Background: an optimization exercise with open tools, aiming at a short achievable clock period and few clock cycles. Do not read the settings as production practice. The RTL was checked by simulation tests, not by an equivalence proof against the original design. Some runs may be left out. An edit can pass the tests and still lose a function that they never use.

===== design/flow/config.mk =====
export PLATFORM = sky130hd
export DESIGN_NAME = MultiCore
export DESIGN_NICKNAME = MultiCore
export VERILOG_FILES = /design/flow/design.v
export SDC_FILE = /design/flow/constraint.sdc
export NUM_CORES = 4
export LEC_CHECK = 0
export CAP_MARGIN = 20
export CORE_MARGIN = 2
export CORE_UTILIZATION = 40
export SLEW_MARGIN = 20

===== design/flow/constraint.sdc =====
create_clock -name core_clock -period 9.0 [get_ports {clock}]
set_input_delay 1.8000 -clock core_clock [delete_from_list [all_inputs] [get_ports {clock}]]
set_output_delay 1.8000 -clock core_clock [all_outputs]
set_load 0.01 [all_outputs]

===== design/flow/run.sh =====
#!/bin/bash
# synth_recipe.tcl (not shown) runs the flow's synth.tcl, then flattens the netlist and writes it again
# the make line also repeats each setting of config.mk as NAME=value (left out here)
make -C /OpenROAD-flow-scripts/flow DESIGN_CONFIG=/design/flow/config.mk WORK_HOME=/design/flow/orfs CLKGATE_MAP_FILE= SYNTH_SCRIPT=/design/flow/synth_recipe.tcl finish

===== design/flow/design.v =====
module ALU #(parameter WIDTH = 12) (ALUop, A, B, result);
input wire [2:0] ALUop;
input wire [WIDTH-1:0] A,B;
output reg [WIDTH-1:0] result;
localparam [2:0] 
clr  =  3'd0,    
pass =  3'd1,    
add  =  3'd2,    
sub  =  3'd3,    
mul  =  3'd4,    
inc  =  3'd5,    
idle =  3'd6;    
always @(*) begin
    case (ALUop)
        clr: result = {WIDTH{1'b0}};  
        pass: result = B;
        add: result = A + B;
        sub: result = A - B;
        mul: result = A * B;
        inc: result = A + 1'b1;  
        idle: result = {WIDTH{1'b0}};
        default: result = {WIDTH{1'b0}};
    endcase
end
endmodule
module Bus #(
    parameter MEM_WIDTH = 12,
    parameter INS_WIDTH = 8
) (
    input wire [3:0] selectIn,  
    input wire [MEM_WIDTH-1:0] DataMem, R, RL, RC, RP, RQ, R1, ACC,
    input wire [INS_WIDTH-1:0] IR,
    output reg [MEM_WIDTH-1:0] busOut
);
localparam  [3:0]
    DataMem_sel = 4'b0, 
    R_sel    = 4'd1,
    IR_sel   = 4'd2,
    RL_sel   = 4'd3,
    RC_sel   = 4'd4,
    RP_sel   = 4'd5,
    RQ_sel   = 4'd6,
    R1_sel   = 4'd7,
    ACC_sel   = 4'd8,
    idle     = 4'd9;
always @(*) begin
    case (selectIn)
        DataMem_sel: busOut = DataMem;
        R_sel:  busOut = R;
        IR_sel: busOut =  {{(MEM_WIDTH-INS_WIDTH){1'b0}},IR};  
        RL_sel: busOut =  RL;
        RC_sel: busOut =  RC;
        RP_sel: busOut =  RP;
        RQ_sel: busOut =  RQ;
        R1_sel: busOut =  R1;
        ACC_sel: busOut =  ACC;   
        default: busOut = {(MEM_WIDTH){1'b0}};
    endcase
end
endmodule
module Register #(
    parameter WIDTH = 12
) 
(
    input wire clock,
    input wire rst,
    input wire writeEn,
    input wire [WIDTH-1:0] dataIn,
    output wire [WIDTH-1:0] dataOut
);
reg [WIDTH-1:0] temp;
    always @(posedge clock) begin
        if (rst == 1) temp <= 0;
        else if (writeEn) temp <= dataIn;
    end
assign dataOut = temp;
endmodule
module incRegister 
#(parameter WIDTH = 12 )   
(
    input [WIDTH-1:0]dataIn,
    input writeEn,rst,clock,incEn,
    output [WIDTH-1:0]dataOut
);
reg [WIDTH-1:0]value;
always @(posedge clock) begin
    if (rst)
        value <= 0;
    else if (writeEn)
        value <= dataIn;
    else if (incEn)
        value <= value + 1'b1;
end
assign dataOut = value;
endmodule  
module isZeroReg 
#(parameter WIDTH = 12)
(
    input wire clock,
    input wire rst,
    input wire writeEn,
    input wire [WIDTH-1:0] dataIn,
    output wire dataOut
);
reg temp;
    always @(posedge clock) begin
        if (rst == 1) temp <= 1'b0;
        else if (writeEn == 1) begin
            if (dataIn == 0) temp <= 1;
            else temp <= 0;
        end
        else temp <= dataOut;
    end
assign dataOut = temp;
endmodule
module ControlUnit 
#(
    parameter INS_WIDTH = 8
)
(
    input clk,reset,start,Zout,
    input [INS_WIDTH-1:0]ins,
    output reg [2:0]aluOp,
    output reg [3:0]incReg,     
    output reg [9:0]wrEnReg,    
    output reg [3:0]busSel,
    output reg DataMemWrEn,ZWrEn,
    output done,ready
);
localparam  IDLE = 6'd0,   
            NOP1 = 6'd1,
            ENDOP1 = 6'd2,
            CLAC1 = 6'd3,
            FETCH_DELAY1 = 6'd37,      
            FETCH1 = 6'd4,
            FETCH2 = 6'd5,
            LDIAC_DELAY1 =  6'd38,      
            LDIAC1 = 6'd6,
            LDIAC2 = 6'd7,
            LDIAC_DELAY2 = 6'd39,        
            LDIAC3 = 6'd8,
            LDAC1 = 6'd9,
            LDAC_DELAY1 = 6'd40,        
            LDAC2 = 6'd10,
            STIR_DELAY1 = 6'd41,        
            STIR1 = 6'd11,
            STIR2 = 6'd12,
            STIR_DELAY2 = 6'd42,        
            STIR3 = 6'd13,
            STR1 = 6'd14,
            STR_DELAY1 = 6'd43,          
            STR2 = 6'd15,
            JUMP_DELAY1 = 6'd44,         
            JUMP1 = 6'd16,
            JUMP2 = 6'd17,
            JMPNZY_DILAY1 = 6'd45,       
            JMPNZY1 = 6'd18,
            JMPNZY2 = 6'd19,
            JMPNZN1 = 6'd20,
            JMPZY_DELAY1 = 6'd46,        
            JMPZY1 = 6'd21,
            JMPZY2 = 6'd22,
            JMPZN1 = 6'd23,
            MUL1 = 6'd24,
            ADD1 = 6'd25,
            SUB1 = 6'd26,
            INCAC1 = 6'd27,
            MV_RL_AC1 = 6'd28,
            MV_RP_AC1 = 6'd29,
            MV_RQ_AC1 = 6'd30,
            MV_RC_AC1 = 6'd31,
            MV_R_AC1 = 6'd32,
            MV_R1_AC1 = 6'd33,
            MV_AC_RP1 = 6'd34,
            MV_AC_RQ1 = 6'd35,
            MV_AC_RL1 = 6'd36;
localparam  clr_alu  =  3'd0,    
            pass_alu =  3'd1,
            add_alu  =  3'd2,
            sub_alu  =  3'd3,
            mul_alu  =  3'd4,
            inc_alu  =  3'd5,
            idle_alu =  3'd6;
localparam  DMem_bus = 4'b0,    
            R_bus    = 4'd1,
            IR_bus   = 4'd2,
            RL_bus   = 4'd3,
            RC_bus   = 4'd4,
            RP_bus   = 4'd5,
            RQ_bus   = 4'd6,
            R1_bus   = 4'd7,
            AC_bus   = 4'd8,
            idle_bus = 4'd9;
localparam    
            NOP	     =  8'd0,
            ENDOP    =	8'd1,
            CLAC     =	8'd2,
            LDIAC    =	8'd3,
            LDAC     =	8'd4,
            STR      =	8'd5,
            STIR     =	8'd6,
            JUMP     =	8'd7,
            JMPNZ    =	8'd8,
            JMPZ     =	8'd9,
            MUL	     =  8'd10,
            ADD	     =  8'd11,
            SUB	     =  8'd12,
            INCAC    =  8'd13,
            MV_RL_AC =	{4'd1,4'd15},
            MV_RP_AC =	{4'd2,4'd15},
            MV_RQ_AC =	{4'd3,4'd15},
            MV_RC_AC =	{4'd4,4'd15},
            MV_R_AC  =	{4'd5,4'd15},
            MV_R1_AC =	{4'd6,4'd15},
            MV_AC_RP =	{4'd7,4'd15},
            MV_AC_RQ =	{4'd8,4'd15},
            MV_AC_RL =	{4'd9,4'd15};
localparam [9:0]
    no_wrEn = 10'b0000000000,
    AR_wrEn = 10'b1000000000,
    R_wrEn  = 10'b0100000000,
    PC_wrEn = 10'b0010000000,
    IR_wrEn = 10'b0001000000,
    RL_wrEn = 10'b0000100000,
    RC_wrEn = 10'b0000010000,
    RP_wrEn = 10'b0000001000,
    RQ_wrEn = 10'b0000000100,
    R1_wrEn = 10'b0000000010,
    AC_wrEn = 10'b0000000001;
localparam [3:0]
    no_inc = 4'b0000,
    PC_inc = 4'b1000,
    RC_inc = 4'b0100,
    RP_inc = 4'b0010,
    RQ_inc = 4'b0001,
    RC_RP_RQ_inc = 4'b0111;
reg [5:0]currentState, nextState;
always @(posedge clk) begin
    if (reset) begin
        currentState <= IDLE;
    end
    else begin
        currentState <= nextState;
    end
end
always @(start, Zout, ins, currentState) begin
    case (currentState)    
        IDLE: begin
            aluOp <= idle_alu;
            incReg <= 4'd0;
            wrEnReg <= 10'd0;
            busSel <= idle_bus;
            DataMemWrEn <= 1'b0;
            ZWrEn <= 1'b0;
            if (start)
                nextState <= FETCH1;
            else
                nextState <= IDLE;
        end
        NOP1: begin
            aluOp <= idle_alu;
            incReg <= 4'd0;
            wrEnReg <= 10'd0;
            busSel <= idle_bus;
            DataMemWrEn <= 1'b0;
            ZWrEn <= 1'b0;
            nextState <= FETCH1;
        end
        ENDOP1: begin
            aluOp <= idle_alu;
            incReg <= 4'd0;
            wrEnReg <= 10'd0;
            busSel <= DMem_bus;
            DataMemWrEn <= 1'b0;
            ZWrEn <= 1'b0;
            nextState <= ENDOP1;
        end
        CLAC1: begin
            aluOp <= clr_alu;
            incReg <= 4'd0;
            wrEnReg <= 10'd1;
            busSel <= idle_bus;
            DataMemWrEn <= 1'b0;
            ZWrEn <= 1'b1;
            nextState <= FETCH1;
        end
        FETCH_DELAY1: begin
            aluOp <= idle_alu;
            incReg <= 4'd0;
            wrEnReg <= IR_wrEn;
            busSel <= idle_bus;
            DataMemWrEn <= 1'b0;
            ZWrEn <= 1'b0;
            nextState <= FETCH1;
        end
        FETCH1: begin
            aluOp <= idle_alu;
            incReg <= 4'd0;
            wrEnReg <= IR_wrEn;
            busSel <= idle_bus;
            DataMemWrEn <= 1'b0;
            ZWrEn <= 1'b0;
            nextState <= FETCH2;
        end
        FETCH2: begin
            aluOp <= idle_alu;
            incReg <= PC_inc;
            wrEnReg <= 10'd0;
            busSel <= 4'd0;
            DataMemWrEn <= 1'b0;
            ZWrEn <= 1'b0;
            case (ins)    
                NOP: nextState <= NOP1;
                ENDOP: nextState <= ENDOP1;
                CLAC: nextState <= CLAC1;
                LDIAC: nextState <= LDIAC_DELAY1; 
                LDAC: nextState <= LDAC1;
                STR: nextState <= STR1;
                STIR: nextState <= STIR_DELAY1;   
                JUMP: nextState <= JUMP_DELAY1;  
                JMPNZ: nextState <= (Zout == 0)? JMPNZY_DILAY1 : JMPNZN1; 
                JMPZ: nextState <= (Zout == 1)? JMPZY_DELAY1 : JMPZN1;  
                MUL: nextState <= MUL1;
                ADD: nextState <= ADD1;
                SUB: nextState <= SUB1;
                INCAC: nextState <= INCAC1;
                MV_RL_AC: nextState <= MV_RL_AC1;
                MV_RP_AC: nextState <= MV_RP_AC1;
                MV_RQ_AC: nextState <= MV_RQ_AC1;
                MV_RC_AC: nextState <= MV_RC_AC1;
                MV_R_AC: nextState <= MV_R_AC1;
                MV_R1_AC: nextState <= MV_R1_AC1;
                MV_AC_RP: nextState <= MV_AC_RP1;
                MV_AC_RQ: nextState <= MV_AC_RQ1;
                MV_AC_RL: nextState <= MV_AC_RL1;
                default : nextState <= IDLE;                    
            endcase
        end
        LDIAC_DELAY1: begin
            aluOp <= idle_alu;
            incReg <= 4'd0;
            wrEnReg <= IR_wrEn;
            busSel <= idle_bus;
            DataMemWrEn <= 1'b0;
            ZWrEn <= 1'b0;
            nextState <= LDIAC1;
        end
        LDIAC1: begin
            aluOp <= idle_alu;
            incReg <= 4'd0;
            wrEnReg <= IR_wrEn;
            busSel <= idle_bus;
            DataMemWrEn <= 1'b0;
            ZWrEn <= 1'b0;
            nextState <= LDIAC2;
        end
        LDIAC2: begin
            aluOp <= idle_alu;
            incReg <= PC_inc;
            wrEnReg <= AR_wrEn;
            busSel <= IR_bus;
            DataMemWrEn <= 1'b0;
            ZWrEn <= 1'b0;
            nextState <= LDIAC_DELAY2;
        end
        LDIAC_DELAY2: begin
            aluOp <= pass_alu;
            incReg <= no_inc;
            wrEnReg <= AC_wrEn;
            busSel <= DMem_bus;
            DataMemWrEn <= 1'b0;
            ZWrEn <= 1'b1;
            nextState <= LDIAC3;
        end
        LDIAC3: begin
            aluOp <= pass_alu;
            incReg <= no_inc;
            wrEnReg <= AC_wrEn;
            busSel <= DMem_bus;
            DataMemWrEn <= 1'b0;
            ZWrEn <= 1'b1;
            nextState <= FETCH_DELAY1;
        end
        LDAC1: begin
            aluOp <= idle_alu;
            incReg <= no_inc;
            wrEnReg <= AR_wrEn;
            busSel <= AC_bus;
            DataMemWrEn <= 1'b0;
            ZWrEn <= 1'b0;
            nextState <= LDAC_DELAY1;
        end
        LDAC_DELAY1: begin
            aluOp <= pass_alu;
            incReg <= no_inc;
            wrEnReg <= AC_wrEn;
            busSel <= DMem_bus;
            DataMemWrEn <= 1'b0;
            ZWrEn <= 1'b1;
            nextState <= LDAC2;
        end
        LDAC2: begin
            aluOp <= pass_alu;
            incReg <= no_inc;
            wrEnReg <= AC_wrEn;
            busSel <= DMem_bus;
            DataMemWrEn <= 1'b0;
            ZWrEn <= 1'b1;
            nextState <= FETCH_DELAY1;
        end
        STR1: begin
            aluOp <= idle_alu;
            incReg <= no_inc;
            wrEnReg <= AR_wrEn;
            busSel <= AC_bus;
            DataMemWrEn <= 1'b0;
            ZWrEn <= 1'b0;
            nextState <= STR_DELAY1;
        end
        STR_DELAY1: begin
            aluOp <= idle_alu;
            incReg <= no_inc;
            wrEnReg <= no_wrEn;
            busSel <= idle_bus;
            DataMemWrEn <= 1'b1;
            ZWrEn <= 1'b0;
            nextState <= STR2;
        end
        STR2: begin
            aluOp <= idle_alu;
            incReg <= no_inc;
            wrEnReg <= no_wrEn;
            busSel <= idle_bus;
            DataMemWrEn <= 1'b1;
            ZWrEn <= 1'b0;
            nextState <= FETCH1;
        end
        STIR_DELAY1: begin
            aluOp <= idle_alu;
            incReg <= no_inc;
            wrEnReg <= IR_wrEn;
            busSel <= idle_bus;
            DataMemWrEn <= 1'b0;
            ZWrEn <= 1'b0;
            nextState <= STIR1;
        end
        STIR1: begin
            aluOp <= idle_alu;
            incReg <= no_inc;
            wrEnReg <= IR_wrEn;
            busSel <= idle_bus;
            DataMemWrEn <= 1'b0;
            ZWrEn <= 1'b0;
            nextState <= STIR2;
        end
        STIR2: begin
            aluOp <= idle_alu;
            incReg <= PC_inc;
            wrEnReg <= AR_wrEn;
            busSel <= IR_bus;
            DataMemWrEn <= 1'b0;
            ZWrEn <= 1'b0;
            nextState <= STIR_DELAY2;
        end
        STIR_DELAY2: begin
            aluOp <= idle_alu;
            incReg <= no_inc;
            wrEnReg <= no_wrEn;
            busSel <= idle_bus;
            DataMemWrEn <= 1'b1;
            ZWrEn <= 1'b0;
            nextState <= STIR3;
        end
        STIR3: begin
            aluOp <= idle_alu;
            incReg <= no_inc;
            wrEnReg <= no_wrEn;
            busSel <= idle_bus;
            DataMemWrEn <= 1'b1;
            ZWrEn <= 1'b0;
            nextState <= FETCH_DELAY1;
        end
        JUMP_DELAY1: begin
            aluOp <= idle_alu;
            incReg <= 4'd0;
            wrEnReg <= IR_wrEn;
            busSel <= 4'd0;
            DataMemWrEn <= 1'b0;
            ZWrEn <= 1'b0;
            nextState <= JUMP1;
        end
        JUMP1: begin
            aluOp <= idle_alu;
            incReg <= 4'd0;
            wrEnReg <= IR_wrEn;
            busSel <= 4'd0;
            DataMemWrEn <= 1'b0;
            ZWrEn <= 1'b0;
            nextState <= JUMP2;
        end
        JUMP2: begin
            aluOp <= idle_alu;
            incReg <= 4'd0;
            wrEnReg <= PC_wrEn;
            busSel <= IR_bus;
            DataMemWrEn <= 1'b0;
            ZWrEn <= 1'b0;
            nextState <= FETCH_DELAY1;
        end
        JMPNZY_DILAY1: begin
            aluOp <= idle_alu;
            incReg <= 4'd0;
            wrEnReg <= IR_wrEn;
            busSel <= 4'd0;
            DataMemWrEn <= 1'b0;
            ZWrEn <= 1'b0;
            nextState <= JMPNZY1;
        end
        JMPNZY1: begin
            aluOp <= idle_alu;
            incReg <= 4'd0;
            wrEnReg <= IR_wrEn;
            busSel <= 4'd0;
            DataMemWrEn <= 1'b0;
            ZWrEn <= 1'b0;
            nextState <= JMPNZY2;
        end
        JMPNZY2: begin
            aluOp <= idle_alu;
            incReg <= 4'd0;
            wrEnReg <= PC_wrEn;
            busSel <= IR_bus;
            DataMemWrEn <= 1'b0;
            ZWrEn <= 1'b0;
            nextState <= FETCH_DELAY1;
        end
        JMPNZN1: begin
            aluOp <= idle_alu;
            incReg <= PC_inc;
            wrEnReg <= no_wrEn;
            busSel <= idle_bus;
            DataMemWrEn <= 1'b0;
            ZWrEn <= 1'b0;
            nextState <= FETCH_DELAY1;
        end
        JMPZY_DELAY1: begin
            aluOp <= idle_alu;
            incReg <= 4'd0;
            wrEnReg <= IR_wrEn;
            busSel <= 4'd0;
            DataMemWrEn <= 1'b0;
            ZWrEn <= 1'b0;
            nextState <= JMPZY1;
        end
        JMPZY1: begin
            aluOp <= idle_alu;
            incReg <= 4'd0;
            wrEnReg <= IR_wrEn;
            busSel <= 4'd0;
            DataMemWrEn <= 1'b0;
            ZWrEn <= 1'b0;
            nextState <= JMPZY2;
        end
        JMPZY2: begin
            aluOp <= idle_alu;
            incReg <= 4'd0;
            wrEnReg <= PC_wrEn;
            busSel <= IR_bus;
            DataMemWrEn <= 1'b0;
            ZWrEn <= 1'b0;
            nextState <= FETCH_DELAY1;
        end
        JMPZN1: begin
            aluOp <= idle_alu;
            incReg <= PC_inc;
            wrEnReg <= no_wrEn;
            busSel <= idle_bus;
            DataMemWrEn <= 1'b0;
            ZWrEn <= 1'b0;
            nextState <= FETCH_DELAY1;
        end
        MUL1: begin
            aluOp <= mul_alu;
            incReg <= RC_RP_RQ_inc;
            wrEnReg <= AC_wrEn;
            busSel <= R1_bus;
            DataMemWrEn <= 1'b0;
            ZWrEn <= 1'b1;
            nextState <= FETCH_DELAY1;
        end
        ADD1: begin
            aluOp <= add_alu;
            incReg <= no_inc;
            wrEnReg <= AC_wrEn;
            busSel <= R_bus;
            DataMemWrEn <= 1'b0;
            ZWrEn <= 1'b1;
            nextState <= FETCH_DELAY1;
        end
        SUB1: begin
            aluOp <= sub_alu;
            incReg <= no_inc;
            wrEnReg <= AC_wrEn;
            busSel <= RC_bus;
            DataMemWrEn <= 1'b0;
            ZWrEn <= 1'b1;
            nextState <= FETCH_DELAY1;
        end
        INCAC1: begin
            aluOp <= inc_alu;
            incReg <= no_inc;
            wrEnReg <= AC_wrEn;
            busSel <= idle_bus;
            DataMemWrEn <= 1'b0;
            ZWrEn <= 1'b1;
            nextState <= FETCH_DELAY1;
        end
        MV_RL_AC1: begin
            aluOp <= idle_alu;
            incReg <= no_inc;
            wrEnReg <= RL_wrEn;
            busSel <= AC_bus;
            DataMemWrEn <= 1'b0;
            ZWrEn <= 1'b0;
            nextState <= FETCH_DELAY1;
        end
        MV_RP_AC1: begin
            aluOp <= idle_alu;
            incReg <= no_inc;
            wrEnReg <= RP_wrEn;
            busSel <= AC_bus;
            DataMemWrEn <= 1'b0;
            ZWrEn <= 1'b0;
            nextState <= FETCH_DELAY1;
        end
        MV_RQ_AC1: begin
            aluOp <= idle_alu;
            incReg <= no_inc;
            wrEnReg <= RQ_wrEn;
            busSel <= AC_bus;
            DataMemWrEn <= 1'b0;
            ZWrEn <= 1'b0;
            nextState <= FETCH_DELAY1;
        end
        MV_RC_AC1: begin
            aluOp <= idle_alu;
            incReg <= no_inc;
            wrEnReg <= RC_wrEn;
            busSel <= AC_bus;
            DataMemWrEn <= 1'b0;
            ZWrEn <= 1'b0;
            nextState <= FETCH_DELAY1;
        end
        MV_R_AC1: begin
            aluOp <= idle_alu;
            incReg <= no_inc;
            wrEnReg <= R_wrEn;
            busSel <= AC_bus;
            DataMemWrEn <= 1'b0;
            ZWrEn <= 1'b0;
            nextState <= FETCH_DELAY1;
        end
        MV_R1_AC1: begin
            aluOp <= idle_alu;
            incReg <= no_inc;
            wrEnReg <= R1_wrEn;
            busSel <= AC_bus;
            DataMemWrEn <= 1'b0;
            ZWrEn <= 1'b0;
            nextState <= FETCH_DELAY1;
        end
        MV_AC_RP1: begin
            aluOp <= pass_alu;
            incReg <= no_inc;
            wrEnReg <= AC_wrEn;
            busSel <= RP_bus;
            DataMemWrEn <= 1'b0;
            ZWrEn <= 1'b1;
            nextState <= FETCH_DELAY1;
        end
        MV_AC_RQ1: begin
            aluOp <= pass_alu;
            incReg <= no_inc;
            wrEnReg <= AC_wrEn;
            busSel <= RQ_bus;
            DataMemWrEn <= 1'b0;
            ZWrEn <= 1'b1;
            nextState <= FETCH_DELAY1;
        end
        MV_AC_RL1: begin
            aluOp <= pass_alu;
            incReg <= no_inc;
            wrEnReg <= AC_wrEn;
            busSel <= RL_bus;
            DataMemWrEn <= 1'b0;
            ZWrEn <= 1'b1;
            nextState <= FETCH_DELAY1;
        end
        default : begin
            aluOp <= idle_alu;
            incReg <= 4'd0;
            wrEnReg <= 10'd0;
            busSel <= 4'd0;
            DataMemWrEn <= 1'b0;
            ZWrEn <= 1'b0;
            nextState <= IDLE;
        end            
    endcase
end
assign done = (currentState == ENDOP1)?1'b1:1'b0;
assign ready = (currentState == IDLE)? 1'b1:1'b0;
endmodule  
module Processor #(
    parameter MEM_WIDTH = 12,
    parameter INS_WIDTH = 8,
    parameter MEM_ADDR = 12,
    parameter INS_ADDR = 8
) (
    input wire clock,reset,start,
    input wire [MEM_WIDTH-1:0] fromDataMem,
    input wire [INS_WIDTH-1:0] fromInsMem,
    output wire [MEM_WIDTH-1:0] toDataMem,
    output wire [MEM_ADDR-1:0] MemAddr,
    output wire [INS_ADDR-1:0] InsAddr,
    output wire DataMemoryWriteEnable,
    output wire done,ready
);
wire [MEM_WIDTH-1:0] aluA, aluB, aluOUT;
wire [2:0] aluOP;
wire [3:0] busSel;
wire [MEM_WIDTH-1:0] busOut;
wire [INS_WIDTH-1:0] IRout;
wire [MEM_WIDTH-1:0] Rout, RLout, RCout, RPout, RQout, R1out, ACCout;
wire Zout, ZWrEn;
wire [3:0]  incReg;     
wire [9:0]  wrEnReg;    
ControlUnit #(.INS_WIDTH(INS_WIDTH)) controlUnit(
    .clk(clock), .reset(reset), .start(start), 
    .Zout(Zout), 
    .ins(IRout), 
    .aluOp(aluOP), 
    .incReg(incReg), 
    .wrEnReg(wrEnReg), 
    .busSel(busSel), 
    .DataMemWrEn(DataMemoryWriteEnable), 
    .ZWrEn(ZWrEn), 
    .done(done), .ready(ready)
    );
ALU #(.WIDTH(MEM_WIDTH)) alu(
    .A(aluA), .B(aluB), 
    .ALUop(aluOP), 
    .result(aluOUT)
    );
Bus #(.MEM_WIDTH(MEM_WIDTH), .INS_WIDTH(INS_WIDTH)) bus(
    .selectIn(busSel), 
    .DataMem(fromDataMem), 
    .R(Rout), .RL(RLout), .RC(RCout), .RP(RPout), .RQ(RQout), .R1(R1out), 
    .ACC(ACCout), .IR(IRout), 
    .busOut(busOut)
    );
Register #(.WIDTH(MEM_WIDTH)) AR(
    .dataIn(busOut), 
    .writeEn(wrEnReg[9]), .rst(reset), .clock(clock),
    .dataOut(MemAddr)
    );
Register #(.WIDTH(MEM_WIDTH)) R(
    .dataIn(busOut),
    .writeEn(wrEnReg[8]), .rst(reset), .clock(clock),
    .dataOut(Rout)
    );
incRegister #(.WIDTH(INS_WIDTH)) PC(
    .dataIn(IRout), 
    .writeEn(wrEnReg[7]), .rst(reset), .clock(clock), 
    .incEn(incReg[3]), 
    .dataOut(InsAddr)
    );
Register #(.WIDTH(INS_WIDTH)) IR(
    .dataIn(fromInsMem), 
    .writeEn(wrEnReg[6]), .rst(reset), .clock(clock),
    .dataOut(IRout)
    );    
Register #(.WIDTH(MEM_WIDTH)) RL(
    .dataIn(busOut), 
    .writeEn(wrEnReg[5]), .rst(reset), .clock(clock),
    .dataOut(RLout)
    );
incRegister #(.WIDTH(MEM_WIDTH)) RC(
    .dataIn(busOut), 
    .writeEn(wrEnReg[4]), .rst(reset), .clock(clock), 
    .incEn(incReg[2]), 
    .dataOut(RCout)
    );
incRegister #(.WIDTH(MEM_WIDTH)) RP(
    .dataIn(busOut), 
    .writeEn(wrEnReg[3]), .rst(reset), .clock(clock),
    .incEn(incReg[1]), 
    .dataOut(RPout)
    );
incRegister #(.WIDTH(MEM_WIDTH)) RQ(
    .dataIn(busOut), 
    .writeEn(wrEnReg[2]), .rst(reset), .clock(clock), 
    .incEn(incReg[0]), 
    .dataOut(RQout)
    );
Register #(.WIDTH(MEM_WIDTH)) R1(
    .dataIn(busOut), 
    .writeEn(wrEnReg[1]), .rst(reset), .clock(clock), 
    .dataOut(R1out)
    );
Register #(.WIDTH(MEM_WIDTH)) ACC(
    .dataIn(aluOUT), 
    .writeEn(wrEnReg[0]), .rst(reset), .clock(clock), 
    .dataOut(ACCout)
    );
isZeroReg #(.WIDTH(MEM_WIDTH)) Z(
    .dataIn(aluOUT), 
    .clock(clock), .rst(reset), .writeEn(ZWrEn), 
    .dataOut(Zout)
    );
assign toDataMem = Rout;
assign aluA = ACCout;
assign aluB = busOut;
endmodule
module MultiCore #(
    parameter CORE_COUNT = 3,
    parameter MEM_WIDTH = 12,
    parameter INS_WIDTH = 8,
    parameter MEM_ADDR = 11,
    parameter INS_ADDR = 8
)
(
    input clock,reset,start,
    input [MEM_WIDTH*CORE_COUNT-1:0] ProcessorDataIn,
    input [INS_WIDTH-1:0] InsMemOut,
    output [MEM_WIDTH*CORE_COUNT-1:0] ProcessorDataOut,
    output [INS_ADDR-1:0] InsAddr,
    output [MEM_ADDR-1:0] MemAddr,
    output DataMemoryWriteEnable, ready, done
);
wire core_DataMemWrEn[0:CORE_COUNT-1]; 
wire core_done[0:CORE_COUNT-1];
wire core_ready[0:CORE_COUNT-1];
wire [MEM_ADDR-1:0] core_dataMemAddr[0:CORE_COUNT-1];
wire [INS_ADDR-1:0] core_InsMemAddr[0:CORE_COUNT-1];
genvar i;
generate
    for (i=0;i<CORE_COUNT; i=i+1) begin:core
        Processor #(
            .MEM_WIDTH(MEM_WIDTH), 
            .INS_WIDTH(INS_WIDTH), 
            .MEM_ADDR(MEM_ADDR),
            .INS_ADDR(INS_ADDR) 
            )
             CPU(
            .clock(clock), .reset(reset), .start(start), 
            .fromDataMem(ProcessorDataIn[MEM_WIDTH*i+:MEM_WIDTH]), 
            .fromInsMem(InsMemOut),  
            .MemAddr(core_dataMemAddr[i]), 
            .InsAddr(core_InsMemAddr[i]), 
            .toDataMem(ProcessorDataOut[MEM_WIDTH*i+:MEM_WIDTH]), 
            .DataMemoryWriteEnable(core_DataMemWrEn[i]), 
            .done(core_done[i]), .ready(core_ready[i]) ); 
    end
endgenerate
assign MemAddr = core_dataMemAddr[0];
assign DataMemoryWriteEnable = core_DataMemWrEn[0];
assign InsAddr = core_InsMemAddr[0];
assign ready = core_ready[0];
assign done = core_done[0];
endmodule  

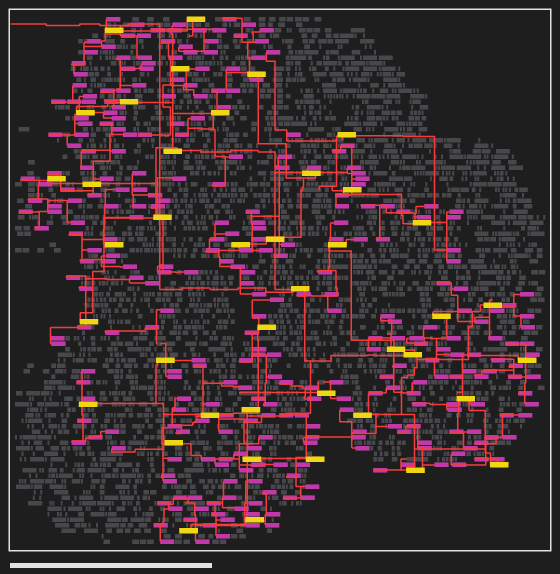
Run 1: clock wires, drivers and flops
Bar = 100 um.
magenta -> flip-flops  # count 316
yellow -> clock drivers  # count 41
red -> clock wires  # length 5,370 um
routed clock nets = 42
Final Skew: 32.19 ps

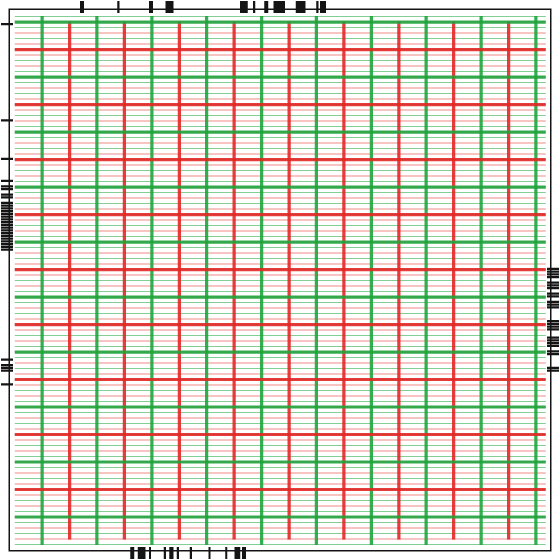
Run 1: floorplan with the power grid
Pins as bars on the die edge.
green -> VSS
red -> VDD
met5 straps = 19
met1 rails = 97
rows = 96
chip width: 267.1 um
core area: 68,590 um^2
DIE HEIGHT: 267.1 um

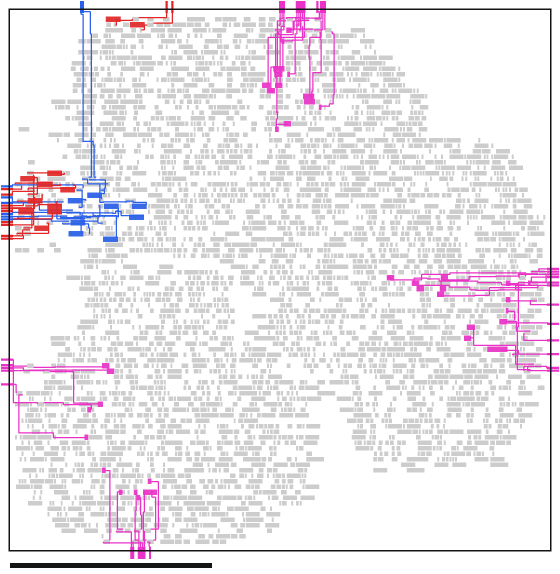
Run 1: I/O nets highlighted
Bar = 100 um.
magenta -> ProcessorDataIn  # bits 36, direction input, end cells 40, buffers 36, wire 1,720 um
blue -> InsAddr  # bits 8, direction output, end cells 8, buffers 8, wire 643 um
red -> MemAddr  # bits 11, direction output, end cells 11, buffers 11, wire 352 um
Port Buf Inserts: 104
Top Ports: 105

==> metrics.md, run 1 <==
| Metric | Value |
|---|---|
| Hold Worst Slack | 481.6 ps |
| FP Rows | 96 |
| # hold bufs at CTS | 0 |
| Vias/cell | 5.880 |
| Crit path kind | reg2reg |
| Total CTS buffers | 41 |
| CP max FO | 18 |
| Clk sink count | 316 |
| DP Area | 29,650 um^2 |
| Invs w/o clock | 244 |
| Pre-antenna DRT Iters | 6 |
| Post-synthesis adder-cell area fraction | 14.73% |
| Ant. Diodes | 0 |
| Largest net degree at the start of global routing | 97 |
| Multi-input combinational area share | 62.34% |
| Area Growth Syn to Fin | 12.34% |
| Top cell category | multi-input combinational cells |
| Tap Count | 931 |
| Least-Margin Pin Slew | 1183 ps |
| Post-synth top area share | 22.85% |
| CTS tree | built |
| Seq area share | 20.34% |
| HPWL Detailed | 69.66 mm |
| Tot GR Track Use | 26.60% |
| Dpl cells | 4,481 |
| Via count | 26,800 |
| Plain + repair buffers | 212 |
| Initial Util | 40.36% |
| Synth Cell Area | 27,680 um^2 |
| Post-route cell area | 31,100 um^2 |
| Mapped Cells | 3,611 |
| Setup TNS | 0 ps |
| Final Hold Vio Count | 0 |
| Leading cell type in the layout, fill and taps excluded | nor2_1 |
| Ys Warns | 10 |
| Slew headroom | 19.07% |
| Remaining antenna violation count after routing | 0 |
| Count leader, synth | nor2_1 |
| Layout clock buffers | 56 |
| Reg area | 6326 um^2 |
| Yosys cell types | 97 |
| Crit start category | flip-flop |
| CP endpoint kind | flip-flop |
| Synthesized area per cell | 7.666 um^2 |
| Sequential element share of the synthesized area | 22.85% |
| Initial antenna violation count | 0 |
| CP Data Required Time | 9510 ps |
| Root buf cell | clkbuf_16 |
| FILL cells | 6,865 |
| DR iter-0 viols | 3,249 |
| GR Util met1 | 37.94% |
| Clock insertion delay at the later pin of the skew report | 600 ps |
| Total of max-cap violations | 0 |
| Clk slew on worst S/H paths | 60 ps |
| First-pass GRT wire length | 150.2 mm |
| Post-Synth Simple-Gate Area | 22.99% |
| Number of global-route vias before repair | 25,210 |
| Xor/xnor share of the synthesized area | 7.264% |
| Commonest non-fill, non-tap cells in the layout | 472 x nor2_1, 361 x nand2_1, 316 x dfxtp_1 |
| Fmax | 0.1242 GHz |
| Arr. time, crit path | 8560 ps |
| RSZ-0062 raised after global routing | no |
| Die area | 71,320 um^2 |
| Post-synth EDFFs | 0 |
| Non-clock buffer share | 5.971% |
| CTS H-Tree Depth | 2 |
| Finish-stage setup viols | 0 |
| Mapped Nets | 3,911 |
| Top Usage Layer GRT | met2 |
| Hold WC Path Type | reg2reg |
| Met2 usage | 40.63% |
| FFs & Latches | 316 |
| Slew Viols, Final | 0 |
| Synth area leaders | dfxtp_1 23%, fa_1 8.7%, nor2_1 6.4%, ha_1 6.0%, a211oi_1 5.0% |
| Setup bufs post-CTS | 0 |
| Drt total wl | 95.35 mm |
| Pre-CTS WS | 1028 ps |
| PostCTS Resize Cnt | 0 |
| Clk cell area share | 4.655% |
| Routability cong. | 0.9640 |
| Post-synthesis mux area share | 2.111% |
| Largest family of logic cells by synthesized area | simple AND/OR/NAND/NOR gates |
| Async SR Flop Fraction | 0% |
| Status | no timing/DRC/antenna violations |
| Total gr overflow | 0 |
| Synth top cells by count | 474 x nor2_1, 361 x nand2_1, 316 x dfxtp_1 |
| Met3 Use GR | 4.634% |
| Cell taking the most area after synthesis | dfxtp_1 |
| Crit path setup slack, layout | 949.0 ps |
| #MultiIn Comb | 2,778 |
| Wire per inst | 20.92 um |
| Final Core Density | 45.34% |
Testbench counts for the RTL of run 1, summed over its fixed seeds: cycles 191,492.
==> run 1: layer usage <==
metal	share of wire, %	routed length (um)
met5	0	0
met4	3.1	2980
met3	8.5	8150
met2	44	41600
met1	45	42610
==> run 1: final timing paths <==
path | from | to | slack, ps | cells past startpoint
min reg2reg | core[2].CPU.R1.temp[6] | core[2].CPU.R1.temp[6] | 480 | 2
max reg2reg | core[0].CPU.controlUnit.currentState[4] | core[0].CPU.Z.temp | 950 | 26
min | core[2].CPU.R1.temp[6] | core[2].CPU.R1.temp[6] | 480 | 2
max | core[0].CPU.controlUnit.currentState[4] | core[0].CPU.Z.temp | 950 | 26
==> run 1: worst max-delay path, stage by stage, from the launching register on <==
cell       delay, ps
dfxtp_1          730
buf_4            310
nand2b_1         190
nor3_1            60
buf_4            170
a2111oi_0       1040
o2111ai_1        340
or2_2            590
and2_1           270
fa_1             410
ha_1             290
ha_1             270
inv_1             50
fa_1             530
inv_1             40
ha_1             220
fa_1             430
a211oi_1         290
o21bai_1         130
a21oi_1          200
xor2_1           300
o22ai_1          130
a221oi_1         340
nand3_1          130
nor3_1           200
o311a_1          190
a32o_1           110
## Run 2: what changed since run 1
--- a/design/flow/design.v
+++ b/design/flow/design.v
@@ -839,32 +839,120 @@
 );
-wire core_DataMemWrEn[0:CORE_COUNT-1]; 
-wire core_done[0:CORE_COUNT-1];
-wire core_ready[0:CORE_COUNT-1];
-wire [MEM_ADDR-1:0] core_dataMemAddr[0:CORE_COUNT-1];
-wire [INS_ADDR-1:0] core_InsMemAddr[0:CORE_COUNT-1];
+localparam [7:0]
+    NOP = 8'h00, ENDOP = 8'h01, CLAC = 8'h02, LDIAC = 8'h03, LDAC = 8'h04,
+    STR = 8'h05, STIR = 8'h06, JUMP = 8'h07, JMPNZ = 8'h08, JMPZ = 8'h09,
+    MUL = 8'h0a, ADD = 8'h0b, SUB = 8'h0c, INCAC = 8'h0d,
+    MV_RL_AC = 8'h1f, MV_RP_AC = 8'h2f, MV_RQ_AC = 8'h3f, MV_RC_AC = 8'h4f,
+    MV_R_AC = 8'h5f, MV_R1_AC = 8'h6f, MV_AC_RP = 8'h7f, MV_AC_RQ = 8'h8f,
+    MV_AC_RL = 8'h9f;
+reg [7:0] FA;         
+reg [7:0] IR;         
+reg IRv;              
+reg IRo;              
+reg IRoLd, IRoSt;     
+reg stall_q;          
+reg squash_q;         
+reg LP;               
+reg zv;               
+reg run, rdy, dn;
+wire [7:0] IB = InsMemOut;
+wire op_valid = run & IRv & ~IRo;
+wire ex = op_valid & ~stall_q;
+wire dENDOP = (IR == ENDOP);
+wire dCLAC  = (IR == CLAC);
+wire dLDIAC = (IR == LDIAC);
+wire dLDAC  = (IR == LDAC);
+wire dSTR   = (IR == STR);
+wire dSTIR  = (IR == STIR);
+wire dJUMP  = (IR == JUMP);
+wire dJMPNZ = (IR == JMPNZ);
+wire dJMPZ  = (IR == JMPZ);
+wire dMUL   = (IR == MUL);
+wire dADD   = (IR == ADD);
+wire dSUB   = (IR == SUB);
+wire dINC   = (IR == INCAC);
+wire dRL_AC = (IR == MV_RL_AC);
+wire dRP_AC = (IR == MV_RP_AC);
+wire dRQ_AC = (IR == MV_RQ_AC);
+wire dRC_AC = (IR == MV_RC_AC);
+wire dR_AC  = (IR == MV_R_AC);
+wire dR1_AC = (IR == MV_R1_AC);
+wire dAC_RP = (IR == MV_AC_RP);
+wire dAC_RQ = (IR == MV_AC_RQ);
+wire dAC_RL = (IR == MV_AC_RL);
+wire is2 = dLDIAC | dSTIR | dJUMP | dJMPNZ | dJMPZ;
+wire [11:0] AC0;
+wire Z = zv & (AC0 == 12'd0);
+wire taken = ex & (dJUMP | (dJMPNZ & ~Z) | (dJMPZ & Z));
+wire ir2 = op_valid & is2;                  
+wire ib_opc = ~squash_q & ~ir2;             
+wire load_issue = (ex & dLDAC) | (run & IRv & IRo & IRoLd);
+wire ib_hazard = (IB == LDAC) | (IB == STR) | (IB == MUL) | (IB == ADD) |
+                 (IB == SUB) | (IB == INCAC) | (IB == JMPNZ) | (IB == JMPZ);
+wire stall_n = load_issue & ib_opc & ib_hazard;
+always @(posedge clock) begin
+    if (reset) begin
+        FA <= 8'd0; IR <= 8'd0; IRv <= 1'b0; IRo <= 1'b0; IRoLd <= 1'b0; IRoSt <= 1'b0;
+        stall_q <= 1'b0; squash_q <= 1'b0; LP <= 1'b0; zv <= 1'b0;
+        run <= 1'b0; rdy <= 1'b1; dn <= 1'b0;
+    end else begin
+        if (rdy) begin
+            FA <= start ? 8'd1 : 8'd0;
+            if (start) begin rdy <= 1'b0; run <= 1'b1; end
+        end else if (run) begin
+            if (stall_n) FA <= FA;
+            else if (taken) FA <= IB;
+            else FA <= FA + 8'd1;
+            if (!stall_q) begin
+                IR <= IB;
+                IRv <= ~squash_q;
+                IRo <= ir2;
+                IRoLd <= ir2 & dLDIAC;
+                IRoSt <= ir2 & dSTIR;
+            end
+            if (ex & dENDOP) begin run <= 1'b0; dn <= 1'b1; end
+        end
+        stall_q <= run & stall_n;
+        squash_q <= taken;
+        LP <= load_issue;
+        if ((ex & (dCLAC | dMUL | dADD | dSUB | dINC | dAC_RP | dAC_RQ | dAC_RL)) | LP)
+            zv <= 1'b1;
+    end
+end
 genvar i;
 generate
-    for (i=0;i<CORE_COUNT; i=i+1) begin:core
-        Processor #(
-            .MEM_WIDTH(MEM_WIDTH), 
-            .INS_WIDTH(INS_WIDTH), 
-            .MEM_ADDR(MEM_ADDR),
-            .INS_ADDR(INS_ADDR) 
-            )
-             CPU(
-            .clock(clock), .reset(reset), .start(start), 
-            .fromDataMem(ProcessorDataIn[MEM_WIDTH*i+:MEM_WIDTH]), 
-            .fromInsMem(InsMemOut),  
-            .MemAddr(core_dataMemAddr[i]), 
-            .InsAddr(core_InsMemAddr[i]), 
-            .toDataMem(ProcessorDataOut[MEM_WIDTH*i+:MEM_WIDTH]), 
-            .DataMemoryWriteEnable(core_DataMemWrEn[i]), 
-            .done(core_done[i]), .ready(core_ready[i]) ); 
+    for (i = 0; i < CORE_COUNT; i = i + 1) begin : lane
+        reg [11:0] AC, R, RL, RC, RP, RQ, R1;
+        wire [11:0] DI = ProcessorDataIn[12*i +: 12];
+        wire [11:0] ACc = LP ? DI : AC;
+        always @(posedge clock) begin
+            if (reset) begin
+                AC <= 12'd0; R <= 12'd0; RL <= 12'd0; RC <= 12'd0;
+                RP <= 12'd0; RQ <= 12'd0; R1 <= 12'd0;
+            end else begin
+                if (ex & dCLAC) AC <= 12'd0;
+                else if (ex & dMUL) AC <= AC * R1;
+                else if (ex & dADD) AC <= AC + R;
+                else if (ex & dSUB) AC <= AC - RC;
+                else if (ex & dINC) AC <= AC + 12'd1;
+                else if (ex & dAC_RP) AC <= RP;
+                else if (ex & dAC_RQ) AC <= RQ;
+                else if (ex & dAC_RL) AC <= RL;
+                else if (LP) AC <= DI;
+                if (ex & dRL_AC) RL <= ACc;
+                if (ex & dR_AC) R <= ACc;
+                if (ex & dR1_AC) R1 <= ACc;
+                if (ex & dRC_AC) RC <= ACc; else if (ex & dMUL) RC <= RC + 12'd1;
+                if (ex & dRP_AC) RP <= ACc; else if (ex & dMUL) RP <= RP + 12'd1;
+                if (ex & dRQ_AC) RQ <= ACc; else if (ex & dMUL) RQ <= RQ + 12'd1;
+            end
+        end
+        assign ProcessorDataOut[12*i +: 12] = R;
     end
 endgenerate
-assign MemAddr = core_dataMemAddr[0];
-assign DataMemoryWriteEnable = core_DataMemWrEn[0];
-assign InsAddr = core_InsMemAddr[0];
-assign ready = core_ready[0];
-assign done = core_done[0];
-endmodule  
+assign AC0 = lane[0].AC;
+assign InsAddr = FA;
+assign MemAddr = (IRv & IRo & (IRoLd | IRoSt)) ? {3'b000, IR} : AC0[10:0];
+assign DataMemoryWriteEnable = (ex & dSTR) | (run & IRv & IRo & IRoSt);
+assign ready = rdy;
+assign done = dn;
+endmodule
--- a/design/flow/config.mk
+++ b/design/flow/config.mk
@@ -7,2 +7,3 @@
 export LEC_CHECK = 0
+export ABC_CLOCK_PERIOD_IN_PS = 3500
 export CAP_MARGIN = 20
@@ -10,2 +11,3 @@
 export CORE_UTILIZATION = 40
+export SETUP_SLACK_MARGIN = 5
 export SLEW_MARGIN = 20
==> run 2 against run 1 <==
Effect of this change:
- highest routed layer unchanged
- synthesized cell count down 17%
- setup slack improved by 3700 ps
- still clean
- sequential cell count is 37 lower
- die area down 14%
- global-route usage up 1.6 points
- count of clock-buffer cells in the layout shrank 6
==> metrics.md, run 2 <==
| Metric | Value |
|---|---|
| Hold Worst Slack | 441.5 ps |
| Tap Count | 773 |
| Synth top cells by count | 345 x nor2_1, 299 x nand2_1, 279 x dfxtp_1 |
| Tmin final | 4329 ps |
| Ys Warns | 1 |
| Worst Path Buf+Inv | 2 |
| Clk cell area share | 4.094% |
| Dpl cells | 3,737 |
| Sequential element share of the synthesized area | 23.49% |
| Post-synth EDFFs | 0 |
| Seq cells post-synth | 279 |
| Leading cell type in the layout, fill and taps excluded | nor2_1 |
| Clock insertion delay at the later pin of the skew report | 570 ps |
| Nets | 3,432 |
| Routability cong. | 0.9155 |
| Crit path kind | reg2reg |
| Area of the multi-input gates | 17,080 um^2 |
| DIE HEIGHT | 247.8 um |
| CTS tree | built |
| Post-synth top area share | 23.49% |
| Total CTS buffers | 34 |
| Mapped Nets | 3,351 |
| Largest net degree at the start of global routing | 102 |
| DP Area | 25,580 um^2 |
| Final Hold Vio Count | 0 |
| Core area | 58,910 um^2 |
| CP max FO | 2 |
| Final period util | 48.10% |
| # hold bufs at CTS | 0 |
| Remaining antenna violation count after routing | 0 |
| Final Non-Filler Cells | 3,895 |
| Multi-input combinational area share | 60.76% |
| Area Growth Syn to Fin | 18.27% |
| Tot GR Track Use | 28.17% |
| Die area | 61,400 um^2 |
| Finish-stage setup viols | 0 |
| Number of global-route vias before repair | 22,700 |
| Plain + repair buffers | 249 |
| CP Data Required Time | 9400 ps |
| First-pass GRT wire length | 134.1 mm |
| Mapped Cells | 3,014 |
| FILL cells | 5,582 |
| CP peak stage delay | 500 ps |
| Initial antenna violation count | 0 |
| Crit path setup slack, layout | 4671 ps |
| Pre-CTS WS | 4356 ps |
| Layout clock buffers | 50 |
| FP Rows | 89 |
| Predominant post-synthesis flop cell | dfxtp_1 |
| Most common cell on crit path | xnor2_1 |
| Top Ports | 105 |
| Setup TNS | 0 ps |
| Vias/cell | 5.940 |
| Synth Cell Area | 23,770 um^2 |
| Hold WC Path Type | reg2reg |
| DRC | 0 |
| Port Buf Inserts | 104 |
| CTS H-Tree Depth | 2 |
| Arr. time, crit path | 4730 ps |
| Non-clock buffer share | 7.934% |
| Least-Margin Pin Slew | 1126 ps |
| Ant. Diodes | 1 |
| Crit-path cells | nand2_2, fa_1, fa_1, inv_1, fa_1, fa_1, inv_1, fa_2, xnor2_2, xnor2_1, xnor2_1, xnor2_1, xnor2_1, xnor2_1, xnor2_1, o32ai_2 |
| Invs w/o clock | 244 |
| Async SR Flop Fraction | 0% |
| RSZ-0062 raised after global routing | yes |
| Chip width | 247.8 um |
| Fmax | 0.2310 GHz |
| Clk sink count | 279 |
| Post-route cell area | 28,120 um^2 |
| DR iter-0 viols | 2,023 |
| Top cell category | multi-input combinational cells |
| Cell taking the most area after synthesis | dfxtp_1 |
| Commonest non-fill, non-tap cells in the layout | 340 x nor2_1, 285 x nand2_1, 231 x inv_1 |
| CP endpoint kind | flip-flop |
| Crit-path slowest cell | fa_1 |
| Status | no timing/DRC/antenna violations |
| Synthesized area per cell | 7.887 um^2 |
| Wire per inst | 22.50 um |
| Final Core Density | 47.73% |
| Total gr overflow | 0 |
| #MultiIn Comb | 2,287 |
| Synth area leaders | dfxtp_1 23%, fa_1 10%, ha_1 8.8%, a211oi_1 6.5%, nor2_1 5.4% |
| CP top delay family | adder cells |
| Reg area | 5761 um^2 |
| Yosys cell types | 74 |
| Clk slew on worst S/H paths | 60 ps |
| Total of max-cap violations | 0 |
| Seq area share | 20.49% |
| Count leader, synth | nor2_1 |
| Slew Viols, Final | 0 |
| Share of cells above drive strength 1 | 13.55% |
| Slew headroom | 22.77% |
| Crit start category | flip-flop |
| Initial Util | 40.36% |
| Max Root-Sink Buffers | 3 |
| Pre-antenna DRT Iters | 6 |
| HPWL Detailed | 59.24 mm |
Testbench counts for the RTL of run 2, summed over its fixed seeds: cycles 54,952.
## run 2: kinds of logic after synthesis
| family | count (synthesis) | synth area share (%) |
|---|---|---|
| simple gates | 997 | 19.56 |
| compound gates | 736 | 20.37 |
| xor+xnor | 209 | 7.700 |
| fa+ha+maj | 290 | 19.15 |
| mux | 55 | 2.400 |
| buf+inv | 448 | 7.332 |
| flops | 279 | 23.49 |
## run 2: timing repair
action,4_1_cts,5_1_grt
endpoints found under the setup margin,27,27
gates cloned,0,1
gates resized for setup,140,51
pin swaps,76,39
buffers inserted,75,19
## run 2: layer usage
metal / vias to the layer above / global-route usage, % / share of wire, %
li1: 10630 / - / -
met1: 11260 / 37.66 / 43
met2: 1037 / 44.87 / 45
met3: 210 / 4.487 / 7.6
met4: 0 / 12.13 / 4.6
met5: - / 0 / 0
## run 2: worst paths after layout
path,start,end,slack (ps),cells after the start
worst max register to register,lane[1].AC[7],lane[1].AC[11],4670,16
worst min register to register,squash_q,IRv,440,1
worst min-delay path,squash_q,IRv,440,1
worst max-delay path,lane[1].AC[7],lane[1].AC[11],4670,16
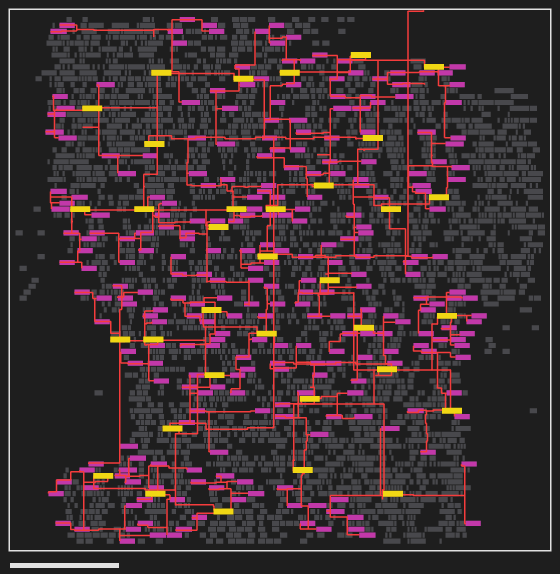
Run 2: clock wires, drivers and flops
Bar = 50 um.
red -> clock wires  # length 4,810 um
yellow -> clock drivers  # count 34
magenta -> flip-flops  # count 279
routed clock nets = 35
Final Skew: 23.58 ps

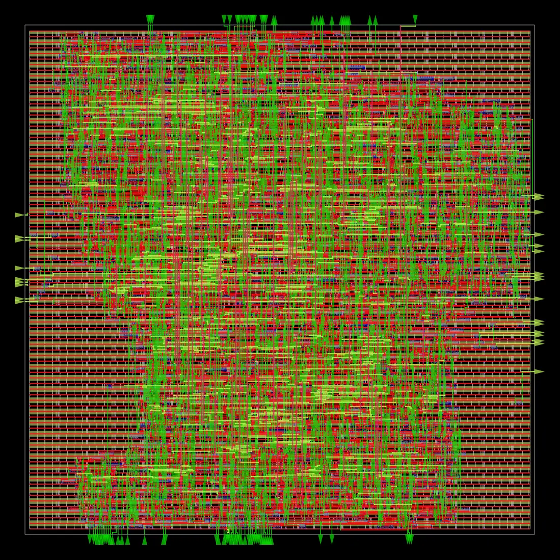
Run 2: the routed nets
drt total wl: 87.63 mm
WL met3: 6.685 mm
DRT met1 WL: 37.39 mm
via count: 23,140

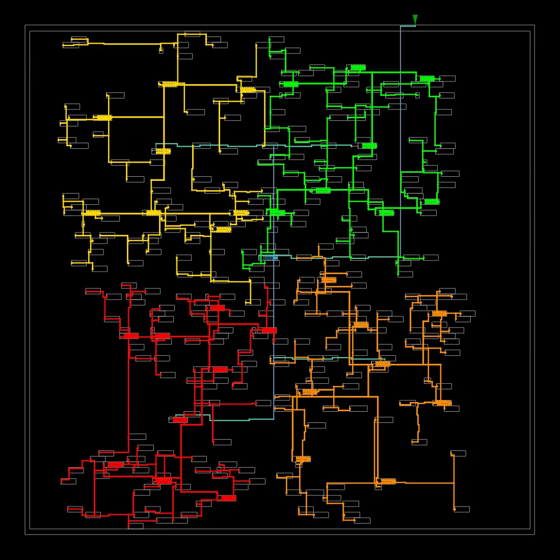
Run 2: clock tree after CTS
FFs & Latches: 279
root buf cell: clkbuf_16

## Run 3: what changed since run 2
--- a/design/flow/config.mk
+++ b/design/flow/config.mk
@@ -7,3 +7,2 @@
 export LEC_CHECK = 0
-export ABC_CLOCK_PERIOD_IN_PS = 3500
 export CAP_MARGIN = 20
@@ -11,3 +10,2 @@
 export CORE_UTILIZATION = 40
-export SETUP_SLACK_MARGIN = 5
 export SLEW_MARGIN = 20
==> run 3 against run 2 <==
Effect of this change:
- wire length fell by 3.5%
- register-to-register slack got worse by 690 ps
- count of clock-buffer cells in the layout did not move
- critical path type unchanged
==> metrics.md, run 3 <==
| Metric | Value |
|---|---|
| Met2 usage | 44.04% |
| Total gr overflow | 0 |
| Post-synth top area share | 23.49% |
| Core area | 58,910 um^2 |
| HPWL Detailed | 60.29 mm |
| Setup bufs post-CTS | 0 |
| Hold WC Path Type | reg2reg |
| Area Growth Syn to Fin | 12.22% |
| Post-Synth Simple-Gate Area | 19.56% |
| Crit-path cells | nand2_1, fa_1, fa_1, inv_1, fa_1, fa_1, inv_1, fa_1, xnor2_1, xnor2_1, xnor2_1, xnor2_1, xnor2_1, xnor2_1, xnor2_1, o32ai_1 |
| Drt total wl | 84.55 mm |
| Hold Worst Slack | 457.3 ps |
| Ant. Diodes | 0 |
| First-pass GRT wire length | 130.3 mm |
| Commonest non-fill, non-tap cells in the layout | 343 x nor2_1, 299 x nand2_1, 278 x dfxtp_1 |
| Predominant post-synthesis flop cell | dfxtp_1 |
| Pre-CTS WS | 4036 ps |
| CTS tree | built |
| # hold bufs at CTS | 0 |
| Fmax | 0.1992 GHz |
| CP Data Required Time | 9400 ps |
| Mapped Nets | 3,351 |
| Remaining antenna violation count after routing | 0 |
| DR iter-0 viols | 2,187 |
| Max Root-Sink Buffers | 3 |
| Tot GR Track Use | 27.43% |
| Clock insertion delay at the later pin of the skew report | 560 ps |
| Post-route cell area | 26,680 um^2 |
| DP Area | 25,440 um^2 |
| Vias/cell | 5.928 |
| Ys Warns | 1 |
| Cell taking the most area after synthesis | dfxtp_1 |
| Total of max-cap violations | 0 |
| Slew Viols, Final | 0 |
| CP peak stage delay | 870 ps |
| Largest net degree at the start of global routing | 88 |
| DRT met1 WL | 36.26 mm |
| Most common cell on crit path | xnor2_1 |
| Top Metal Used | met4 |
| Clk slew on worst S/H paths | 60 ps |
| Chip width | 247.8 um |
| Number of global-route vias before repair | 21,970 |
| DIE HEIGHT | 247.8 um |
| Count leader, synth | nor2_1 |
| Largest family of logic cells by synthesized area | compound AO/OA/AOI/OAI gates |
| Synth area leaders | dfxtp_1 23%, fa_1 10%, ha_1 8.8%, a211oi_1 6.5%, nor2_1 5.4% |
| Synth Cell Area | 23,770 um^2 |
| Sequential element share of the synthesized area | 23.49% |
| Slew headroom | 27.85% |
| DRC | 0 |
| Post-synthesis mux area share | 2.400% |
| Synthesized area per cell | 7.887 um^2 |
| Finish-stage setup viols | 0 |
| Crit-path slowest cell | dfxtp_1 |
| Met3 Use GR | 3.914% |
| Initial antenna violation count | 0 |
| Setup TNS | 0 ps |
| Pre-antenna DRT Iters | 5 |
| DR WL met2 | 38.36 mm |
| CTS H-Tree Depth | 2 |
| Share of cells above drive strength 1 | 5.380% |
| Mapped Cells | 3,014 |
| CP endpoint kind | flip-flop |
| Root buf cell | clkbuf_16 |
| Final Non-Filler Cells | 3,803 |
| RSZ-0062 raised after global routing | no |
| Crit path kind | reg2reg |
| Leading cell type in the layout, fill and taps excluded | nor2_1 |
| Top Usage Layer GRT | met2 |
| CP max FO | 19 |
| Arr. time, crit path | 5420 ps |
| Crit start category | flip-flop |
| Post-synthesis adder-cell area fraction | 19.15% |
| Xor/xnor share of the synthesized area | 7.700% |
| Nets | 3,343 |
| Synth top cells by count | 345 x nor2_1, 299 x nand2_1, 279 x dfxtp_1 |
| Final Core Density | 45.29% |
| Routability cong. | 0.9326 |
| Tmin final | 5020 ps |
| Dpl cells | 3,741 |
| Final Skew | 18.85 ps |
| Status | no timing/DRC/antenna violations |
| Top Ports | 105 |
run 3: changes by cell type in the layout (fill, tap and decap cells not counted), moves of 15 or more:
cell,delta
ha_1,+28
dfxtp_2,-25
fa_1,+15
buf_4,-71
dfxtp_4,-38
dfxtp_1,+63
fa_2,-15
buf_6,-15
ha_4,-20
run 3: worst paths after layout:
path / startpoint / end / slack (ps) / depth (start not counted)
min reg2reg: squash_q / IRv / 460 / 1
max: lane[1].AC[2] / lane[1].AC[11] / 3980 / 16
min: squash_q / IRv / 460 / 1
max reg2reg: lane[1].AC[2] / lane[1].AC[11] / 3980 / 16
run 3: critical path, delay by kind of cell (launching register included):
| kind | cells | cell delay, ps |
|---|---|---|
| compound gates | 1 | 120 |
| xor+xnor | 7 | 1100 |
| fa+ha+maj | 5 | 2480 |
| buf+inv | 2 | 100 |
| flops | 1 | 870 |
| simple gates | 1 | 170 |
run 3: layout make-up:
type | count | area (um^2)
clock buffer | 50 | 1065
clock inverter | 12 | 170.2
fill | 5784 | 32230
inverter | 244 | 915.9
multi-input combinational | 2287 | 16520
sequential | 279 | 5587
tap | 773 | 967.2
timing repair buffer | 158 | 1450
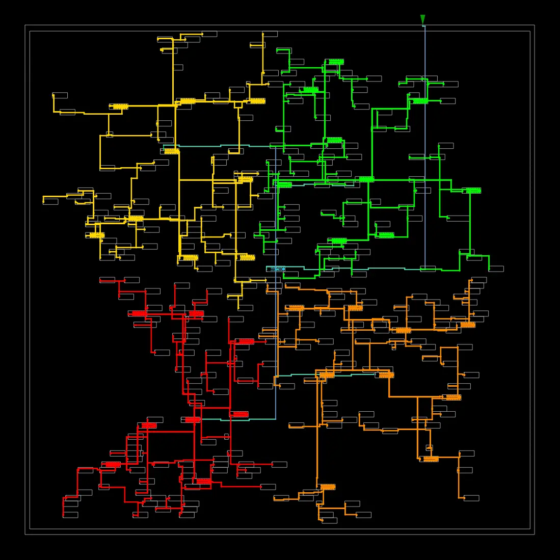
Run 3: clock tree after CTS
clk sink count: 279
total CTS buffers: 36

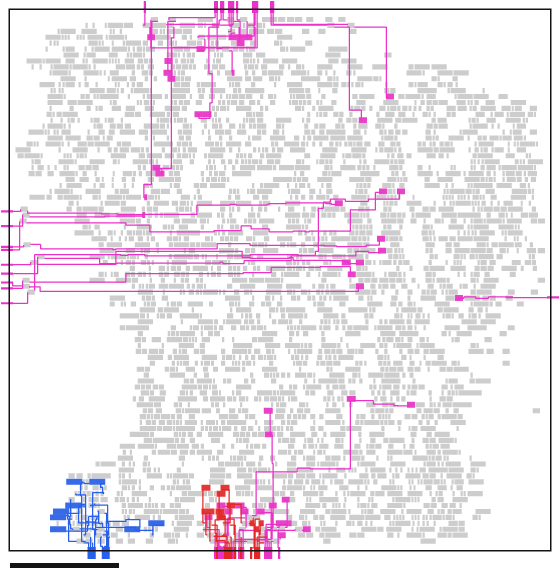
Run 3: I/O nets highlighted
Bar = 50 um.
red -> MemAddr  # bits 11, direction output, end cells 11, buffers 11, wire 260 um
magenta -> ProcessorDataIn  # bits 36, direction input, end cells 44, buffers 36, wire 2,830 um
blue -> InsAddr  # bits 8, direction output, end cells 8, buffers 8, wire 359 um

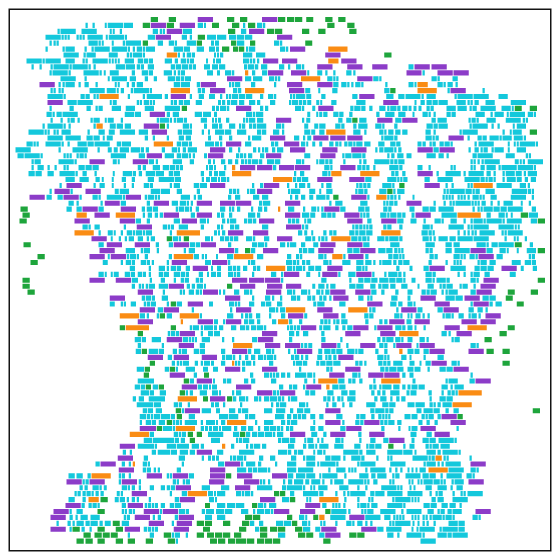
Run 3: cell classes on the final placement
green -> other buffers and delay cells  # cells 158
purple -> flops  # cells 279
cyan -> combinational and other logic  # cells 2,531
orange -> clock drivers and dummy loads  # cells 62
Seq area share: 20.94%
FP Rows: 89

## Run 4: what changed since run 3
--- a/design/flow/design.v
+++ b/design/flow/design.v
@@ -1,25 +1,45 @@
-module ALU #(parameter WIDTH = 12) (ALUop, A, B, result);
-input wire [2:0] ALUop;
-input wire [WIDTH-1:0] A,B;
-output reg [WIDTH-1:0] result;
-localparam [2:0] 
-clr  =  3'd0,    
-pass =  3'd1,    
-add  =  3'd2,    
-sub  =  3'd3,    
-mul  =  3'd4,    
-inc  =  3'd5,    
-idle =  3'd6;    
-always @(*) begin
-    case (ALUop)
-        clr: result = {WIDTH{1'b0}};  
-        pass: result = B;
-        add: result = A + B;
-        sub: result = A - B;
-        mul: result = A * B;
-        inc: result = A + 1'b1;  
-        idle: result = {WIDTH{1'b0}};
-        default: result = {WIDTH{1'b0}};
-    endcase
-end
+module add12 (input [11:0] a, input [11:0] b, input cin, output [11:0] s);
+    wire [11:0] p = a ^ b;
+    reg [11:0] G, P;
+    integer i, d;
+    always @(*) begin
+        G = a & b;
+        P = p;
+        G[0] = G[0] | (p[0] & cin);
+        for (d = 1; d < 12; d = d * 2)
+            for (i = 11; i >= d; i = i - 1) begin
+                G[i] = G[i] | (P[i] & G[i-d]);
+                P[i] = P[i] & P[i-d];
+            end
+    end
+    assign s = p ^ {G[10:0], cin};
+endmodule
+module mul12 (input [11:0] a, input [11:0] r1, input [11:0] m3, input [11:0] m5,
+              input [11:0] m7, output [11:0] p);
+    function [11:0] msel(input [2:0] d, input [11:0] x1, input [11:0] x3,
+                         input [11:0] x5, input [11:0] x7);
+        case (d)
+            3'd0: msel = 12'd0;
+            3'd1: msel = x1;
+            3'd2: msel = {x1[10:0], 1'b0};
+            3'd3: msel = x3;
+            3'd4: msel = {x1[9:0], 2'b0};
+            3'd5: msel = x5;
+            3'd6: msel = {x3[10:0], 1'b0};
+            default: msel = x7;
+        endcase
+    endfunction
+    wire [11:0] t0 = msel(a[2:0], r1, m3, m5, m7);
+    wire [11:0] t1 = msel(a[5:3], r1, m3, m5, m7);
+    wire [11:0] t2 = msel(a[8:6], r1, m3, m5, m7);
+    wire [11:0] t3 = msel(a[11:9], r1, m3, m5, m7);
+    wire [11:0] x0 = t0;
+    wire [11:0] x1 = {t1[8:0], 3'b0};
+    wire [11:0] x2 = {t2[5:0], 6'b0};
+    wire [11:0] x3 = {t3[2:0], 9'b0};
+    wire [11:0] s1 = x0 ^ x1 ^ x2;
+    wire [11:0] c1 = {((x0[10:0] & x1[10:0]) | (x0[10:0] & x2[10:0]) | (x1[10:0] & x2[10:0])), 1'b0};
+    wire [11:0] s2 = s1 ^ c1 ^ x3;
+    wire [11:0] c2 = {((s1[10:0] & c1[10:0]) | (s1[10:0] & x3[10:0]) | (c1[10:0] & x3[10:0])), 1'b0};
+    add12 fin (.a(s2), .b(c2), .cin(1'b0), .s(p));
 endmodule
@@ -890,3 +910,3 @@
                  (IB == SUB) | (IB == INCAC) | (IB == JMPNZ) | (IB == JMPZ);
-wire stall_n = load_issue & ib_opc & ib_hazard;
+wire stall_n = ib_opc & ((load_issue & ib_hazard) | (ex & dR1_AC & (IB == MUL)));
 always @(posedge clock) begin
@@ -924,4 +944,16 @@
         reg [11:0] AC, R, RL, RC, RP, RQ, R1;
+        reg [11:0] M3, M5, M7;
         wire [11:0] DI = ProcessorDataIn[12*i +: 12];
         wire [11:0] ACc = LP ? DI : AC;
+        wire [11:0] m3n, m5n, m7n, prod, sum, dif, inc;
+        add12 a3 (.a(R1), .b({R1[10:0], 1'b0}), .cin(1'b0), .s(m3n));
+        add12 a5 (.a(R1), .b({R1[9:0], 2'b0}), .cin(1'b0), .s(m5n));
+        add12 a7 (.a({R1[8:0], 3'b0}), .b(~R1), .cin(1'b1), .s(m7n));
+        mul12 mu (.a(AC), .r1(R1), .m3(M3), .m5(M5), .m7(M7), .p(prod));
+        add12 aa (.a(AC), .b(R), .cin(1'b0), .s(sum));
+        add12 as (.a(AC), .b(~RC), .cin(1'b1), .s(dif));
+        add12 ai (.a(AC), .b(12'd0), .cin(1'b1), .s(inc));
+        always @(posedge clock) begin
+            M3 <= m3n; M5 <= m5n; M7 <= m7n;
+        end
         always @(posedge clock) begin
@@ -932,6 +964,6 @@
                 if (ex & dCLAC) AC <= 12'd0;
-                else if (ex & dMUL) AC <= AC * R1;
-                else if (ex & dADD) AC <= AC + R;
-                else if (ex & dSUB) AC <= AC - RC;
-                else if (ex & dINC) AC <= AC + 12'd1;
+                else if (ex & dMUL) AC <= prod;
+                else if (ex & dADD) AC <= sum;
+                else if (ex & dSUB) AC <= dif;
+                else if (ex & dINC) AC <= inc;
                 else if (ex & dAC_RP) AC <= RP;
--- a/design/flow/config.mk
+++ b/design/flow/config.mk
@@ -7,2 +7,3 @@
 export LEC_CHECK = 0
+export ABC_CLOCK_PERIOD_IN_PS = 3500
 export CAP_MARGIN = 20
@@ -10,2 +11,3 @@
 export CORE_UTILIZATION = 40
+export SETUP_SLACK_MARGIN = 5
 export SLEW_MARGIN = 20
==> run 4 against run 3 <==
Effect of this change:
- hold slack worse by 11 ps
- first-iteration DRC count grew 41%
- still clean
- wire length rose by 25%
- highest routed layer unchanged
- sequential cell count up 99
- setup slack improved by 1100 ps
- count of clock-buffer cells in the layout up 12
- final area rose by 24%
- die area increased by 21%
- cell count increased by 23%
==> metrics.md, run 4 <==
| Metric | Value |
|---|---|
| Cell taking the most area after synthesis | dfxtp_1 |
| Arr. time, crit path | 2130 ps |
| Async SR Flop Fraction | 0% |
| # hold bufs at CTS | 0 |
| Crit path setup slack, layout | 5066 ps |
| CP Data Required Time | 7200 ps |
| DP Area | 30,690 um^2 |
| CP max FO | 6 |
| Crit start category | flip-flop |
| Die area | 74,210 um^2 |
| DR iter-0 viols | 3,092 |
| Synth Cell Area | 28,820 um^2 |
| GR Util met1 | 38.44% |
| Predominant post-synthesis flop cell | dfxtp_1 |
| Ant. Diodes | 0 |
| Ys Warns | 3 |
| Dpl cells | 4,546 |
| Mapped Nets | 3,965 |
| Remaining antenna violation count after routing | 0 |
| Reg area | 7642 um^2 |
| Clk slew on worst S/H paths | 60 ps |
| Slew headroom | 5.604% |
| Top Ports | 105 |
| Crit path kind | reg2out |
| First-pass GRT wire length | 160.5 mm |
| Tot GR Track Use | 27.42% |
| PostCTS Resize Cnt | 79 |
| Synth top cells by count | 416 x nor2_1, 378 x dfxtp_1, 282 x nand2_1 |
| Multi-input combinational area share | 60.56% |
| Routability cong. | 0.9387 |
| Final Hold Vio Count | 0 |
| HPWL Detailed | 72.74 mm |
| Initial Util | 40.39% |
| Commonest non-fill, non-tap cells in the layout | 410 x nor2_1, 342 x dfxtp_1, 282 x nand2_1 |
| Tmin final | 3934 ps |
| Setup TNS | 0 ps |
| Non-clock buffer share | 6.363% |
| Pre-antenna DRT Iters | 6 |
| Tap Count | 950 |
| Total of max-cap violations | 0 |
| Status | no timing/DRC/antenna violations |
| Seq area share | 23.11% |
| Mapped Cells | 3,662 |
| CP endpoint kind | primary output |
| Share of cells above drive strength 1 | 10.12% |
| Post-route cell area | 33,070 um^2 |
| Area of the multi-input gates | 20,030 um^2 |
| FILL cells | 7,085 |
| Via count | 28,450 |
| DRC | 0 |
| Top Metal Used | met4 |
| Least-Margin Pin Slew | 1414 ps |
| Pre-CTS WS | 4311 ps |
| #MultiIn Comb | 2,875 |
| WL met3 | 8.520 mm |
| Invs w/o clock | 169 |
| Yosys cell types | 84 |
| Hold Worst Slack | 446.3 ps |
| Met3 Use GR | 3.597% |
| Final Non-Filler Cells | 4,686 |
| Fmax | 0.2542 GHz |
| Total gr overflow | 0 |
| Final Skew | 28.85 ps |
| Setup bufs post-CTS | 14 |
| RSZ-0062 raised after global routing | yes |
| CTS tree | built |
| Layout clock buffers | 62 |
| CTS H-Tree Depth | 2 |
| Clock insertion delay at the later pin of the skew report | 620 ps |
| Post-synth EDFFs | 0 |
| Sequential element share of the synthesized area | 26.26% |
| Hold WC Path Type | reg2reg |
| Seq cells post-synth | 378 |
| Synth area leaders | dfxtp_1 26%, ha_1 9.6%, a211oi_1 5.8%, nor2_1 5.4%, xnor2_1 5.1% |
| Max Root-Sink Buffers | 3 |
| Plain + repair buffers | 234 |
| Clk cell area share | 4.404% |
| Largest net degree at the start of global routing | 90 |
| Synthesized area per cell | 7.870 um^2 |
| Finish-stage setup viols | 0 |
| Slew Viols, Final | 0 |
| Port Buf Inserts | 104 |
| Top cell category | multi-input combinational cells |
| Root buf cell | clkbuf_16 |
| Initial antenna violation count | 0 |
| Post-synth top area share | 26.26% |
| Leading cell type in the layout, fill and taps excluded | nor2_1 |
| Number of global-route vias before repair | 26,280 |
| Drt total wl | 106.0 mm |
| Vias/cell | 6.072 |
| Area Growth Syn to Fin | 14.76% |
| Top Usage Layer GRT | met2 |
| FP Rows | 98 |
| Met2 usage | 43.32% |
| Final Core Density | 46.34% |
| Nets | 4,006 |
| Count leader, synth | nor2_1 |
| Final period util | 43.71% |
| R2R setup slack | 5110 ps |
| DRT met1 WL | 47.27 mm |
Testbench counts for the RTL of run 4, summed over its fixed seeds: cycles 54,952.
[run 4: logic make-up after synthesis]
group / count (synthesis) / synth area share [%]
AOI/OAI and AO/OA: 1186 / 27.31
and+or+nand+nor: 1101 / 17.73
buffers and inverters: 411 / 5.696
DFF: 378 / 26.26
adders and majority gates: 256 / 12.05
xor gates and xnor gates: 235 / 7.142
muxes: 95 / 3.812
[run 4: worst paths after layout]
path | cells after the start | endpoint | start
worst min-delay path | 1 | IRv | squash_q
worst max register to register | 15 | lane[0].AC[11] | lane[0].AC[1]
worst min register to register | 1 | IRv | squash_q
worst max-delay path | 5 | MemAddr[0] | IRoLd
[run 4: critical path: stages (launching register included)]
cell,delay (ps)
dfxtp_1,330
o211ai_1,250
buf_6,160
buf_4,130
mux2_2,370
dlygate4sd2_1,300
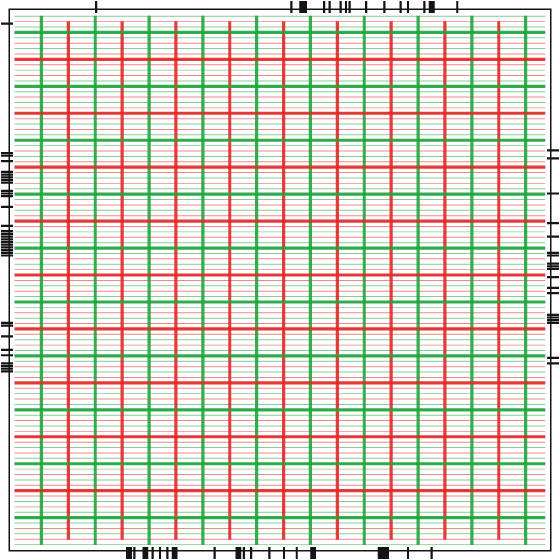
Run 4: floorplan with the power grid
Pins as bars on the die edge.
green -> VSS
red -> VDD
met1 rails = 99
met5 straps = 19
chip width: 272.4 um
DIE HEIGHT: 272.4 um
core area: 71,360 um^2

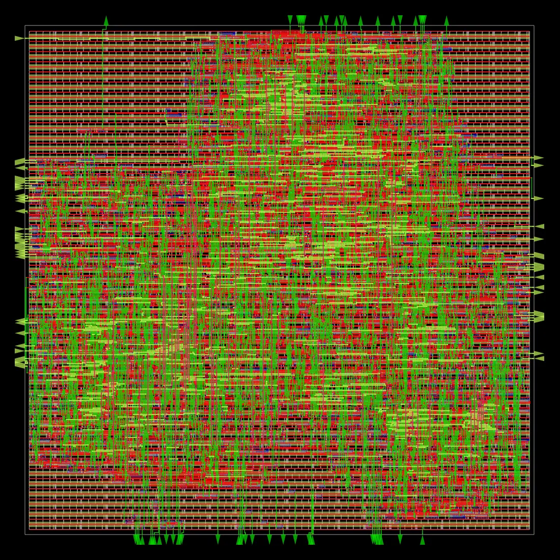
Run 4: the routed nets
wire per inst: 22.62 um
DR WL met2: 46.76 mm

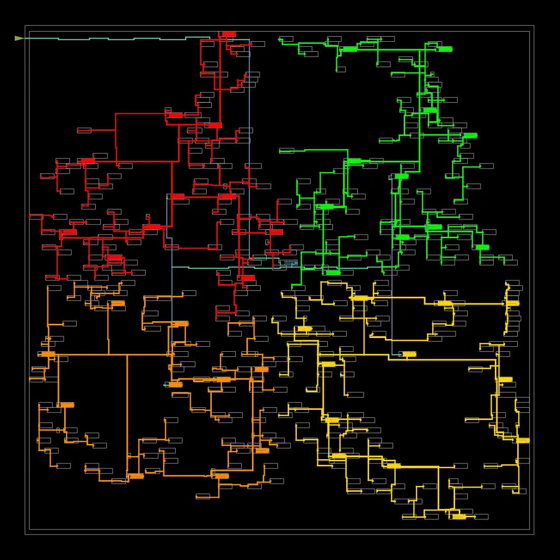
Run 4: clock tree after CTS
clk sink count: 378
total CTS buffers: 45
FFs & Latches: 378

## Run 5: large edit since run 4, in outline
design/flow/design.v: 990 -> 1212 lines; modules unchanged: 7
  mulsel: new, 21 lines
  mulsum: new, 14 lines
  boothpp: new, 26 lines
  boothsum: new, 14 lines
  MultiCore: edited, 147 -> 323 lines
  removed: mul12
==> module mulsel as of run 5 <==
module mulsel (input [11:0] a, input [11:0] r1, input [11:0] m3, input [11:0] m5,
               input [11:0] m7, output [11:0] t0, output [11:0] t1, output [11:0] t2,
               output [11:0] t3);
    function [11:0] msel(input [2:0] d, input [11:0] x1, input [11:0] x3,
                         input [11:0] x5, input [11:0] x7);
        case (d)
            3'd0: msel = 12'd0;
            3'd1: msel = x1;
            3'd2: msel = {x1[10:0], 1'b0};
            3'd3: msel = x3;
            3'd4: msel = {x1[9:0], 2'b0};
            3'd5: msel = x5;
            3'd6: msel = {x3[10:0], 1'b0};
            default: msel = x7;
        endcase
    endfunction
    assign t0 = msel(a[2:0], r1, m3, m5, m7);
    assign t1 = msel(a[5:3], r1, m3, m5, m7);
    assign t2 = msel(a[8:6], r1, m3, m5, m7);
    assign t3 = msel(a[11:9], r1, m3, m5, m7);
endmodule
==> module boothsum as of run 5 <==
module boothsum (input [11:0] q0, input [11:0] q1, input [11:0] q2, input [11:0] q3,
                 input [11:0] qn, input [11:0] c, output [11:0] p);
    function [11:0] cs(input [11:0] x, input [11:0] y, input [11:0] z);
        cs = x ^ y ^ z;
    endfunction
    function [11:0] cc(input [11:0] x, input [11:0] y, input [11:0] z);
        cc = {((x[10:0] & y[10:0]) | (x[10:0] & z[10:0]) | (y[10:0] & z[10:0])), 1'b0};
    endfunction
    wire [11:0] s1 = cs(q0, q1, q2), c1 = cc(q0, q1, q2);
    wire [11:0] s2 = cs(q3, qn, c), c2 = cc(q3, qn, c);
    wire [11:0] s3 = cs(s1, c1, s2), c3 = cc(s1, c1, s2);
    wire [11:0] s4 = cs(s3, c3, c2), c4 = cc(s3, c3, c2);
    add12 fin (.a(s4), .b(c4), .cin(1'b0), .s(p));
endmodule
==> module mulsum as of run 5 <==
module mulsum (input [11:0] t0, input [11:0] t1, input [11:0] t2, input [11:0] t3,
               input [11:0] c, output [11:0] p);
    wire [11:0] x0 = t0;
    wire [11:0] x1 = {t1[8:0], 3'b0};
    wire [11:0] x2 = {t2[5:0], 6'b0};
    wire [11:0] x3 = {t3[2:0], 9'b0};
    wire [11:0] s1 = x0 ^ x1 ^ x2;
    wire [11:0] c1 = {((x0[10:0] & x1[10:0]) | (x0[10:0] & x2[10:0]) | (x1[10:0] & x2[10:0])), 1'b0};
    wire [11:0] s2 = s1 ^ c1 ^ x3;
    wire [11:0] c2 = {((s1[10:0] & c1[10:0]) | (s1[10:0] & x3[10:0]) | (c1[10:0] & x3[10:0])), 1'b0};
    wire [11:0] s3 = s2 ^ c2 ^ c;
    wire [11:0] c3 = {((s2[10:0] & c2[10:0]) | (s2[10:0] & c[10:0]) | (c2[10:0] & c[10:0])), 1'b0};
    add12 fin (.a(s3), .b(c3), .cin(1'b0), .s(p));
endmodule
==> module boothpp as of run 5 <==
module boothpp (input [11:0] a, input [11:0] b, output [11:0] q0, output [11:0] q1,
                output [11:0] q2, output [11:0] q3, output [11:0] qn);
    function [11:0] pp(input [2:0] t, input [11:0] x);
        case (t)
            3'd1, 3'd2: pp = x;
            3'd3: pp = {x[10:0], 1'b0};
            3'd4: pp = ~{x[10:0], 1'b0};
            3'd5, 3'd6: pp = ~x;
            default: pp = 12'd0;
        endcase
    endfunction
    wire [12:0] ae = {a, 1'b0};
    wire [11:0] p0 = pp(ae[2:0], b);
    wire [11:0] p1 = {pp(ae[4:2], b), 2'b0};
    wire [11:0] p2 = {pp(ae[6:4], b), 4'b0};
    wire [11:0] p3 = {pp(ae[8:6], b), 6'b0};
    wire [11:0] p4 = {pp(ae[10:8], b), 8'b0};
    wire [11:0] p5 = {pp(ae[12:10], b), 10'b0};
    function ng(input [2:0] t); ng = t[2] & ~(t[1] & t[0]); endfunction
    assign qn = {1'b0, ng(ae[12:10]), 1'b0, ng(ae[10:8]), 1'b0, ng(ae[8:6]), 1'b0, ng(ae[6:4]),
                 1'b0, ng(ae[4:2]), 1'b0, ng(ae[2:0])};
    assign q0 = p0 ^ p1 ^ p2;
    assign q1 = {((p0[10:0] & p1[10:0]) | (p0[10:0] & p2[10:0]) | (p1[10:0] & p2[10:0])), 1'b0};
    assign q2 = p3 ^ p4 ^ p5;
    assign q3 = {((p3[10:0] & p4[10:0]) | (p3[10:0] & p5[10:0]) | (p4[10:0] & p5[10:0])), 1'b0};
endmodule
--- a/design/flow/config.mk
+++ b/design/flow/config.mk
@@ -6,8 +6,7 @@
 export NUM_CORES = 4
 export LEC_CHECK = 0
-export ABC_CLOCK_PERIOD_IN_PS = 3500
 export CAP_MARGIN = 20
 export CORE_MARGIN = 2
-export CORE_UTILIZATION = 40
+export CORE_UTILIZATION = 30
 export SETUP_SLACK_MARGIN = 5
 export SLEW_MARGIN = 20
==> run 5 against run 4 <==
Effect of this change:
- critical path depth rose by 15
- utilization fell by 9.9 points
- synthesized cell count rose to 2.8 times the previous value
- highest routed layer is now met5
- fmax fell by 21%
- via count rose to 3.5 times the previous value
- largest cell class unchanged
- critical path type is now reg2reg
- count of clock-buffer cells in the layout rose by 187
- first-iteration DRC count rose to 5.1 times the previous value
- hold slack improved by 2.5 ps
- die area rose to 5.2 times the previous value
- wire length rose to 4.5 times the previous value
- setup slack got worse by 1100 ps
==> metrics.md, run 5 <==
| Metric | Value |
|---|---|
| Mapped Cells | 10,370 |
| Seq cells post-synth | 1,697 |
| CP max FO | 7 |
| Via count | 99,250 |
| Reg2Reg Depth | 20 |
| Status | no timing/DRC/antenna violations |
| Number of global-route vias before repair | 92,730 |
| Worst Path Buf+Inv | 4 |
| Count leader, synth | nand2_1 |
| Synth top cells by count | 1,238 x nand2_1, 1,109 x edfxtp_1, 1,037 x mux4_2 |
| Chip width | 622.4 um |
| Max Root-Sink Buffers | 4 |
| Hold endpoint | run |
| Area of the multi-input gates | 69,000 um^2 |
| Synth Area in Compound Gates | 12.98% |
| Share of cells above drive strength 1 | 28.36% |
| Initial Util | 30.07% |
| Reg area | 45,170 um^2 |
| Tmin final | 4994 ps |
| FP Rows | 227 |
| Area Growth Syn to Fin | 21.29% |
| Routability cong. | 0.9737 |
| DP Area | 121,000 um^2 |
| DR iter-0 viols | 15,850 |
| Worst r2r src | PC[0] |
| DIE HEIGHT | 622.4 um |
| Worst Setup SP | PC[0] |
| Tot GR Track Use | 23.55% |
| Hold Worst Slack | 448.8 ps |
| Post-synthesis adder-cell area fraction | 3.870% |
| Synth Cell Area | 114,700 um^2 |
| Sequential element share of the synthesized area | 39.29% |
| Xor/xnor share of the synthesized area | 3.847% |
| Synthesized area per cell | 11.07 um^2 |
| FILL cells | 36,550 |
| Crit start category | flip-flop |
| Drt total wl | 479.2 mm |
| # hold bufs at CTS | 0 |
| Initial antenna violation count | 36 |
| Die area | 387,300 um^2 |
| Post-Synth Simple-Gate Area | 11.92% |
| Largest net degree at the start of global routing | 168 |
| Total of max-cap violations | 0 |
| Crit path kind | reg2reg |
| Commonest non-fill, non-tap cells in the layout | 1,189 x nand2_1, 1,109 x edfxtp_1, 1,037 x mux4_2 |
| CP top delay family | multiplexers |
| Cells on Worst Hold Path | 2 |
| Hold WC Path Type | reg2reg |
| Wire per inst | 30.22 um |
| Hold_sp | rdy |
| Port Buf Inserts | 104 |
| Nets | 11,000 |
| Leading cell type in the layout, fill and taps excluded | nand2_1 |
| Final Hold Vio Count | 0 |
| Final Core Density | 36.48% |
| Post-synth top area share | 29.03% |
| Ys Warns | 4 |
| Predominant post-synthesis flop cell | edfxtp_1 |
| Arr. time, crit path | 5830 ps |
| First-pass GRT wire length | 677.0 mm |
| Critical path depth in cells | 20 |
| Synth area leaders | edfxtp_1 29%, mux4_2 20%, dfxtp_1 10%, nand2_1 4.1%, nor2_1 3.2% |
| Core area | 381,400 um^2 |
| Top Ports | 105 |
| Least-Margin Pin Slew | 1276 ps |
| Slew headroom | 14.30% |
| Post-route cell area | 139,100 um^2 |
| Final Non-Filler Cells | 15,860 |
| Clock insertion delay at the later pin of the skew report | 980 ps |
| DRC | 0 |
| Total gr overflow | 0 |
| CP endpoint kind | flip-flop |
| CTS tree | built |
| Crit-path cells | buf_12, buf_16, mux4_2, mux4_2, nand2_2, a22oi_2, buf_12, mux2i_4, mux2i_1, mux2_4, o2111a_2, a31oi_4, inv_2, ha_4, nor2_2, mux2_2, mux2_4, o311a_1, nand4_1, nand3_2 |
| RSZ-0062 raised after global routing | yes |
| Root buf cell | clkbuf_16 |
| Post-synth EDFFs | 1,109 |
| Cell taking the most area after synthesis | edfxtp_1 |
| Post-synthesis mux area share | 23.83% |
| Clk slew on worst S/H paths | 70 ps |
| HPWL Detailed | 302.2 mm |
| Yosys cell types | 112 |
Testbench counts for the RTL of run 5, summed over its fixed seeds: cycles 23,784.
-- run 5: cell types whose count changed in the layout (fill, tap and decap cells not counted), sizes merged, moves of 362 or more --
cell | before | now
a21oi | 252 | 614
buf | 127 | 805
edfxtp | 0 | 1109
mux4 | 9 | 1039
nand2 | 283 | 1238
nor2 | 420 | 992
-- run 5: area by class of cell --
type	count	area share [%]
tap	5038	4.531
multi-input combinational	7558	49.59
timing repair inverter	2	0.01259
timing repair buffer	934	7.684
inverter	260	0.7464
antenna	15	0.02698
clock buffer	249	3.964
sequential	1697	32.47
clock inverter	105	0.9721
-- run 5: per-layer routing --
metal | global-route usage, % | vias up | wire, um
met3 | 7.891 | 1812 | 68640
met4 | 14.17 | 24 | 35930
met2 | 34.51 | 8081 | 202800
met5 | 0.07408 | - | 186
met1 | 30.02 | 48860 | 171600
li1 | - | 40470 | -
-- run 5: repair_timing --
item,4_1_cts,5_1_grt
pin swaps,282,292
endpoints found under the setup margin,645,637
buffers inserted,324,150
cloned,66,5
gates resized for setup,808,487
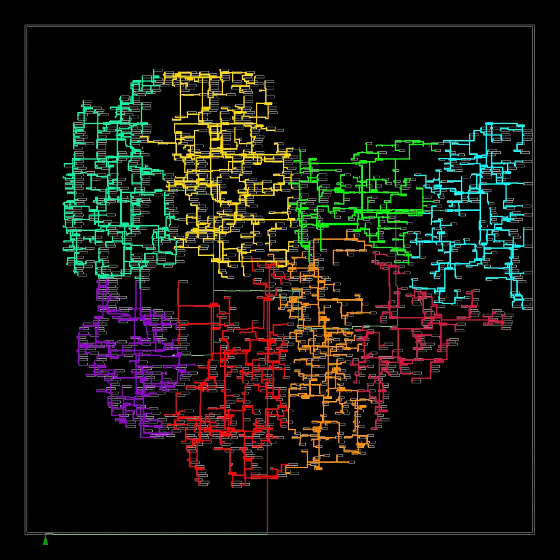
Run 5: clock tree after CTS
clk sink count: 1,697
CTS H-Tree Depth: 4

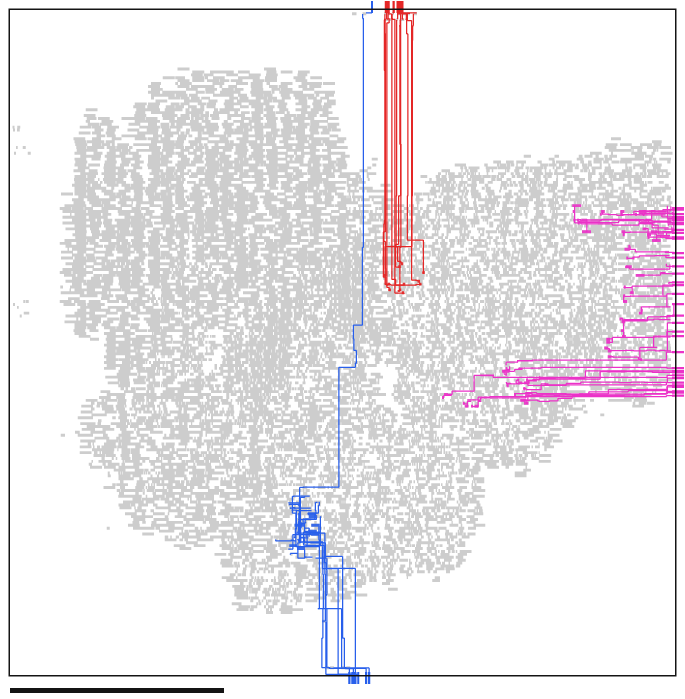
Run 5: I/O nets highlighted
Bar = 200 um.
red -> MemAddr  # bits 11, direction output, end cells 11, buffers 11, wire 2,970 um
blue -> InsAddr  # bits 8, direction output, end cells 8, buffers 8, wire 2,390 um
magenta -> ProcessorDataIn  # bits 36, direction input, end cells 68, buffers 36, wire 3,830 um

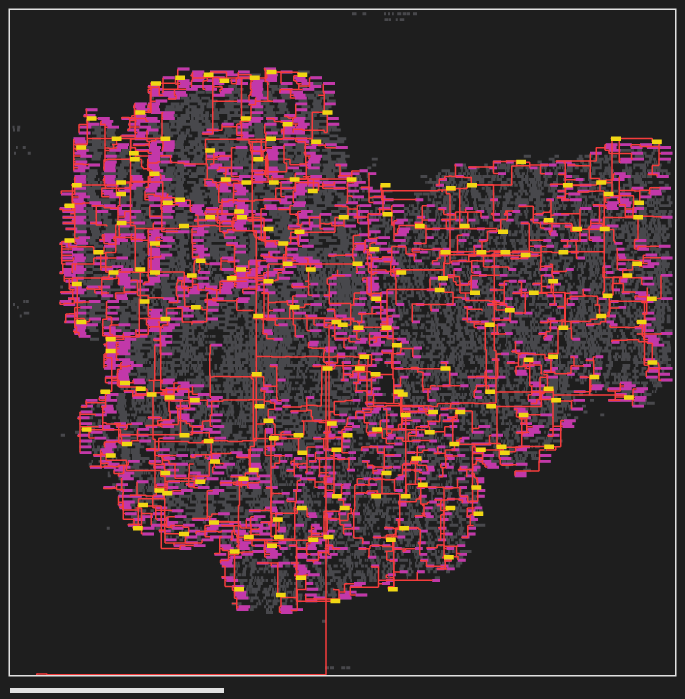
Run 5: clock wires, drivers and flops
Bar = 200 um.
magenta -> flip-flops  # count 1,697
yellow -> clock drivers  # count 195
red -> clock wires  # length 25.7 mm
routed clock nets = 196
Final Skew: 165.7 ps

## Run 6: what changed since run 5
--- a/design/flow/design.v
+++ b/design/flow/design.v
@@ -91,2 +91,27 @@
 endmodule
+module ALU #(parameter WIDTH = 12) (ALUop, A, B, result);
+input wire [2:0] ALUop;
+input wire [WIDTH-1:0] A,B;
+output reg [WIDTH-1:0] result;
+localparam [2:0] 
+clr  =  3'd0,    
+pass =  3'd1,    
+add  =  3'd2,    
+sub  =  3'd3,    
+mul  =  3'd4,    
+inc  =  3'd5,    
+idle =  3'd6;    
+always @(*) begin
+    case (ALUop)
+        clr: result = {WIDTH{1'b0}};  
+        pass: result = B;
+        add: result = A + B;
+        sub: result = A - B;
+        mul: result = A * B;
+        inc: result = A + 1'b1;  
+        idle: result = {WIDTH{1'b0}};
+        default: result = {WIDTH{1'b0}};
+    endcase
+end
+endmodule
 module Bus #(
@@ -936,2 +961,6 @@
 endfunction
+function quad(input [7:0] a, input [7:0] b, input [7:0] c, input [7:0] d);
+    quad = ~is2(a) & (isW(a) | isN(a)) & isA(b) & pairable(a, b) &
+           ((c == ADD) | (c == SUB) | (c == INCAC)) & ~wconf(a, c) & isCB(d);
+endfunction
 function pairable(input [7:0] a, input [7:0] b);
@@ -957,4 +986,5 @@
 reg [63:0] icq, ics;  
-reg [7:0] hA1, hA2, hA3, hB1, hB2, hB3;    
-reg hv1, hv2, hv3;
+reg [63:0] icr;       
+reg [7:0] hA1, hA2, hA3, hA4, hB1, hB2, hB3, hB4;    
+reg hv1, hv2, hv3, hv4;
 reg [7:0] FP;         
@@ -970,10 +1000,13 @@
 reg X0A, X1A, X0F, X1F, XMAC, XF1, XFA, XADD, XSUB, XINC;
+reg XQ;                       
 reg Xld, Xend, Xr1, Xzv;
 reg Xbr, Xbnz, Xbp;           
-reg [7:0] Xalt;
+reg [7:0] Xtgt, Xft;         
 reg [3:0] Xbpc;
 reg [7:0] XZ;                 
-wire [7:0] p1 = PC + 8'd1, p2 = PC + 8'd2, p3 = PC + 8'd3, p4 = PC + 8'd4;
+wire [7:0] p1 = PC + 8'd1, p2 = PC + 8'd2, p3 = PC + 8'd3, p4 = PC + 8'd4, p5 = PC + 8'd5;
 wire [5:0] i0 = PC[5:0], i1 = p1[5:0], i2 = p2[5:0], i3 = p3[5:0];
-wire [7:0] w0 = icd[i0], w1 = icd[i1], w2 = icd[i2], w3 = icd[i3];
+wire [5:0] i4 = p4[5:0];
+wire [7:0] w0 = icd[i0], w1 = icd[i1], w2 = icd[i2], w3 = icd[i3], w4 = icd[i4];
+wire v4 = icv[i4] & (ict[i4] == p4[7:6]);
 wire v0 = icv[i0] & (ict[i0] == PC[7:6]);
@@ -995,3 +1028,4 @@
 wire pred0 = icj[i0] | (icc[i0] & bht[PC[3:0]][1]);
-wire pred1 = j1 | (c1 & bht[pc1[3:0]][1]);
+wire bh1 = bht[p1[3:0]][1], bh2 = bht[p2[3:0]][1];    
+wire pred1 = j1 | (c1 & (l0 ? bh2 : bh1));
 wire pair = icp[i0];                       
@@ -999,3 +1033,5 @@
 wire trip = tq | ts;
-wire issue = ok0 & (~pair | ok1) & (~trip | v2);
+wire qd = icr[i0];                         
+wire pred3 = bht[p3[3:0]][1];
+wire issue = ok0 & (~pair | ok1) & (~trip | v2) & (~qd | (v2 & v3 & v4));
 reg [7:0] ng;
@@ -1005,2 +1041,3 @@
     else if (trip) ng = p3;
+    else if (qd) ng = pred3 ? w4 : p5;
     else if (pred1) ng = k1;
@@ -1029,3 +1066,3 @@
 wire ff1 = s1 & isF(op1);
-wire [7:0] ffop = ff1 ? op1 : w0;
+wire [7:0] ffop = qd ? w2 : ff1 ? op1 : w0;
 wire fbr1 = s1 & isCB(op1);
@@ -1061,7 +1098,7 @@
 wire e1 = ex & G1v;
-wire [11:0] AC0, RP0, RQ0, RL0, R0, RC0;
+wire [11:0] AC0, RP0, RQ0, RL0, R0, RC0, AA0;
 wire Zbase = zv & (AC0 == 12'd0);
 wire Zb = (XZ[0] & Zbase) | XZ[1] | (XZ[2] & (RP0 == 12'd0)) | (XZ[3] & (RQ0 == 12'd0)) |
-          (XZ[4] & (RL0 == 12'd0)) | (XZ[5] & ((AC0 ^ R0) == {AC0[10:0] | R0[10:0], 1'b0})) |
-          (XZ[6] & (AC0 == RC0)) | (XZ[7] & (AC0 == 12'hfff));
+          (XZ[4] & (RL0 == 12'd0)) | (XZ[5] & ((AA0 ^ R0) == {AA0[10:0] | R0[10:0], 1'b0})) |
+          (XZ[6] & (AA0 == RC0)) | (XZ[7] & (AA0 == 12'hfff));
 wire bex = e0 & Xbr;
@@ -1070,3 +1107,3 @@
 wire mis = bex & (bact != bpred);
-wire [7:0] balt = Xalt;
+wire [7:0] balt = Xbp ? Xft : Xtgt;
 wire [3:0] bpc = Xbpc;
@@ -1081,3 +1118,3 @@
         run <= 1'b0; rdy <= 1'b1; dn <= 1'b0; LP <= 1'b0; zv <= 1'b0; macp <= 1'b0;
-        icv <= 64'd0; icp <= 64'd0; icq <= 64'd0; ics <= 64'd0; hv1 <= 1'b0; hv2 <= 1'b0; hv3 <= 1'b0; FP <= 8'd0; FA1 <= 8'd0; fv1 <= 1'b0; missq <= 1'b0; Mq <= 8'd0; FA2 <= 8'd0; fv2 <= 1'b0;
+        icv <= 64'd0; icp <= 64'd0; icq <= 64'd0; ics <= 64'd0; icr <= 64'd0; hv4 <= 1'b0; hv1 <= 1'b0; hv2 <= 1'b0; hv3 <= 1'b0; FP <= 8'd0; FA1 <= 8'd0; fv1 <= 1'b0; missq <= 1'b0; Mq <= 8'd0; FA2 <= 8'd0; fv2 <= 1'b0;
         PC <= 8'd0;
@@ -1091,5 +1128,7 @@
             icl[FA1[5:0]] <= is2(InsMemOut); icj[FA1[5:0]] <= (InsMemOut == JUMP); icc[FA1[5:0]] <= isCB(InsMemOut);
-            hA1 <= FA1; hB1 <= InsMemOut; hA2 <= hA1; hB2 <= hB1; hA3 <= hA2; hB3 <= hB2;
+            hA1 <= FA1; hB1 <= InsMemOut; hA2 <= hA1; hB2 <= hB1; hA3 <= hA2; hB3 <= hB2; hA4 <= hA3; hB4 <= hB3;
         end
-        hv1 <= fv1; hv2 <= hv1 & fv1; hv3 <= hv2 & fv1;
+        hv1 <= fv1; hv2 <= hv1 & fv1; hv3 <= hv2 & fv1; hv4 <= hv3 & fv1;
+        if (hv1 & hv2 & hv3 & hv4 & (hA2 == hA1 - 8'd1) & (hA3 == hA1 - 8'd2) & (hA4 == hA1 - 8'd3))
+            icr[hA4[5:0]] <= quad(hB4, hB3, hB2, hB1);
         if (hv1 & hv2 & (hA2 == hA1 - 8'd1) & ~is2(hB2)) icp[hA2[5:0]] <= pairable(hB2, hB1);
@@ -1100,3 +1139,3 @@
         end
-        if (fv1) begin icp[FA1[5:0]] <= 1'b0; icq[FA1[5:0]] <= 1'b0; ics[FA1[5:0]] <= 1'b0; end
+        if (fv1) begin icp[FA1[5:0]] <= 1'b0; icq[FA1[5:0]] <= 1'b0; ics[FA1[5:0]] <= 1'b0; icr[FA1[5:0]] <= 1'b0; end
         FA1 <= FP;
@@ -1133,3 +1172,3 @@
                 X0F <= isF(w0) & (w0 != MUL); X1F <= isF(op1) & (op1 != MUL) & ~fmac;
-                XMAC <= fmac; XF1 <= ff1; XFA <= ff1 & isA(w0);
+                XMAC <= fmac; XF1 <= ff1; XFA <= ff1 & isA(w0); XQ <= qd;
                 XADD <= (ffop == ADD); XSUB <= (ffop == SUB); XINC <= (ffop == INCAC);
@@ -1139,8 +1178,9 @@
                 Xzv <= isA(w0) | isF(w0) | (s1 & (isA(op1) | isF(op1)));
-                Xbr <= isCB(w0) | fbr1;
-                Xbnz <= fbr1 ? (op1 == JMPNZ) : (w0 == JMPNZ);
-                Xbp <= fbr1 ? pred1 : pred0;
-                Xalt <= fbr1 ? (pred1 ? pc1n : k1) : (pred0 ? p2 : w1);
-                Xbpc <= fbr1 ? pc1[3:0] : PC[3:0];
-                XZ <= fZ;
+                Xbr <= isCB(w0) | fbr1 | qd;
+                Xbnz <= qd ? (w3 == JMPNZ) : fbr1 ? (op1 == JMPNZ) : (w0 == JMPNZ);
+                Xbp <= qd ? pred3 : fbr1 ? pred1 : pred0;
+                Xtgt <= qd ? w4 : fbr1 ? k1 : w1;
+                Xft <= qd ? p5 : fbr1 ? pc1n : p2;
+                Xbpc <= qd ? p3[3:0] : fbr1 ? pc1[3:0] : PC[3:0];
+                XZ <= qd ? ((w2 == ADD) ? 8'b00100000 : (w2 == SUB) ? 8'b01000000 : 8'b10000000) : fZ;
             end
@@ -1158,3 +1198,3 @@
         wire [11:0] src1 = ({12{X1S[2]}} & RP) | ({12{X1S[1]}} & RQ) | ({12{X1S[0]}} & RL);
-        wire [11:0] aa = fa ? src0 : AC;
+        wire [11:0] aa = ({12{fa}} & src0) | ({12{XQ}} & src1) | ({12{~fa & ~XQ}} & AC);
         wire [11:0] sum, dif, inc;
@@ -1181,3 +1221,4 @@
             end else begin
-                if (w1AC) AC <= X1A ? src1 : fres;
+                if (e0 & XQ) AC <= fres;
+                else if (w1AC) AC <= X1A ? src1 : fres;
                 else if (w0AC) AC <= X0A ? src0 : fres;
@@ -1205,2 +1246,3 @@
 assign RC0 = lane[0].RC;
+assign AA0 = lane[0].aa;
 assign MemAddr = ({11{GsK}} & {3'd0, Gk}) | ({11{GsAC}} & AC0[10:0]) | ({11{GsRP}} & RP0[10:0]) |
--- a/design/flow/config.mk
+++ b/design/flow/config.mk
@@ -10,2 +10,3 @@
 export CORE_UTILIZATION = 30
+export PLACE_DENSITY = 0.45
 export SETUP_SLACK_MARGIN = 5
==> run 6 against run 5 <==
Effect of this change:
- global-route usage is 4.3 points higher
- sequential cell count increased by 89
- setup slack improved by 100 ps
- die area is 9.8% higher
==> metrics.md, run 6 <==
| Metric | Value |
|---|---|
| DR WL met2 | 271.2 mm |
| Top Usage Layer GRT | met2 |
| CP endpoint kind | flip-flop |
| Crit-path slowest cell | edfxtp_1 |
| Ant. Diodes | 13 |
| Seq cells post-synth | 1,786 |
| Count leader, synth | nand2_1 |
| Multi-input combinational area share | 50.64% |
| Invs w/o clock | 291 |
| Crit path kind | reg2reg |
| Hold endpoint | ics[63] |
| GR Util met1 | 35.74% |
| Final period util | 54.36% |
| Reg2Reg Depth | 18 |
| Final Skew | 91.80 ps |
| Initial Util | 30.07% |
| CP peak stage delay | 530 ps |
| CP max FO | 8 |
| Layout clock buffers | 295 |
| CTS H-Tree Depth | 4 |
| Finish-stage setup viols | 0 |
| Sequential element share of the synthesized area | 37.35% |
| Total gr overflow | 0 |
| Ys Warns | 4 |
| Mapped Cells | 11,610 |
| HPWL Detailed | 388.8 mm |
| Crit path setup slack, layout | 4108 ps |
| Commonest non-fill, non-tap cells in the layout | 1,263 x nand2_1, 1,199 x mux4_2, 1,133 x edfxtp_1 |
| Post-synth top area share | 26.99% |
| Tmin final | 4892 ps |
| Non-clock buffer share | 9.745% |
| Pre-CTS WS | 1749 ps |
| Top cell category | multi-input combinational cells |
| Worst r2r src | X1S[1] |
| Number of global-route vias before repair | 108,300 |
| First-pass GRT wire length | 855.9 mm |
| Cells on Worst Hold Path | 2 |
| Mapped Nets | 11,960 |
| Area of the multi-input gates | 80,270 um^2 |
| Status | no timing/DRC/antenna violations |
| CTS tree | built |
| Drt total wl | 619.5 mm |
| Max Root-Sink Buffers | 4 |
| Share of cells above drive strength 1 | 33.41% |
| Total of max-cap violations | 0 |
| Top Ports | 105 |
| Predominant post-synthesis flop cell | edfxtp_1 |
| Remaining antenna violation count after routing | 0 |
| Hold WC Path Type | reg2reg |
| CP Data Required Time | 9650 ps |
| Leading cell type in the layout, fill and taps excluded | nand2_1 |
| Met3 Use GR | 6.974% |
| Clk sink count | 1,786 |
| Hold Worst Slack | 446.6 ps |
| Critical path depth in cells | 18 |
| Slew headroom | 13.54% |
| Tap Count | 5,520 |
| Root buf cell | clkbuf_16 |
| Initial antenna violation count | 21 |
| Largest net degree at the start of global routing | 175 |
| FFs & Latches | 1,786 |
| Fmax | 0.2044 GHz |
| DR iter-0 viols | 16,070 |
| Routability cong. | 0.9456 |
| DRT met1 WL | 232.3 mm |
| Synth Cell Area | 126,100 um^2 |
| Pre-antenna DRT Iters | 9 |
| Synthesized area per cell | 10.86 um^2 |
| Wire per inst | 34.56 um |
| R2R setup slack | 4110 ps |
| Clock insertion delay at the later pin of the skew report | 1010 ps |
| # hold bufs at CTS | 0 |
| Total CTS buffers | 223 |
| Clk cell area share | 4.709% |
| Setup TNS | 0 ps |
Testbench counts for the RTL of run 6, summed over its fixed seeds: cycles 21,662.
## run 6: worst max-delay path by stage
| stage | slack, ps | to | startpoint |
|---|---|---|---|
| 3_3_place_gp | 1920 | flip-flop | PC[1] |
| 4_1_cts | 4270 | bht[8][0] | X1S[2] |
| 3_5_place_dp | 1750 | flip-flop | PC[1] |
| 6_report | 4110 | bht[8][0] | X1S[1] |
| 5_1_grt | 4040 | bht[0][0] | X0S[2] |
| 2_1_floorplan | 3460 | PC[2] | PC[0] |
## run 6: cell families after synthesis
family,Yosys count,share of synthesized area (%)
AND/OR/NAND/NOR,3460,12.32
AO/OA/AOI/OAI,2684,13.87
flip-flops,1786,37.35
multiplexers,1582,24.84
buffers and inverters,1300,4.613
XOR/XNOR,488,3.408
adder cells (fa/ha/maj),309,3.601
## run 6: per-stage QoR
stage	instance area, um^2	cells
CTS	153500	17670
finish	158500	17930
detailed placement	133400	16600
global route	158500	17920
floorplan	126800	11610
global placement	133300	16590
## run 6: repair_timing
action                                   CTS  global route
resized for setup                       1388           658
pin swaps                                436           341
setup buffers                            582           230
gates cloned                              75            15
endpoints found under the setup margin   901           784
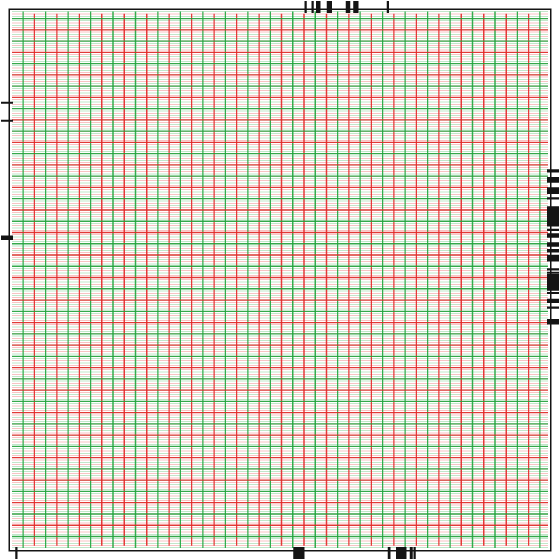
Run 6: floorplan with the power grid
Pins as bars on the die edge.
red -> VDD
green -> VSS
met4 straps = 47
rows = 238
met5 straps = 47
met1 rails = 239
core area: 419,300 um^2
DIE HEIGHT: 652.3 um
chip width: 652.3 um

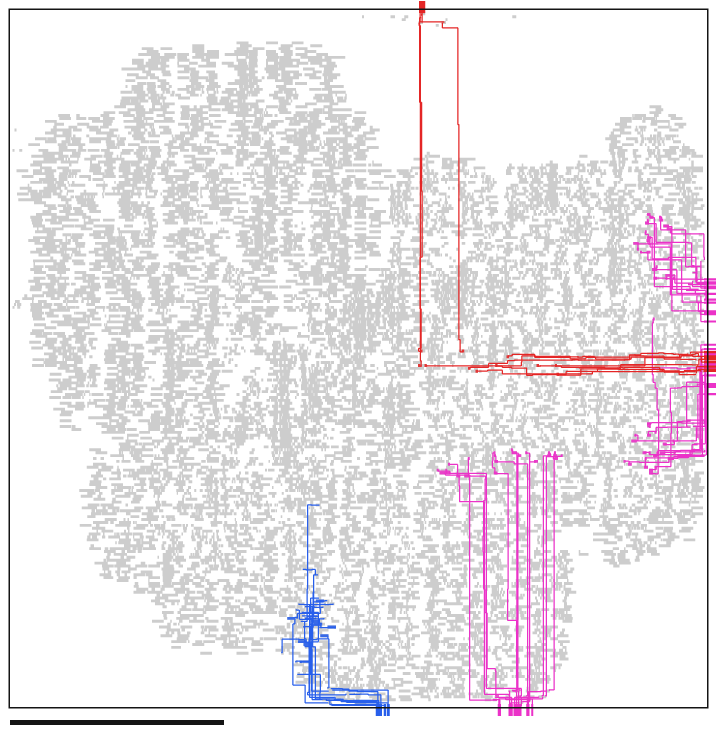
Run 6: I/O nets highlighted
Bar = 200 um.
magenta -> ProcessorDataIn  # bits 36, direction input, end cells 72, buffers 36, wire 6,270 um
blue -> InsAddr  # bits 8, direction output, end cells 8, buffers 8, wire 1,810 um
red -> MemAddr  # bits 11, direction output, end cells 11, buffers 11, wire 2,660 um

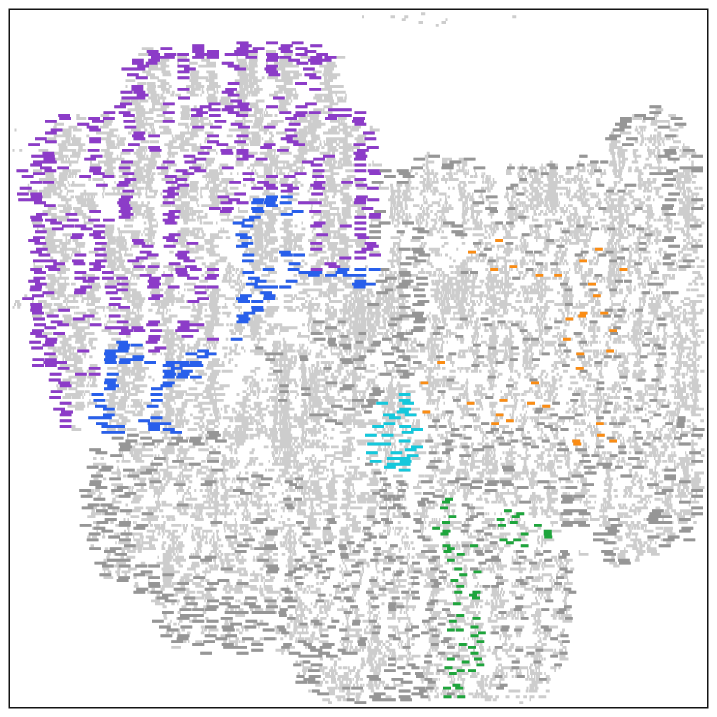
Run 6: sequential cells coloured by netlist name
Other sequential cells in the stronger grey, the rest of the logic in the fainter grey.
purple -> icd  # placed flops 512
orange -> lane.RP  # placed flops 36, where east
green -> ics  # placed flops 64
blue -> ict  # placed flops 128
cyan -> bht  # placed flops 32, where centre
not coloured = 1,014
Seq area share: 29.77%
Reg area: 47,190 um^2
Final Core Density: 37.81%

## Run 7: what changed since run 6
--- a/design/flow/design.v
+++ b/design/flow/design.v
@@ -993,3 +993,8 @@
 reg [7:0] PC;
-reg [1:0] bht [0:15];   
+reg [7:0] P1, P2, P3, P4;     
+reg [1:0] bht [0:15];
+reg [3:0] lcnt [0:15];    
+reg [3:0] ltrip [0:15];   
+reg [15:0] ltv;           
+reg [15:0] ptk;           
 reg G0v, G1v;
@@ -1001,2 +1006,5 @@
 reg XQ;                       
+reg aF, aRP, aRQ, aRL, aN;    
+reg oAC, oRP, oRQ, oRL;       
+reg [5:0] wS0, wF, wA;        
 reg Xld, Xend, Xr1, Xzv;
@@ -1006,3 +1014,4 @@
 reg [7:0] XZ;                 
-wire [7:0] p1 = PC + 8'd1, p2 = PC + 8'd2, p3 = PC + 8'd3, p4 = PC + 8'd4, p5 = PC + 8'd5;
+wire [7:0] p1 = P1, p2 = P2, p3 = P3, p4 = P4, p5 = PC + 8'd5;
+wire [7:0] p6 = PC + 8'd6, p7 = PC + 8'd7, p8 = PC + 8'd8, p9 = PC + 8'd9;
 wire [5:0] i0 = PC[5:0], i1 = p1[5:0], i2 = p2[5:0], i3 = p3[5:0];
@@ -1027,4 +1036,4 @@
 wire [7:0] pc1n = l0 ? p4 : p3;           
-wire pred0 = icj[i0] | (icc[i0] & bht[PC[3:0]][1]);
-wire bh1 = bht[p1[3:0]][1], bh2 = bht[p2[3:0]][1];    
+wire pred0 = icj[i0] | (icc[i0] & ptk[PC[3:0]]);
+wire bh1 = ptk[p1[3:0]], bh2 = ptk[p2[3:0]];    
 wire pred1 = j1 | (c1 & (l0 ? bh2 : bh1));
@@ -1034,25 +1043,28 @@
 wire qd = icr[i0];                         
-wire pred3 = bht[p3[3:0]][1];
+wire pred3 = ptk[p3[3:0]];
 wire issue = ok0 & (~pair | ok1) & (~trip | v2) & (~qd | (v2 & v3 & v4));
-reg [7:0] ng;
-always @(*) begin
-    if (pred0) ng = w1;
-    else if (!pair) ng = l0 ? p2 : p1;
-    else if (trip) ng = p3;
-    else if (qd) ng = pred3 ? w4 : p5;
-    else if (pred1) ng = k1;
-    else case ({l0, l1})
-        2'b00: ng = p2;
-        2'b11: ng = p4;
-        default: ng = p3;
-    endcase
-end
-wire fm1 = pair & (isL(op1) | isS(op1));      
-wire [7:0] fmop = fm1 ? op1 : w0;
-wire fsK = (fmop == LDIAC) | (fmop == STIR);
+wire pr2 = pair & ~trip & ~qd;             
+wire ngw1 = pred0, ngp1 = ~pred0 & ~pair & ~l0;
+wire ngp2 = (~pred0 & ~pair & l0) | (pr2 & ~pred1 & ~l0 & ~l1);
+wire ngp3 = (pair & trip) | (pr2 & ~pred1 & (l0 ^ l1));
+wire ngp4 = pr2 & ~pred1 & l0 & l1;
+wire ngp5 = pair & qd & ~pred3, ngw4 = pair & qd & pred3, ngk1 = pr2 & pred1;
+function [7:0] ngd(input [7:0] q1, input [7:0] q2, input [7:0] q3, input [7:0] q4,
+                   input [7:0] q5, input [7:0] x1, input [7:0] x4, input [7:0] xk);
+    ngd = ({8{ngw1}} & x1) | ({8{ngp1}} & q1) | ({8{ngp2}} & q2) | ({8{ngp3}} & q3) |
+          ({8{ngp4}} & q4) | ({8{ngp5}} & q5) | ({8{ngw4}} & x4) | ({8{ngk1}} & xk);
+endfunction
+wire [7:0] ng  = ngd(p1, p2, p3, p4, p5, w1, w4, k1);
+wire [7:0] ng1 = ngd(p2, p3, p4, p5, p6, w1 + 8'd1, w4 + 8'd1, k1 + 8'd1);
+wire [7:0] ng2 = ngd(p3, p4, p5, p6, p7, w1 + 8'd2, w4 + 8'd2, k1 + 8'd2);
+wire [7:0] ng3 = ngd(p4, p5, p6, p7, p8, w1 + 8'd3, w4 + 8'd3, k1 + 8'd3);
+wire [7:0] ng4 = ngd(p5, p6, p7, p8, p9, w1 + 8'd4, w4 + 8'd4, k1 + 8'd4);
+wire fm1 = pair & ((l0 ? isL(w2) : isL(w1)) | (l0 ? isS(w2) : isS(w1)));      
+wire fsK = fm1 ? (l0 ? ((w2 == LDIAC) | (w2 == STIR)) : ((w1 == LDIAC) | (w1 == STIR))) :
+                  ((w0 == LDIAC) | (w0 == STIR));
 wire fa0 = fm1 & isA(w0);
-wire fslowL = slowL(w0) | (pair & ~isA(w0) & (w0 != MUL) & slowL(op1));
-wire fslowM = slowM(w0) | (pair & ~isA(w0) & (w0 != MUL) & slowM(op1));
-wire fmul = (w0 == MUL) | (pair & (op1 == MUL));
-wire fst = isS(w0) | (pair & isS(op1)) | ts;
+wire fslowL = slowL(w0) | (pair & ~isA(w0) & (w0 != MUL) & (l0 ? slowL(w2) : slowL(w1)));
+wire fslowM = slowM(w0) | (pair & ~isA(w0) & (w0 != MUL) & (l0 ? slowM(w2) : slowM(w1)));
+wire fmul = (w0 == MUL) | (pair & (l0 ? (w2 == MUL) : (w1 == MUL)));
+wire fst = isS(w0) | (pair & (l0 ? isS(w2) : isS(w1))) | ts;
 function [5:0] wsel(input [7:0] o);
@@ -1063,7 +1075,16 @@
 endfunction
-wire s1 = pair & ~pred0;
-wire fmac = s1 & (w0 == MUL) & (op1 == ADD);
-wire ff1 = s1 & isF(op1);
-wire [7:0] ffop = qd ? w2 : ff1 ? op1 : w0;
-wire fbr1 = s1 & isCB(op1);
+wire s1 = pair;                           
+wire fmac = s1 & (w0 == MUL) & (l0 ? (w2 == ADD) : (w1 == ADD));
+wire ff1 = s1 & (l0 ? isF(w2) : isF(w1));
+wire fbr1 = s1 & (l0 ? isCB(w2) : isCB(w1));
+wire fx1A = s1 & (l0 ? isA(w2) : isA(w1));
+wire fx1F = s1 & (l0 ? isF(w2) : isF(w1)) & (l0 ? (w2 != MUL) : (w1 != MUL)) & ~fmac;
+wire fx0A = isA(w0);
+wire fx0F = isF(w0) & (w0 != MUL);
+wire faF = qd | fx1F | (fx0F & ~fx1A);
+wire faS1 = fx1A & ~qd;
+wire faS0 = fx0A & ~fx1A & ~fx1F & ~qd;
+wire ffa = ff1 & isA(w0);
+wire [5:0] fwv1 = {6{s1}} & (l0 ? wsel(w2) : wsel(w1));
+wire [5:0] fwv0 = wsel(w0) & ~fwv1;
 reg [7:0] fZ;
@@ -1109,2 +1130,8 @@
 wire [3:0] bpc = Xbpc;
+wire [1:0] obht = bht[bpc];
+wire [3:0] ocnt = lcnt[bpc];
+wire [1:0] nbht = bact ? ((obht == 2'b11) ? 2'b11 : obht + 2'd1) : ((obht == 2'b00) ? 2'b00 : obht - 2'd1);
+wire [3:0] ncnt = bact ? ((ocnt == 4'hf) ? 4'hf : ocnt + 4'd1) : 4'd0;
+wire [3:0] ntrip = bact ? ltrip[bpc] : ocnt;
+wire ntv = bact ? (ltv[bpc] & (ocnt != 4'hf)) : (ocnt != 4'hf);
 wire endx = e0 & Xend;
@@ -1112,2 +1139,6 @@
 wire stx = run & G0v & Gst & ~hazard;
+reg WEq;
+wire we_next = run & ~endx & ~mis &
+               (hazard ? (G0v & Gst) :
+                         (issue & fst & ~(ldx & fslowL) & ~(e0 & Gmul & fslowM)));
 wire mac = XMAC;
@@ -1117,5 +1148,5 @@
     if (reset) begin
-        run <= 1'b0; rdy <= 1'b1; dn <= 1'b0; LP <= 1'b0; zv <= 1'b0; macp <= 1'b0;
+        run <= 1'b0; rdy <= 1'b1; dn <= 1'b0; LP <= 1'b0; WEq <= 1'b0; zv <= 1'b0; macp <= 1'b0;
         icv <= 64'd0; icp <= 64'd0; icq <= 64'd0; ics <= 64'd0; icr <= 64'd0; hv4 <= 1'b0; hv1 <= 1'b0; hv2 <= 1'b0; hv3 <= 1'b0; FP <= 8'd0; FA1 <= 8'd0; fv1 <= 1'b0; missq <= 1'b0; Mq <= 8'd0; FA2 <= 8'd0; fv2 <= 1'b0;
-        PC <= 8'd0;
+        PC <= 8'd0; P1 <= 8'd1; P2 <= 8'd2; P3 <= 8'd3; P4 <= 8'd4;
         G0v <= 1'b0; G1v <= 1'b0;
@@ -1123,3 +1154,4 @@
         GsRQ <= 1'b0; GsRL <= 1'b0; Gk <= 8'd0; 
-        for (bi = 0; bi < 16; bi = bi + 1) bht[bi] <= 2'b10;
+        for (bi = 0; bi < 16; bi = bi + 1) begin bht[bi] <= 2'b10; lcnt[bi] <= 4'd0; ltrip[bi] <= 4'd0; end
+        ltv <= 16'd0; ptk <= 16'hffff;
     end else begin
@@ -1147,2 +1179,3 @@
         LP <= ldx;
+        WEq <= we_next;
         macp <= e0 & Gmul;
@@ -1150,4 +1183,7 @@
         if (bex) begin
-            if (bact & (bht[bpc] != 2'b11)) bht[bpc] <= bht[bpc] + 2'd1;
-            if (~bact & (bht[bpc] != 2'b00)) bht[bpc] <= bht[bpc] - 2'd1;
+            bht[bpc] <= nbht;
+            lcnt[bpc] <= ncnt;
+            ltrip[bpc] <= ntrip;
+            ltv[bpc] <= ntv;
+            ptk[bpc] <= nbht[1] & ~(ntv & (ncnt == ntrip));
         end
@@ -1155,3 +1191,3 @@
             if (mis) begin
-                PC <= balt;
+                PC <= balt; P1 <= balt + 8'd1; P2 <= balt + 8'd2; P3 <= balt + 8'd3; P4 <= balt + 8'd4;
                 G0v <= 1'b0; G1v <= 1'b0;
@@ -1160,3 +1196,3 @@
                 G1v <= issue & pair & ~pred0 & ~endx;
-                if (issue) PC <= ng;
+                if (issue) begin PC <= ng; P1 <= ng1; P2 <= ng2; P3 <= ng3; P4 <= ng4; end
             end
@@ -1165,17 +1201,31 @@
                 GsK <= fsK & ~trip; GsAC <= ~fsK & ~fa0 & ~trip;
-                GsRP <= trip ? (op1 == MV_AC_RP) : (~fsK & fa0 & (w0 == MV_AC_RP));
-                GsRQ <= trip ? (op1 == MV_AC_RQ) : (~fsK & fa0 & (w0 == MV_AC_RQ));
-                GsRL <= trip ? (op1 == MV_AC_RL) : (~fsK & fa0 & (w0 == MV_AC_RL));
+                GsRP <= trip ? (l0 ? (w2 == MV_AC_RP) : (w1 == MV_AC_RP)) : (~fsK & fa0 & (w0 == MV_AC_RP));
+                GsRQ <= trip ? (l0 ? (w2 == MV_AC_RQ) : (w1 == MV_AC_RQ)) : (~fsK & fa0 & (w0 == MV_AC_RQ));
+                GsRL <= trip ? (l0 ? (w2 == MV_AC_RL) : (w1 == MV_AC_RL)) : (~fsK & fa0 & (w0 == MV_AC_RL));
                 Gk <= fm1 ? k1 : w1;
-                X0W <= wsel(w0); X1W <= wsel(op1); X0S <= ssel(w0); X1S <= ssel(op1);
-                X0A <= isA(w0); X1A <= isA(op1);
-                X0F <= isF(w0) & (w0 != MUL); X1F <= isF(op1) & (op1 != MUL) & ~fmac;
+                X0W <= wsel(w0); X1W <= (l0 ? wsel(w2) : wsel(w1)); X0S <= ssel(w0); X1S <= (l0 ? ssel(w2) : ssel(w1));
+                X0A <= isA(w0); X1A <= (l0 ? isA(w2) : isA(w1));
+                X0F <= isF(w0) & (w0 != MUL); X1F <= (l0 ? isF(w2) : isF(w1)) & (l0 ? (w2 != MUL) : (w1 != MUL)) & ~fmac;
                 XMAC <= fmac; XF1 <= ff1; XFA <= ff1 & isA(w0); XQ <= qd;
-                XADD <= (ffop == ADD); XSUB <= (ffop == SUB); XINC <= (ffop == INCAC);
-                Xld <= isL(w0) | (s1 & isL(op1)) | tq;
-                Xend <= (w0 == ENDOP) | (s1 & (op1 == ENDOP));
-                Xr1 <= (w0 == MV_R1_AC) | (s1 & (op1 == MV_R1_AC));
-                Xzv <= isA(w0) | isF(w0) | (s1 & (isA(op1) | isF(op1)));
+                aF <= faF;
+                aRP <= (faS1 & (l0 ? (w2 == MV_AC_RP) : (w1 == MV_AC_RP))) | (faS0 & (w0 == MV_AC_RP));
+                aRQ <= (faS1 & (l0 ? (w2 == MV_AC_RQ) : (w1 == MV_AC_RQ))) | (faS0 & (w0 == MV_AC_RQ));
+                aRL <= (faS1 & (l0 ? (w2 == MV_AC_RL) : (w1 == MV_AC_RL))) | (faS0 & (w0 == MV_AC_RL));
+                aN <= ~(faF | faS1 | faS0);
+                oAC <= ~ffa & ~qd;
+                oRP <= (ffa & (w0 == MV_AC_RP)) | (qd & (l0 ? (w2 == MV_AC_RP) : (w1 == MV_AC_RP)));
+                oRQ <= (ffa & (w0 == MV_AC_RQ)) | (qd & (l0 ? (w2 == MV_AC_RQ) : (w1 == MV_AC_RQ)));
+                oRL <= (ffa & (w0 == MV_AC_RL)) | (qd & (l0 ? (w2 == MV_AC_RL) : (w1 == MV_AC_RL)));
+                wS0 <= fwv1 & {6{fx0A}};
+                wF <= fwv1 & {6{fx0F}};
+                wA <= (fwv1 & {6{~fx0A & ~fx0F}}) | fwv0;
+                XADD <= qd ? (w2 == ADD) : ff1 ? (l0 ? (w2 == ADD) : (w1 == ADD)) : (w0 == ADD);
+                XSUB <= qd ? (w2 == SUB) : ff1 ? (l0 ? (w2 == SUB) : (w1 == SUB)) : (w0 == SUB);
+                XINC <= qd ? (w2 == INCAC) : ff1 ? (l0 ? (w2 == INCAC) : (w1 == INCAC)) : (w0 == INCAC);
+                Xld <= isL(w0) | (s1 & (l0 ? isL(w2) : isL(w1))) | tq;
+                Xend <= (w0 == ENDOP) | (s1 & (l0 ? (w2 == ENDOP) : (w1 == ENDOP)));
+                Xr1 <= (w0 == MV_R1_AC) | (s1 & (l0 ? (w2 == MV_R1_AC) : (w1 == MV_R1_AC)));
+                Xzv <= isA(w0) | isF(w0) | (s1 & ((l0 ? isA(w2) : isA(w1)) | (l0 ? isF(w2) : isF(w1))));
                 Xbr <= isCB(w0) | fbr1 | qd;
-                Xbnz <= qd ? (w3 == JMPNZ) : fbr1 ? (op1 == JMPNZ) : (w0 == JMPNZ);
+                Xbnz <= qd ? (w3 == JMPNZ) : fbr1 ? (l0 ? (w2 == JMPNZ) : (w1 == JMPNZ)) : (w0 == JMPNZ);
                 Xbp <= qd ? pred3 : fbr1 ? pred1 : pred0;
@@ -1195,6 +1245,5 @@
         wire [11:0] macres;
-        wire [11:0] ACc = LP ? DI : macp ? macres : AC;
+        wire [11:0] ACc = ({12{LP}} & DI) | ({12{macp & ~LP}} & macres) | ({12{~LP & ~macp}} & AC);
         wire [11:0] src0 = ({12{X0S[2]}} & RP) | ({12{X0S[1]}} & RQ) | ({12{X0S[0]}} & RL);
-        wire [11:0] src1 = ({12{X1S[2]}} & RP) | ({12{X1S[1]}} & RQ) | ({12{X1S[0]}} & RL);
-        wire [11:0] aa = ({12{fa}} & src0) | ({12{XQ}} & src1) | ({12{~fa & ~XQ}} & AC);
+        wire [11:0] aa = ({12{oAC}} & AC) | ({12{oRP}} & RP) | ({12{oRQ}} & RQ) | ({12{oRL}} & RL);
         wire [11:0] sum, dif, inc;
@@ -1209,6 +1258,10 @@
         wire [11:0] fres = ({12{XADD}} & sum) | ({12{XSUB}} & dif) | ({12{XINC}} & inc);
-        wire [11:0] v1 = a0A ? src0 : X0F ? fres : ACc;
-        wire w1AC = e1 & (X1A | X1F);
-        wire w0AC = e0 & (X0A | X0F);
         wire incr = e0 & Gmul;
+        wire [11:0] acn = ({12{e0 & aF}} & fres) | ({12{e0 & aRP}} & RP) | ({12{e0 & aRQ}} & RQ) |
+                          ({12{e0 & aRL}} & RL) | ({12{~e0 | aN}} & ACc);
+        function [11:0] wn(input [11:0] x, input s0, input f, input a, input inc1);
+            wn = ({12{e0 & s0}} & src0) | ({12{e0 & f}} & fres) | ({12{e0 & a}} & ACc) |
+                 ({12{inc1 & ~(e0 & (s0 | f | a))}} & (x + 12'd1)) |
+                 ({12{~(e0 & (s0 | f | a)) & ~inc1}} & x);
+        endfunction
         always @(posedge clock) begin
@@ -1221,16 +1274,9 @@
             end else begin
-                if (e0 & XQ) AC <= fres;
-                else if (w1AC) AC <= X1A ? src1 : fres;
-                else if (w0AC) AC <= X0A ? src0 : fres;
-                else if (LP) AC <= DI;
-                else if (macp) AC <= macres;
-                if (e1 & X1W[5]) RL <= v1; else if (e0 & X0W[5]) RL <= ACc;
-                if (e1 & X1W[4]) R <= v1; else if (e0 & X0W[4]) R <= ACc;
-                if (e1 & X1W[3]) R1 <= v1; else if (e0 & X0W[3]) R1 <= ACc;
-                if (e1 & X1W[2]) RC <= v1; else if (e0 & X0W[2]) RC <= ACc;
-                else if (incr) RC <= RC + 12'd1;
-                if (e1 & X1W[1]) RP <= v1; else if (e0 & X0W[1]) RP <= ACc;
-                else if (incr) RP <= RP + 12'd1;
-                if (e1 & X1W[0]) RQ <= v1; else if (e0 & X0W[0]) RQ <= ACc;
-                else if (incr) RQ <= RQ + 12'd1;
+                AC <= acn;
+                RL <= wn(RL, wS0[5], wF[5], wA[5], 1'b0);
+                R  <= wn(R,  wS0[4], wF[4], wA[4], 1'b0);
+                R1 <= wn(R1, wS0[3], wF[3], wA[3], 1'b0);
+                RC <= wn(RC, wS0[2], wF[2], wA[2], incr);
+                RP <= wn(RP, wS0[1], wF[1], wA[1], incr);
+                RQ <= wn(RQ, wS0[0], wF[0], wA[0], incr);
             end
@@ -1249,3 +1295,3 @@
                  ({11{GsRQ}} & RQ0[10:0]) | ({11{GsRL}} & RL0[10:0]);
-assign DataMemoryWriteEnable = stx;
+assign DataMemoryWriteEnable = WEq;
 assign InsAddr = FP;
==> run 7 against run 6 <==
Effect of this change:
- global-route usage shrank 0.088 points
- still clean
- final area grew 5.5%
- largest cell class unchanged
- utilization shrank 0.46 points
- via count grew 3.4%
==> metrics.md, run 7 <==
| Metric | Value |
|---|---|
| GR Util met1 | 36.98% |
| DP Area | 142,900 um^2 |
| Mapped Cells | 11,920 |
| Area of the multi-input gates | 82,630 um^2 |
| Top Ports | 105 |
| Post-synthesis adder-cell area fraction | 3.685% |
| FILL cells | 42,990 |
| Tap Count | 5,952 |
| Crit path setup slack, layout | 3834 ps |
| Routability cong. | 0.9542 |
| Arr. time, crit path | 6040 ps |
| Tmin final | 5166 ps |
| Status | no timing/DRC/antenna violations |
| FFs & Latches | 2,009 |
| Die area | 454,300 um^2 |
| Post-Synth Simple-Gate Area | 10.82% |
| Wire per inst | 35.27 um |
| Xor/xnor share of the synthesized area | 3.349% |
| Dpl cells | 17,370 |
| Area Growth Syn to Fin | 24.19% |
| DR iter-0 viols | 17,170 |
| Ant. Diodes | 23 |
| Clk cell area share | 5.248% |
| Largest family of logic cells by synthesized area | multiplexers |
| FP Rows | 246 |
| Final period util | 57.40% |
| Commonest non-fill, non-tap cells in the layout | 1,341 x mux4_2, 1,268 x edfxtp_1, 1,035 x nand2_1 |
| CP Data Required Time | 9870 ps |
| Post-synthesis mux area share | 25.26% |
| Finish-stage setup viols | 0 |
| Synth top cells by count | 1,341 x mux4_2, 1,268 x edfxtp_1, 1,194 x nor2_1 |
| HPWL Detailed | 431.4 mm |
| Max Root-Sink Buffers | 4 |
Testbench counts for the RTL of run 7, summed over its fixed seeds: cycles 21,157.
-- run 7: path summary, 6_finish.rpt --
path                             endpoint   start  cells after the start  slack (ps)
worst min-delay path               GslowM  GslowM                      2         450
worst max register to register  flip-flop   PC[2]                     19        3830
worst min register to register     GslowM  GslowM                      2         450
worst max-delay path            flip-flop   PC[2]                     19        3830
-- run 7: routing by layer --
metal	up-vias	routed length [um]
met5	-	255
met4	30	38550
li1	47710	-
met3	1751	75410
met1	60050	259100
met2	8068	284700
-- run 7: critical path, cell delays in order (launching register included) --
cell	delay [ps]
dfxtp_4	530
buf_4	350
buf_4	570
mux4_2	540
mux4_2	540
buf_12	170
nor2_4	140
buf_12	150
nand2_4	70
buf_12	130
or3_4	350
o32ai_4	260
a21oi_2	100
o32ai_4	300
buf_12	160
buf_12	130
buf_4	110
mux2i_2	70
and3_4	180
a21oi_4	120
-- run 7: cells by family after synthesis --
family	Yosys count
AOI/OAI and AO/OA	2755
xor gates and xnor gates	515
adders and majority gates	343
buffers and inverters	1294
DFF	2009
muxes	1713
and+or+nand+nor	3290
-- run 7: timing repair --
action	4_1_cts	5_1_grt
endpoints found under the setup margin	1438	1127
gates cloned	61	12
resized for setup	1066	717
pin swaps	242	355
buffers inserted	471	237
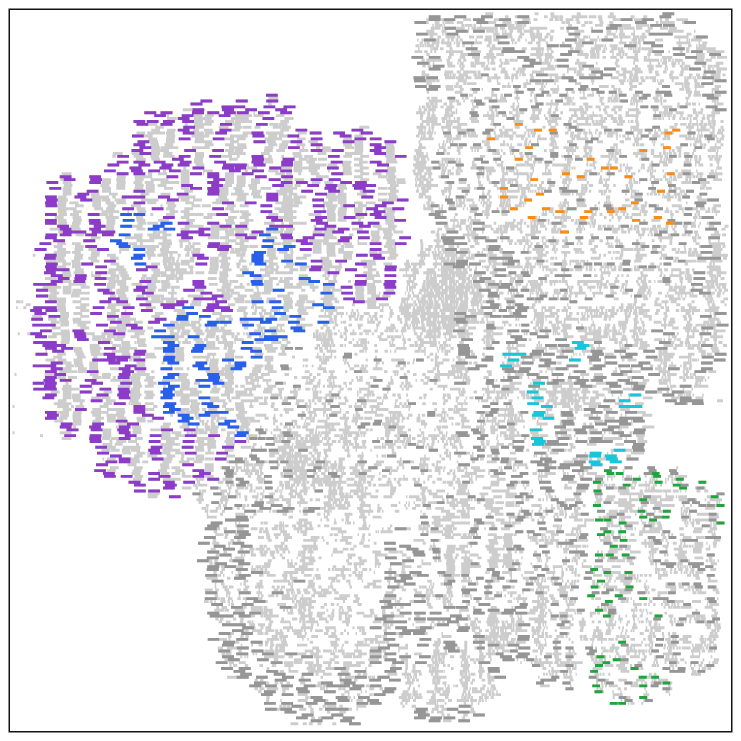
Run 7: sequential cells coloured by netlist name
Other sequential cells in the stronger grey, the rest of the logic in the fainter grey.
purple -> icd  # placed flops 512
green -> ics  # placed flops 64, where south-east
blue -> ict  # placed flops 128, where west
cyan -> bht  # placed flops 32, where east
orange -> lane.RP  # placed flops 36, where north-east
Seq area share: 31.76%
Final Core Density: 37.35%
Reg area: 53,110 um^2

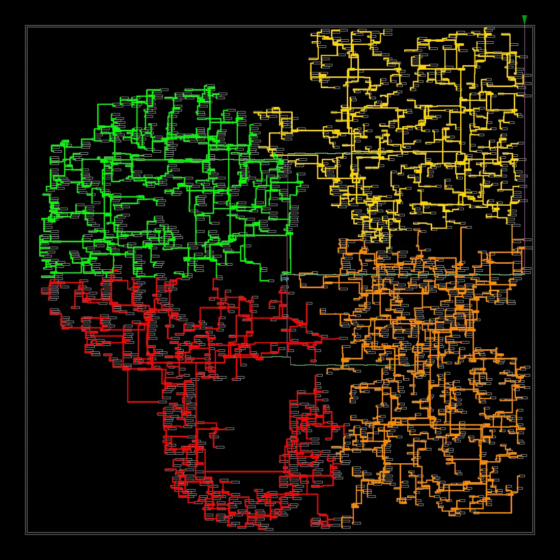
Run 7: clock tree after CTS
clk sink count: 2,009
CTS H-Tree Depth: 5
total CTS buffers: 265

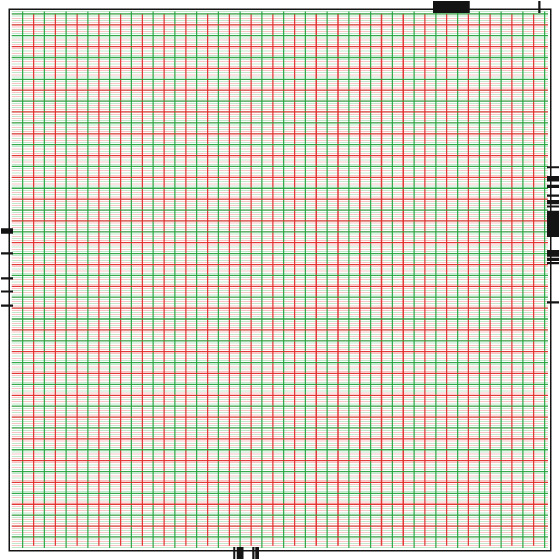
Run 7: floorplan with the power grid
Pins as bars on the die edge.
green -> VSS
red -> VDD
met1 rails = 247
met5 straps = 49
met4 straps = 49
rows = 246
signal pins = 105
DIE HEIGHT: 674 um
chip width: 674 um
core area: 447,800 um^2

==> afterwards: timing with drivers on the ports <==
No port has a modelled driver above. Below, the same layouts with a new extraction and two added sets of constraints.
Step 1 sets driving cells, clkbuf_16 on the clock port and buf_2 on the other inputs (assumed; they add their load-dependent delay and slew).
Step 2 adds t to the input delays and takes it off the output delays; t is the mean of the earliest and latest rising clock arrival at the registers after step 1. Input paths then give back, and output paths get back, about the clock's delay inside the block.
a / b / c = ideal ports / drivers / drivers and shift; a / b = the first two.
run | t (ns) | setup slack, ns | hold slack, ns | latest minus earliest clock arrival (ns)
run 1 | 0.649 | 0.949 / 0.949 / 0.949 | 0.482 / 0.482 / 0.482 | 0.032 / 0.033
run 2 | 0.619 | 4.671 / 4.671 / 4.671 | 0.441 / 0.441 / 0.441 | 0.028 / 0.027
run 3 | 0.611 | 3.980 / 3.980 / 3.980 | 0.457 / 0.457 / 0.457 | 0.021 / 0.021
run 4 | 0.663 | 5.066 / 5.004 / 4.896 | 0.446 / 0.446 / 0.446 | 0.029 / 0.029
run 5 | 0.999 | 4.006 / 4.006 / 4.006 | 0.449 / 0.449 / 0.449 | 0.166 / 0.166
run 6 | 1.075 | 4.108 / 4.108 / 3.927 | 0.447 / 0.447 / 0.447 | 0.096 / 0.095
run 7 | 1.077 | 3.834 / 3.834 / 3.834 | 0.452 / 0.452 / 0.452 | 0.096 / 0.095
After both steps setup and hold are still met in every run listed. The setup slack of run 6, which loses most, moves by 0.000 ns with the drivers and by -0.181 ns with both steps.
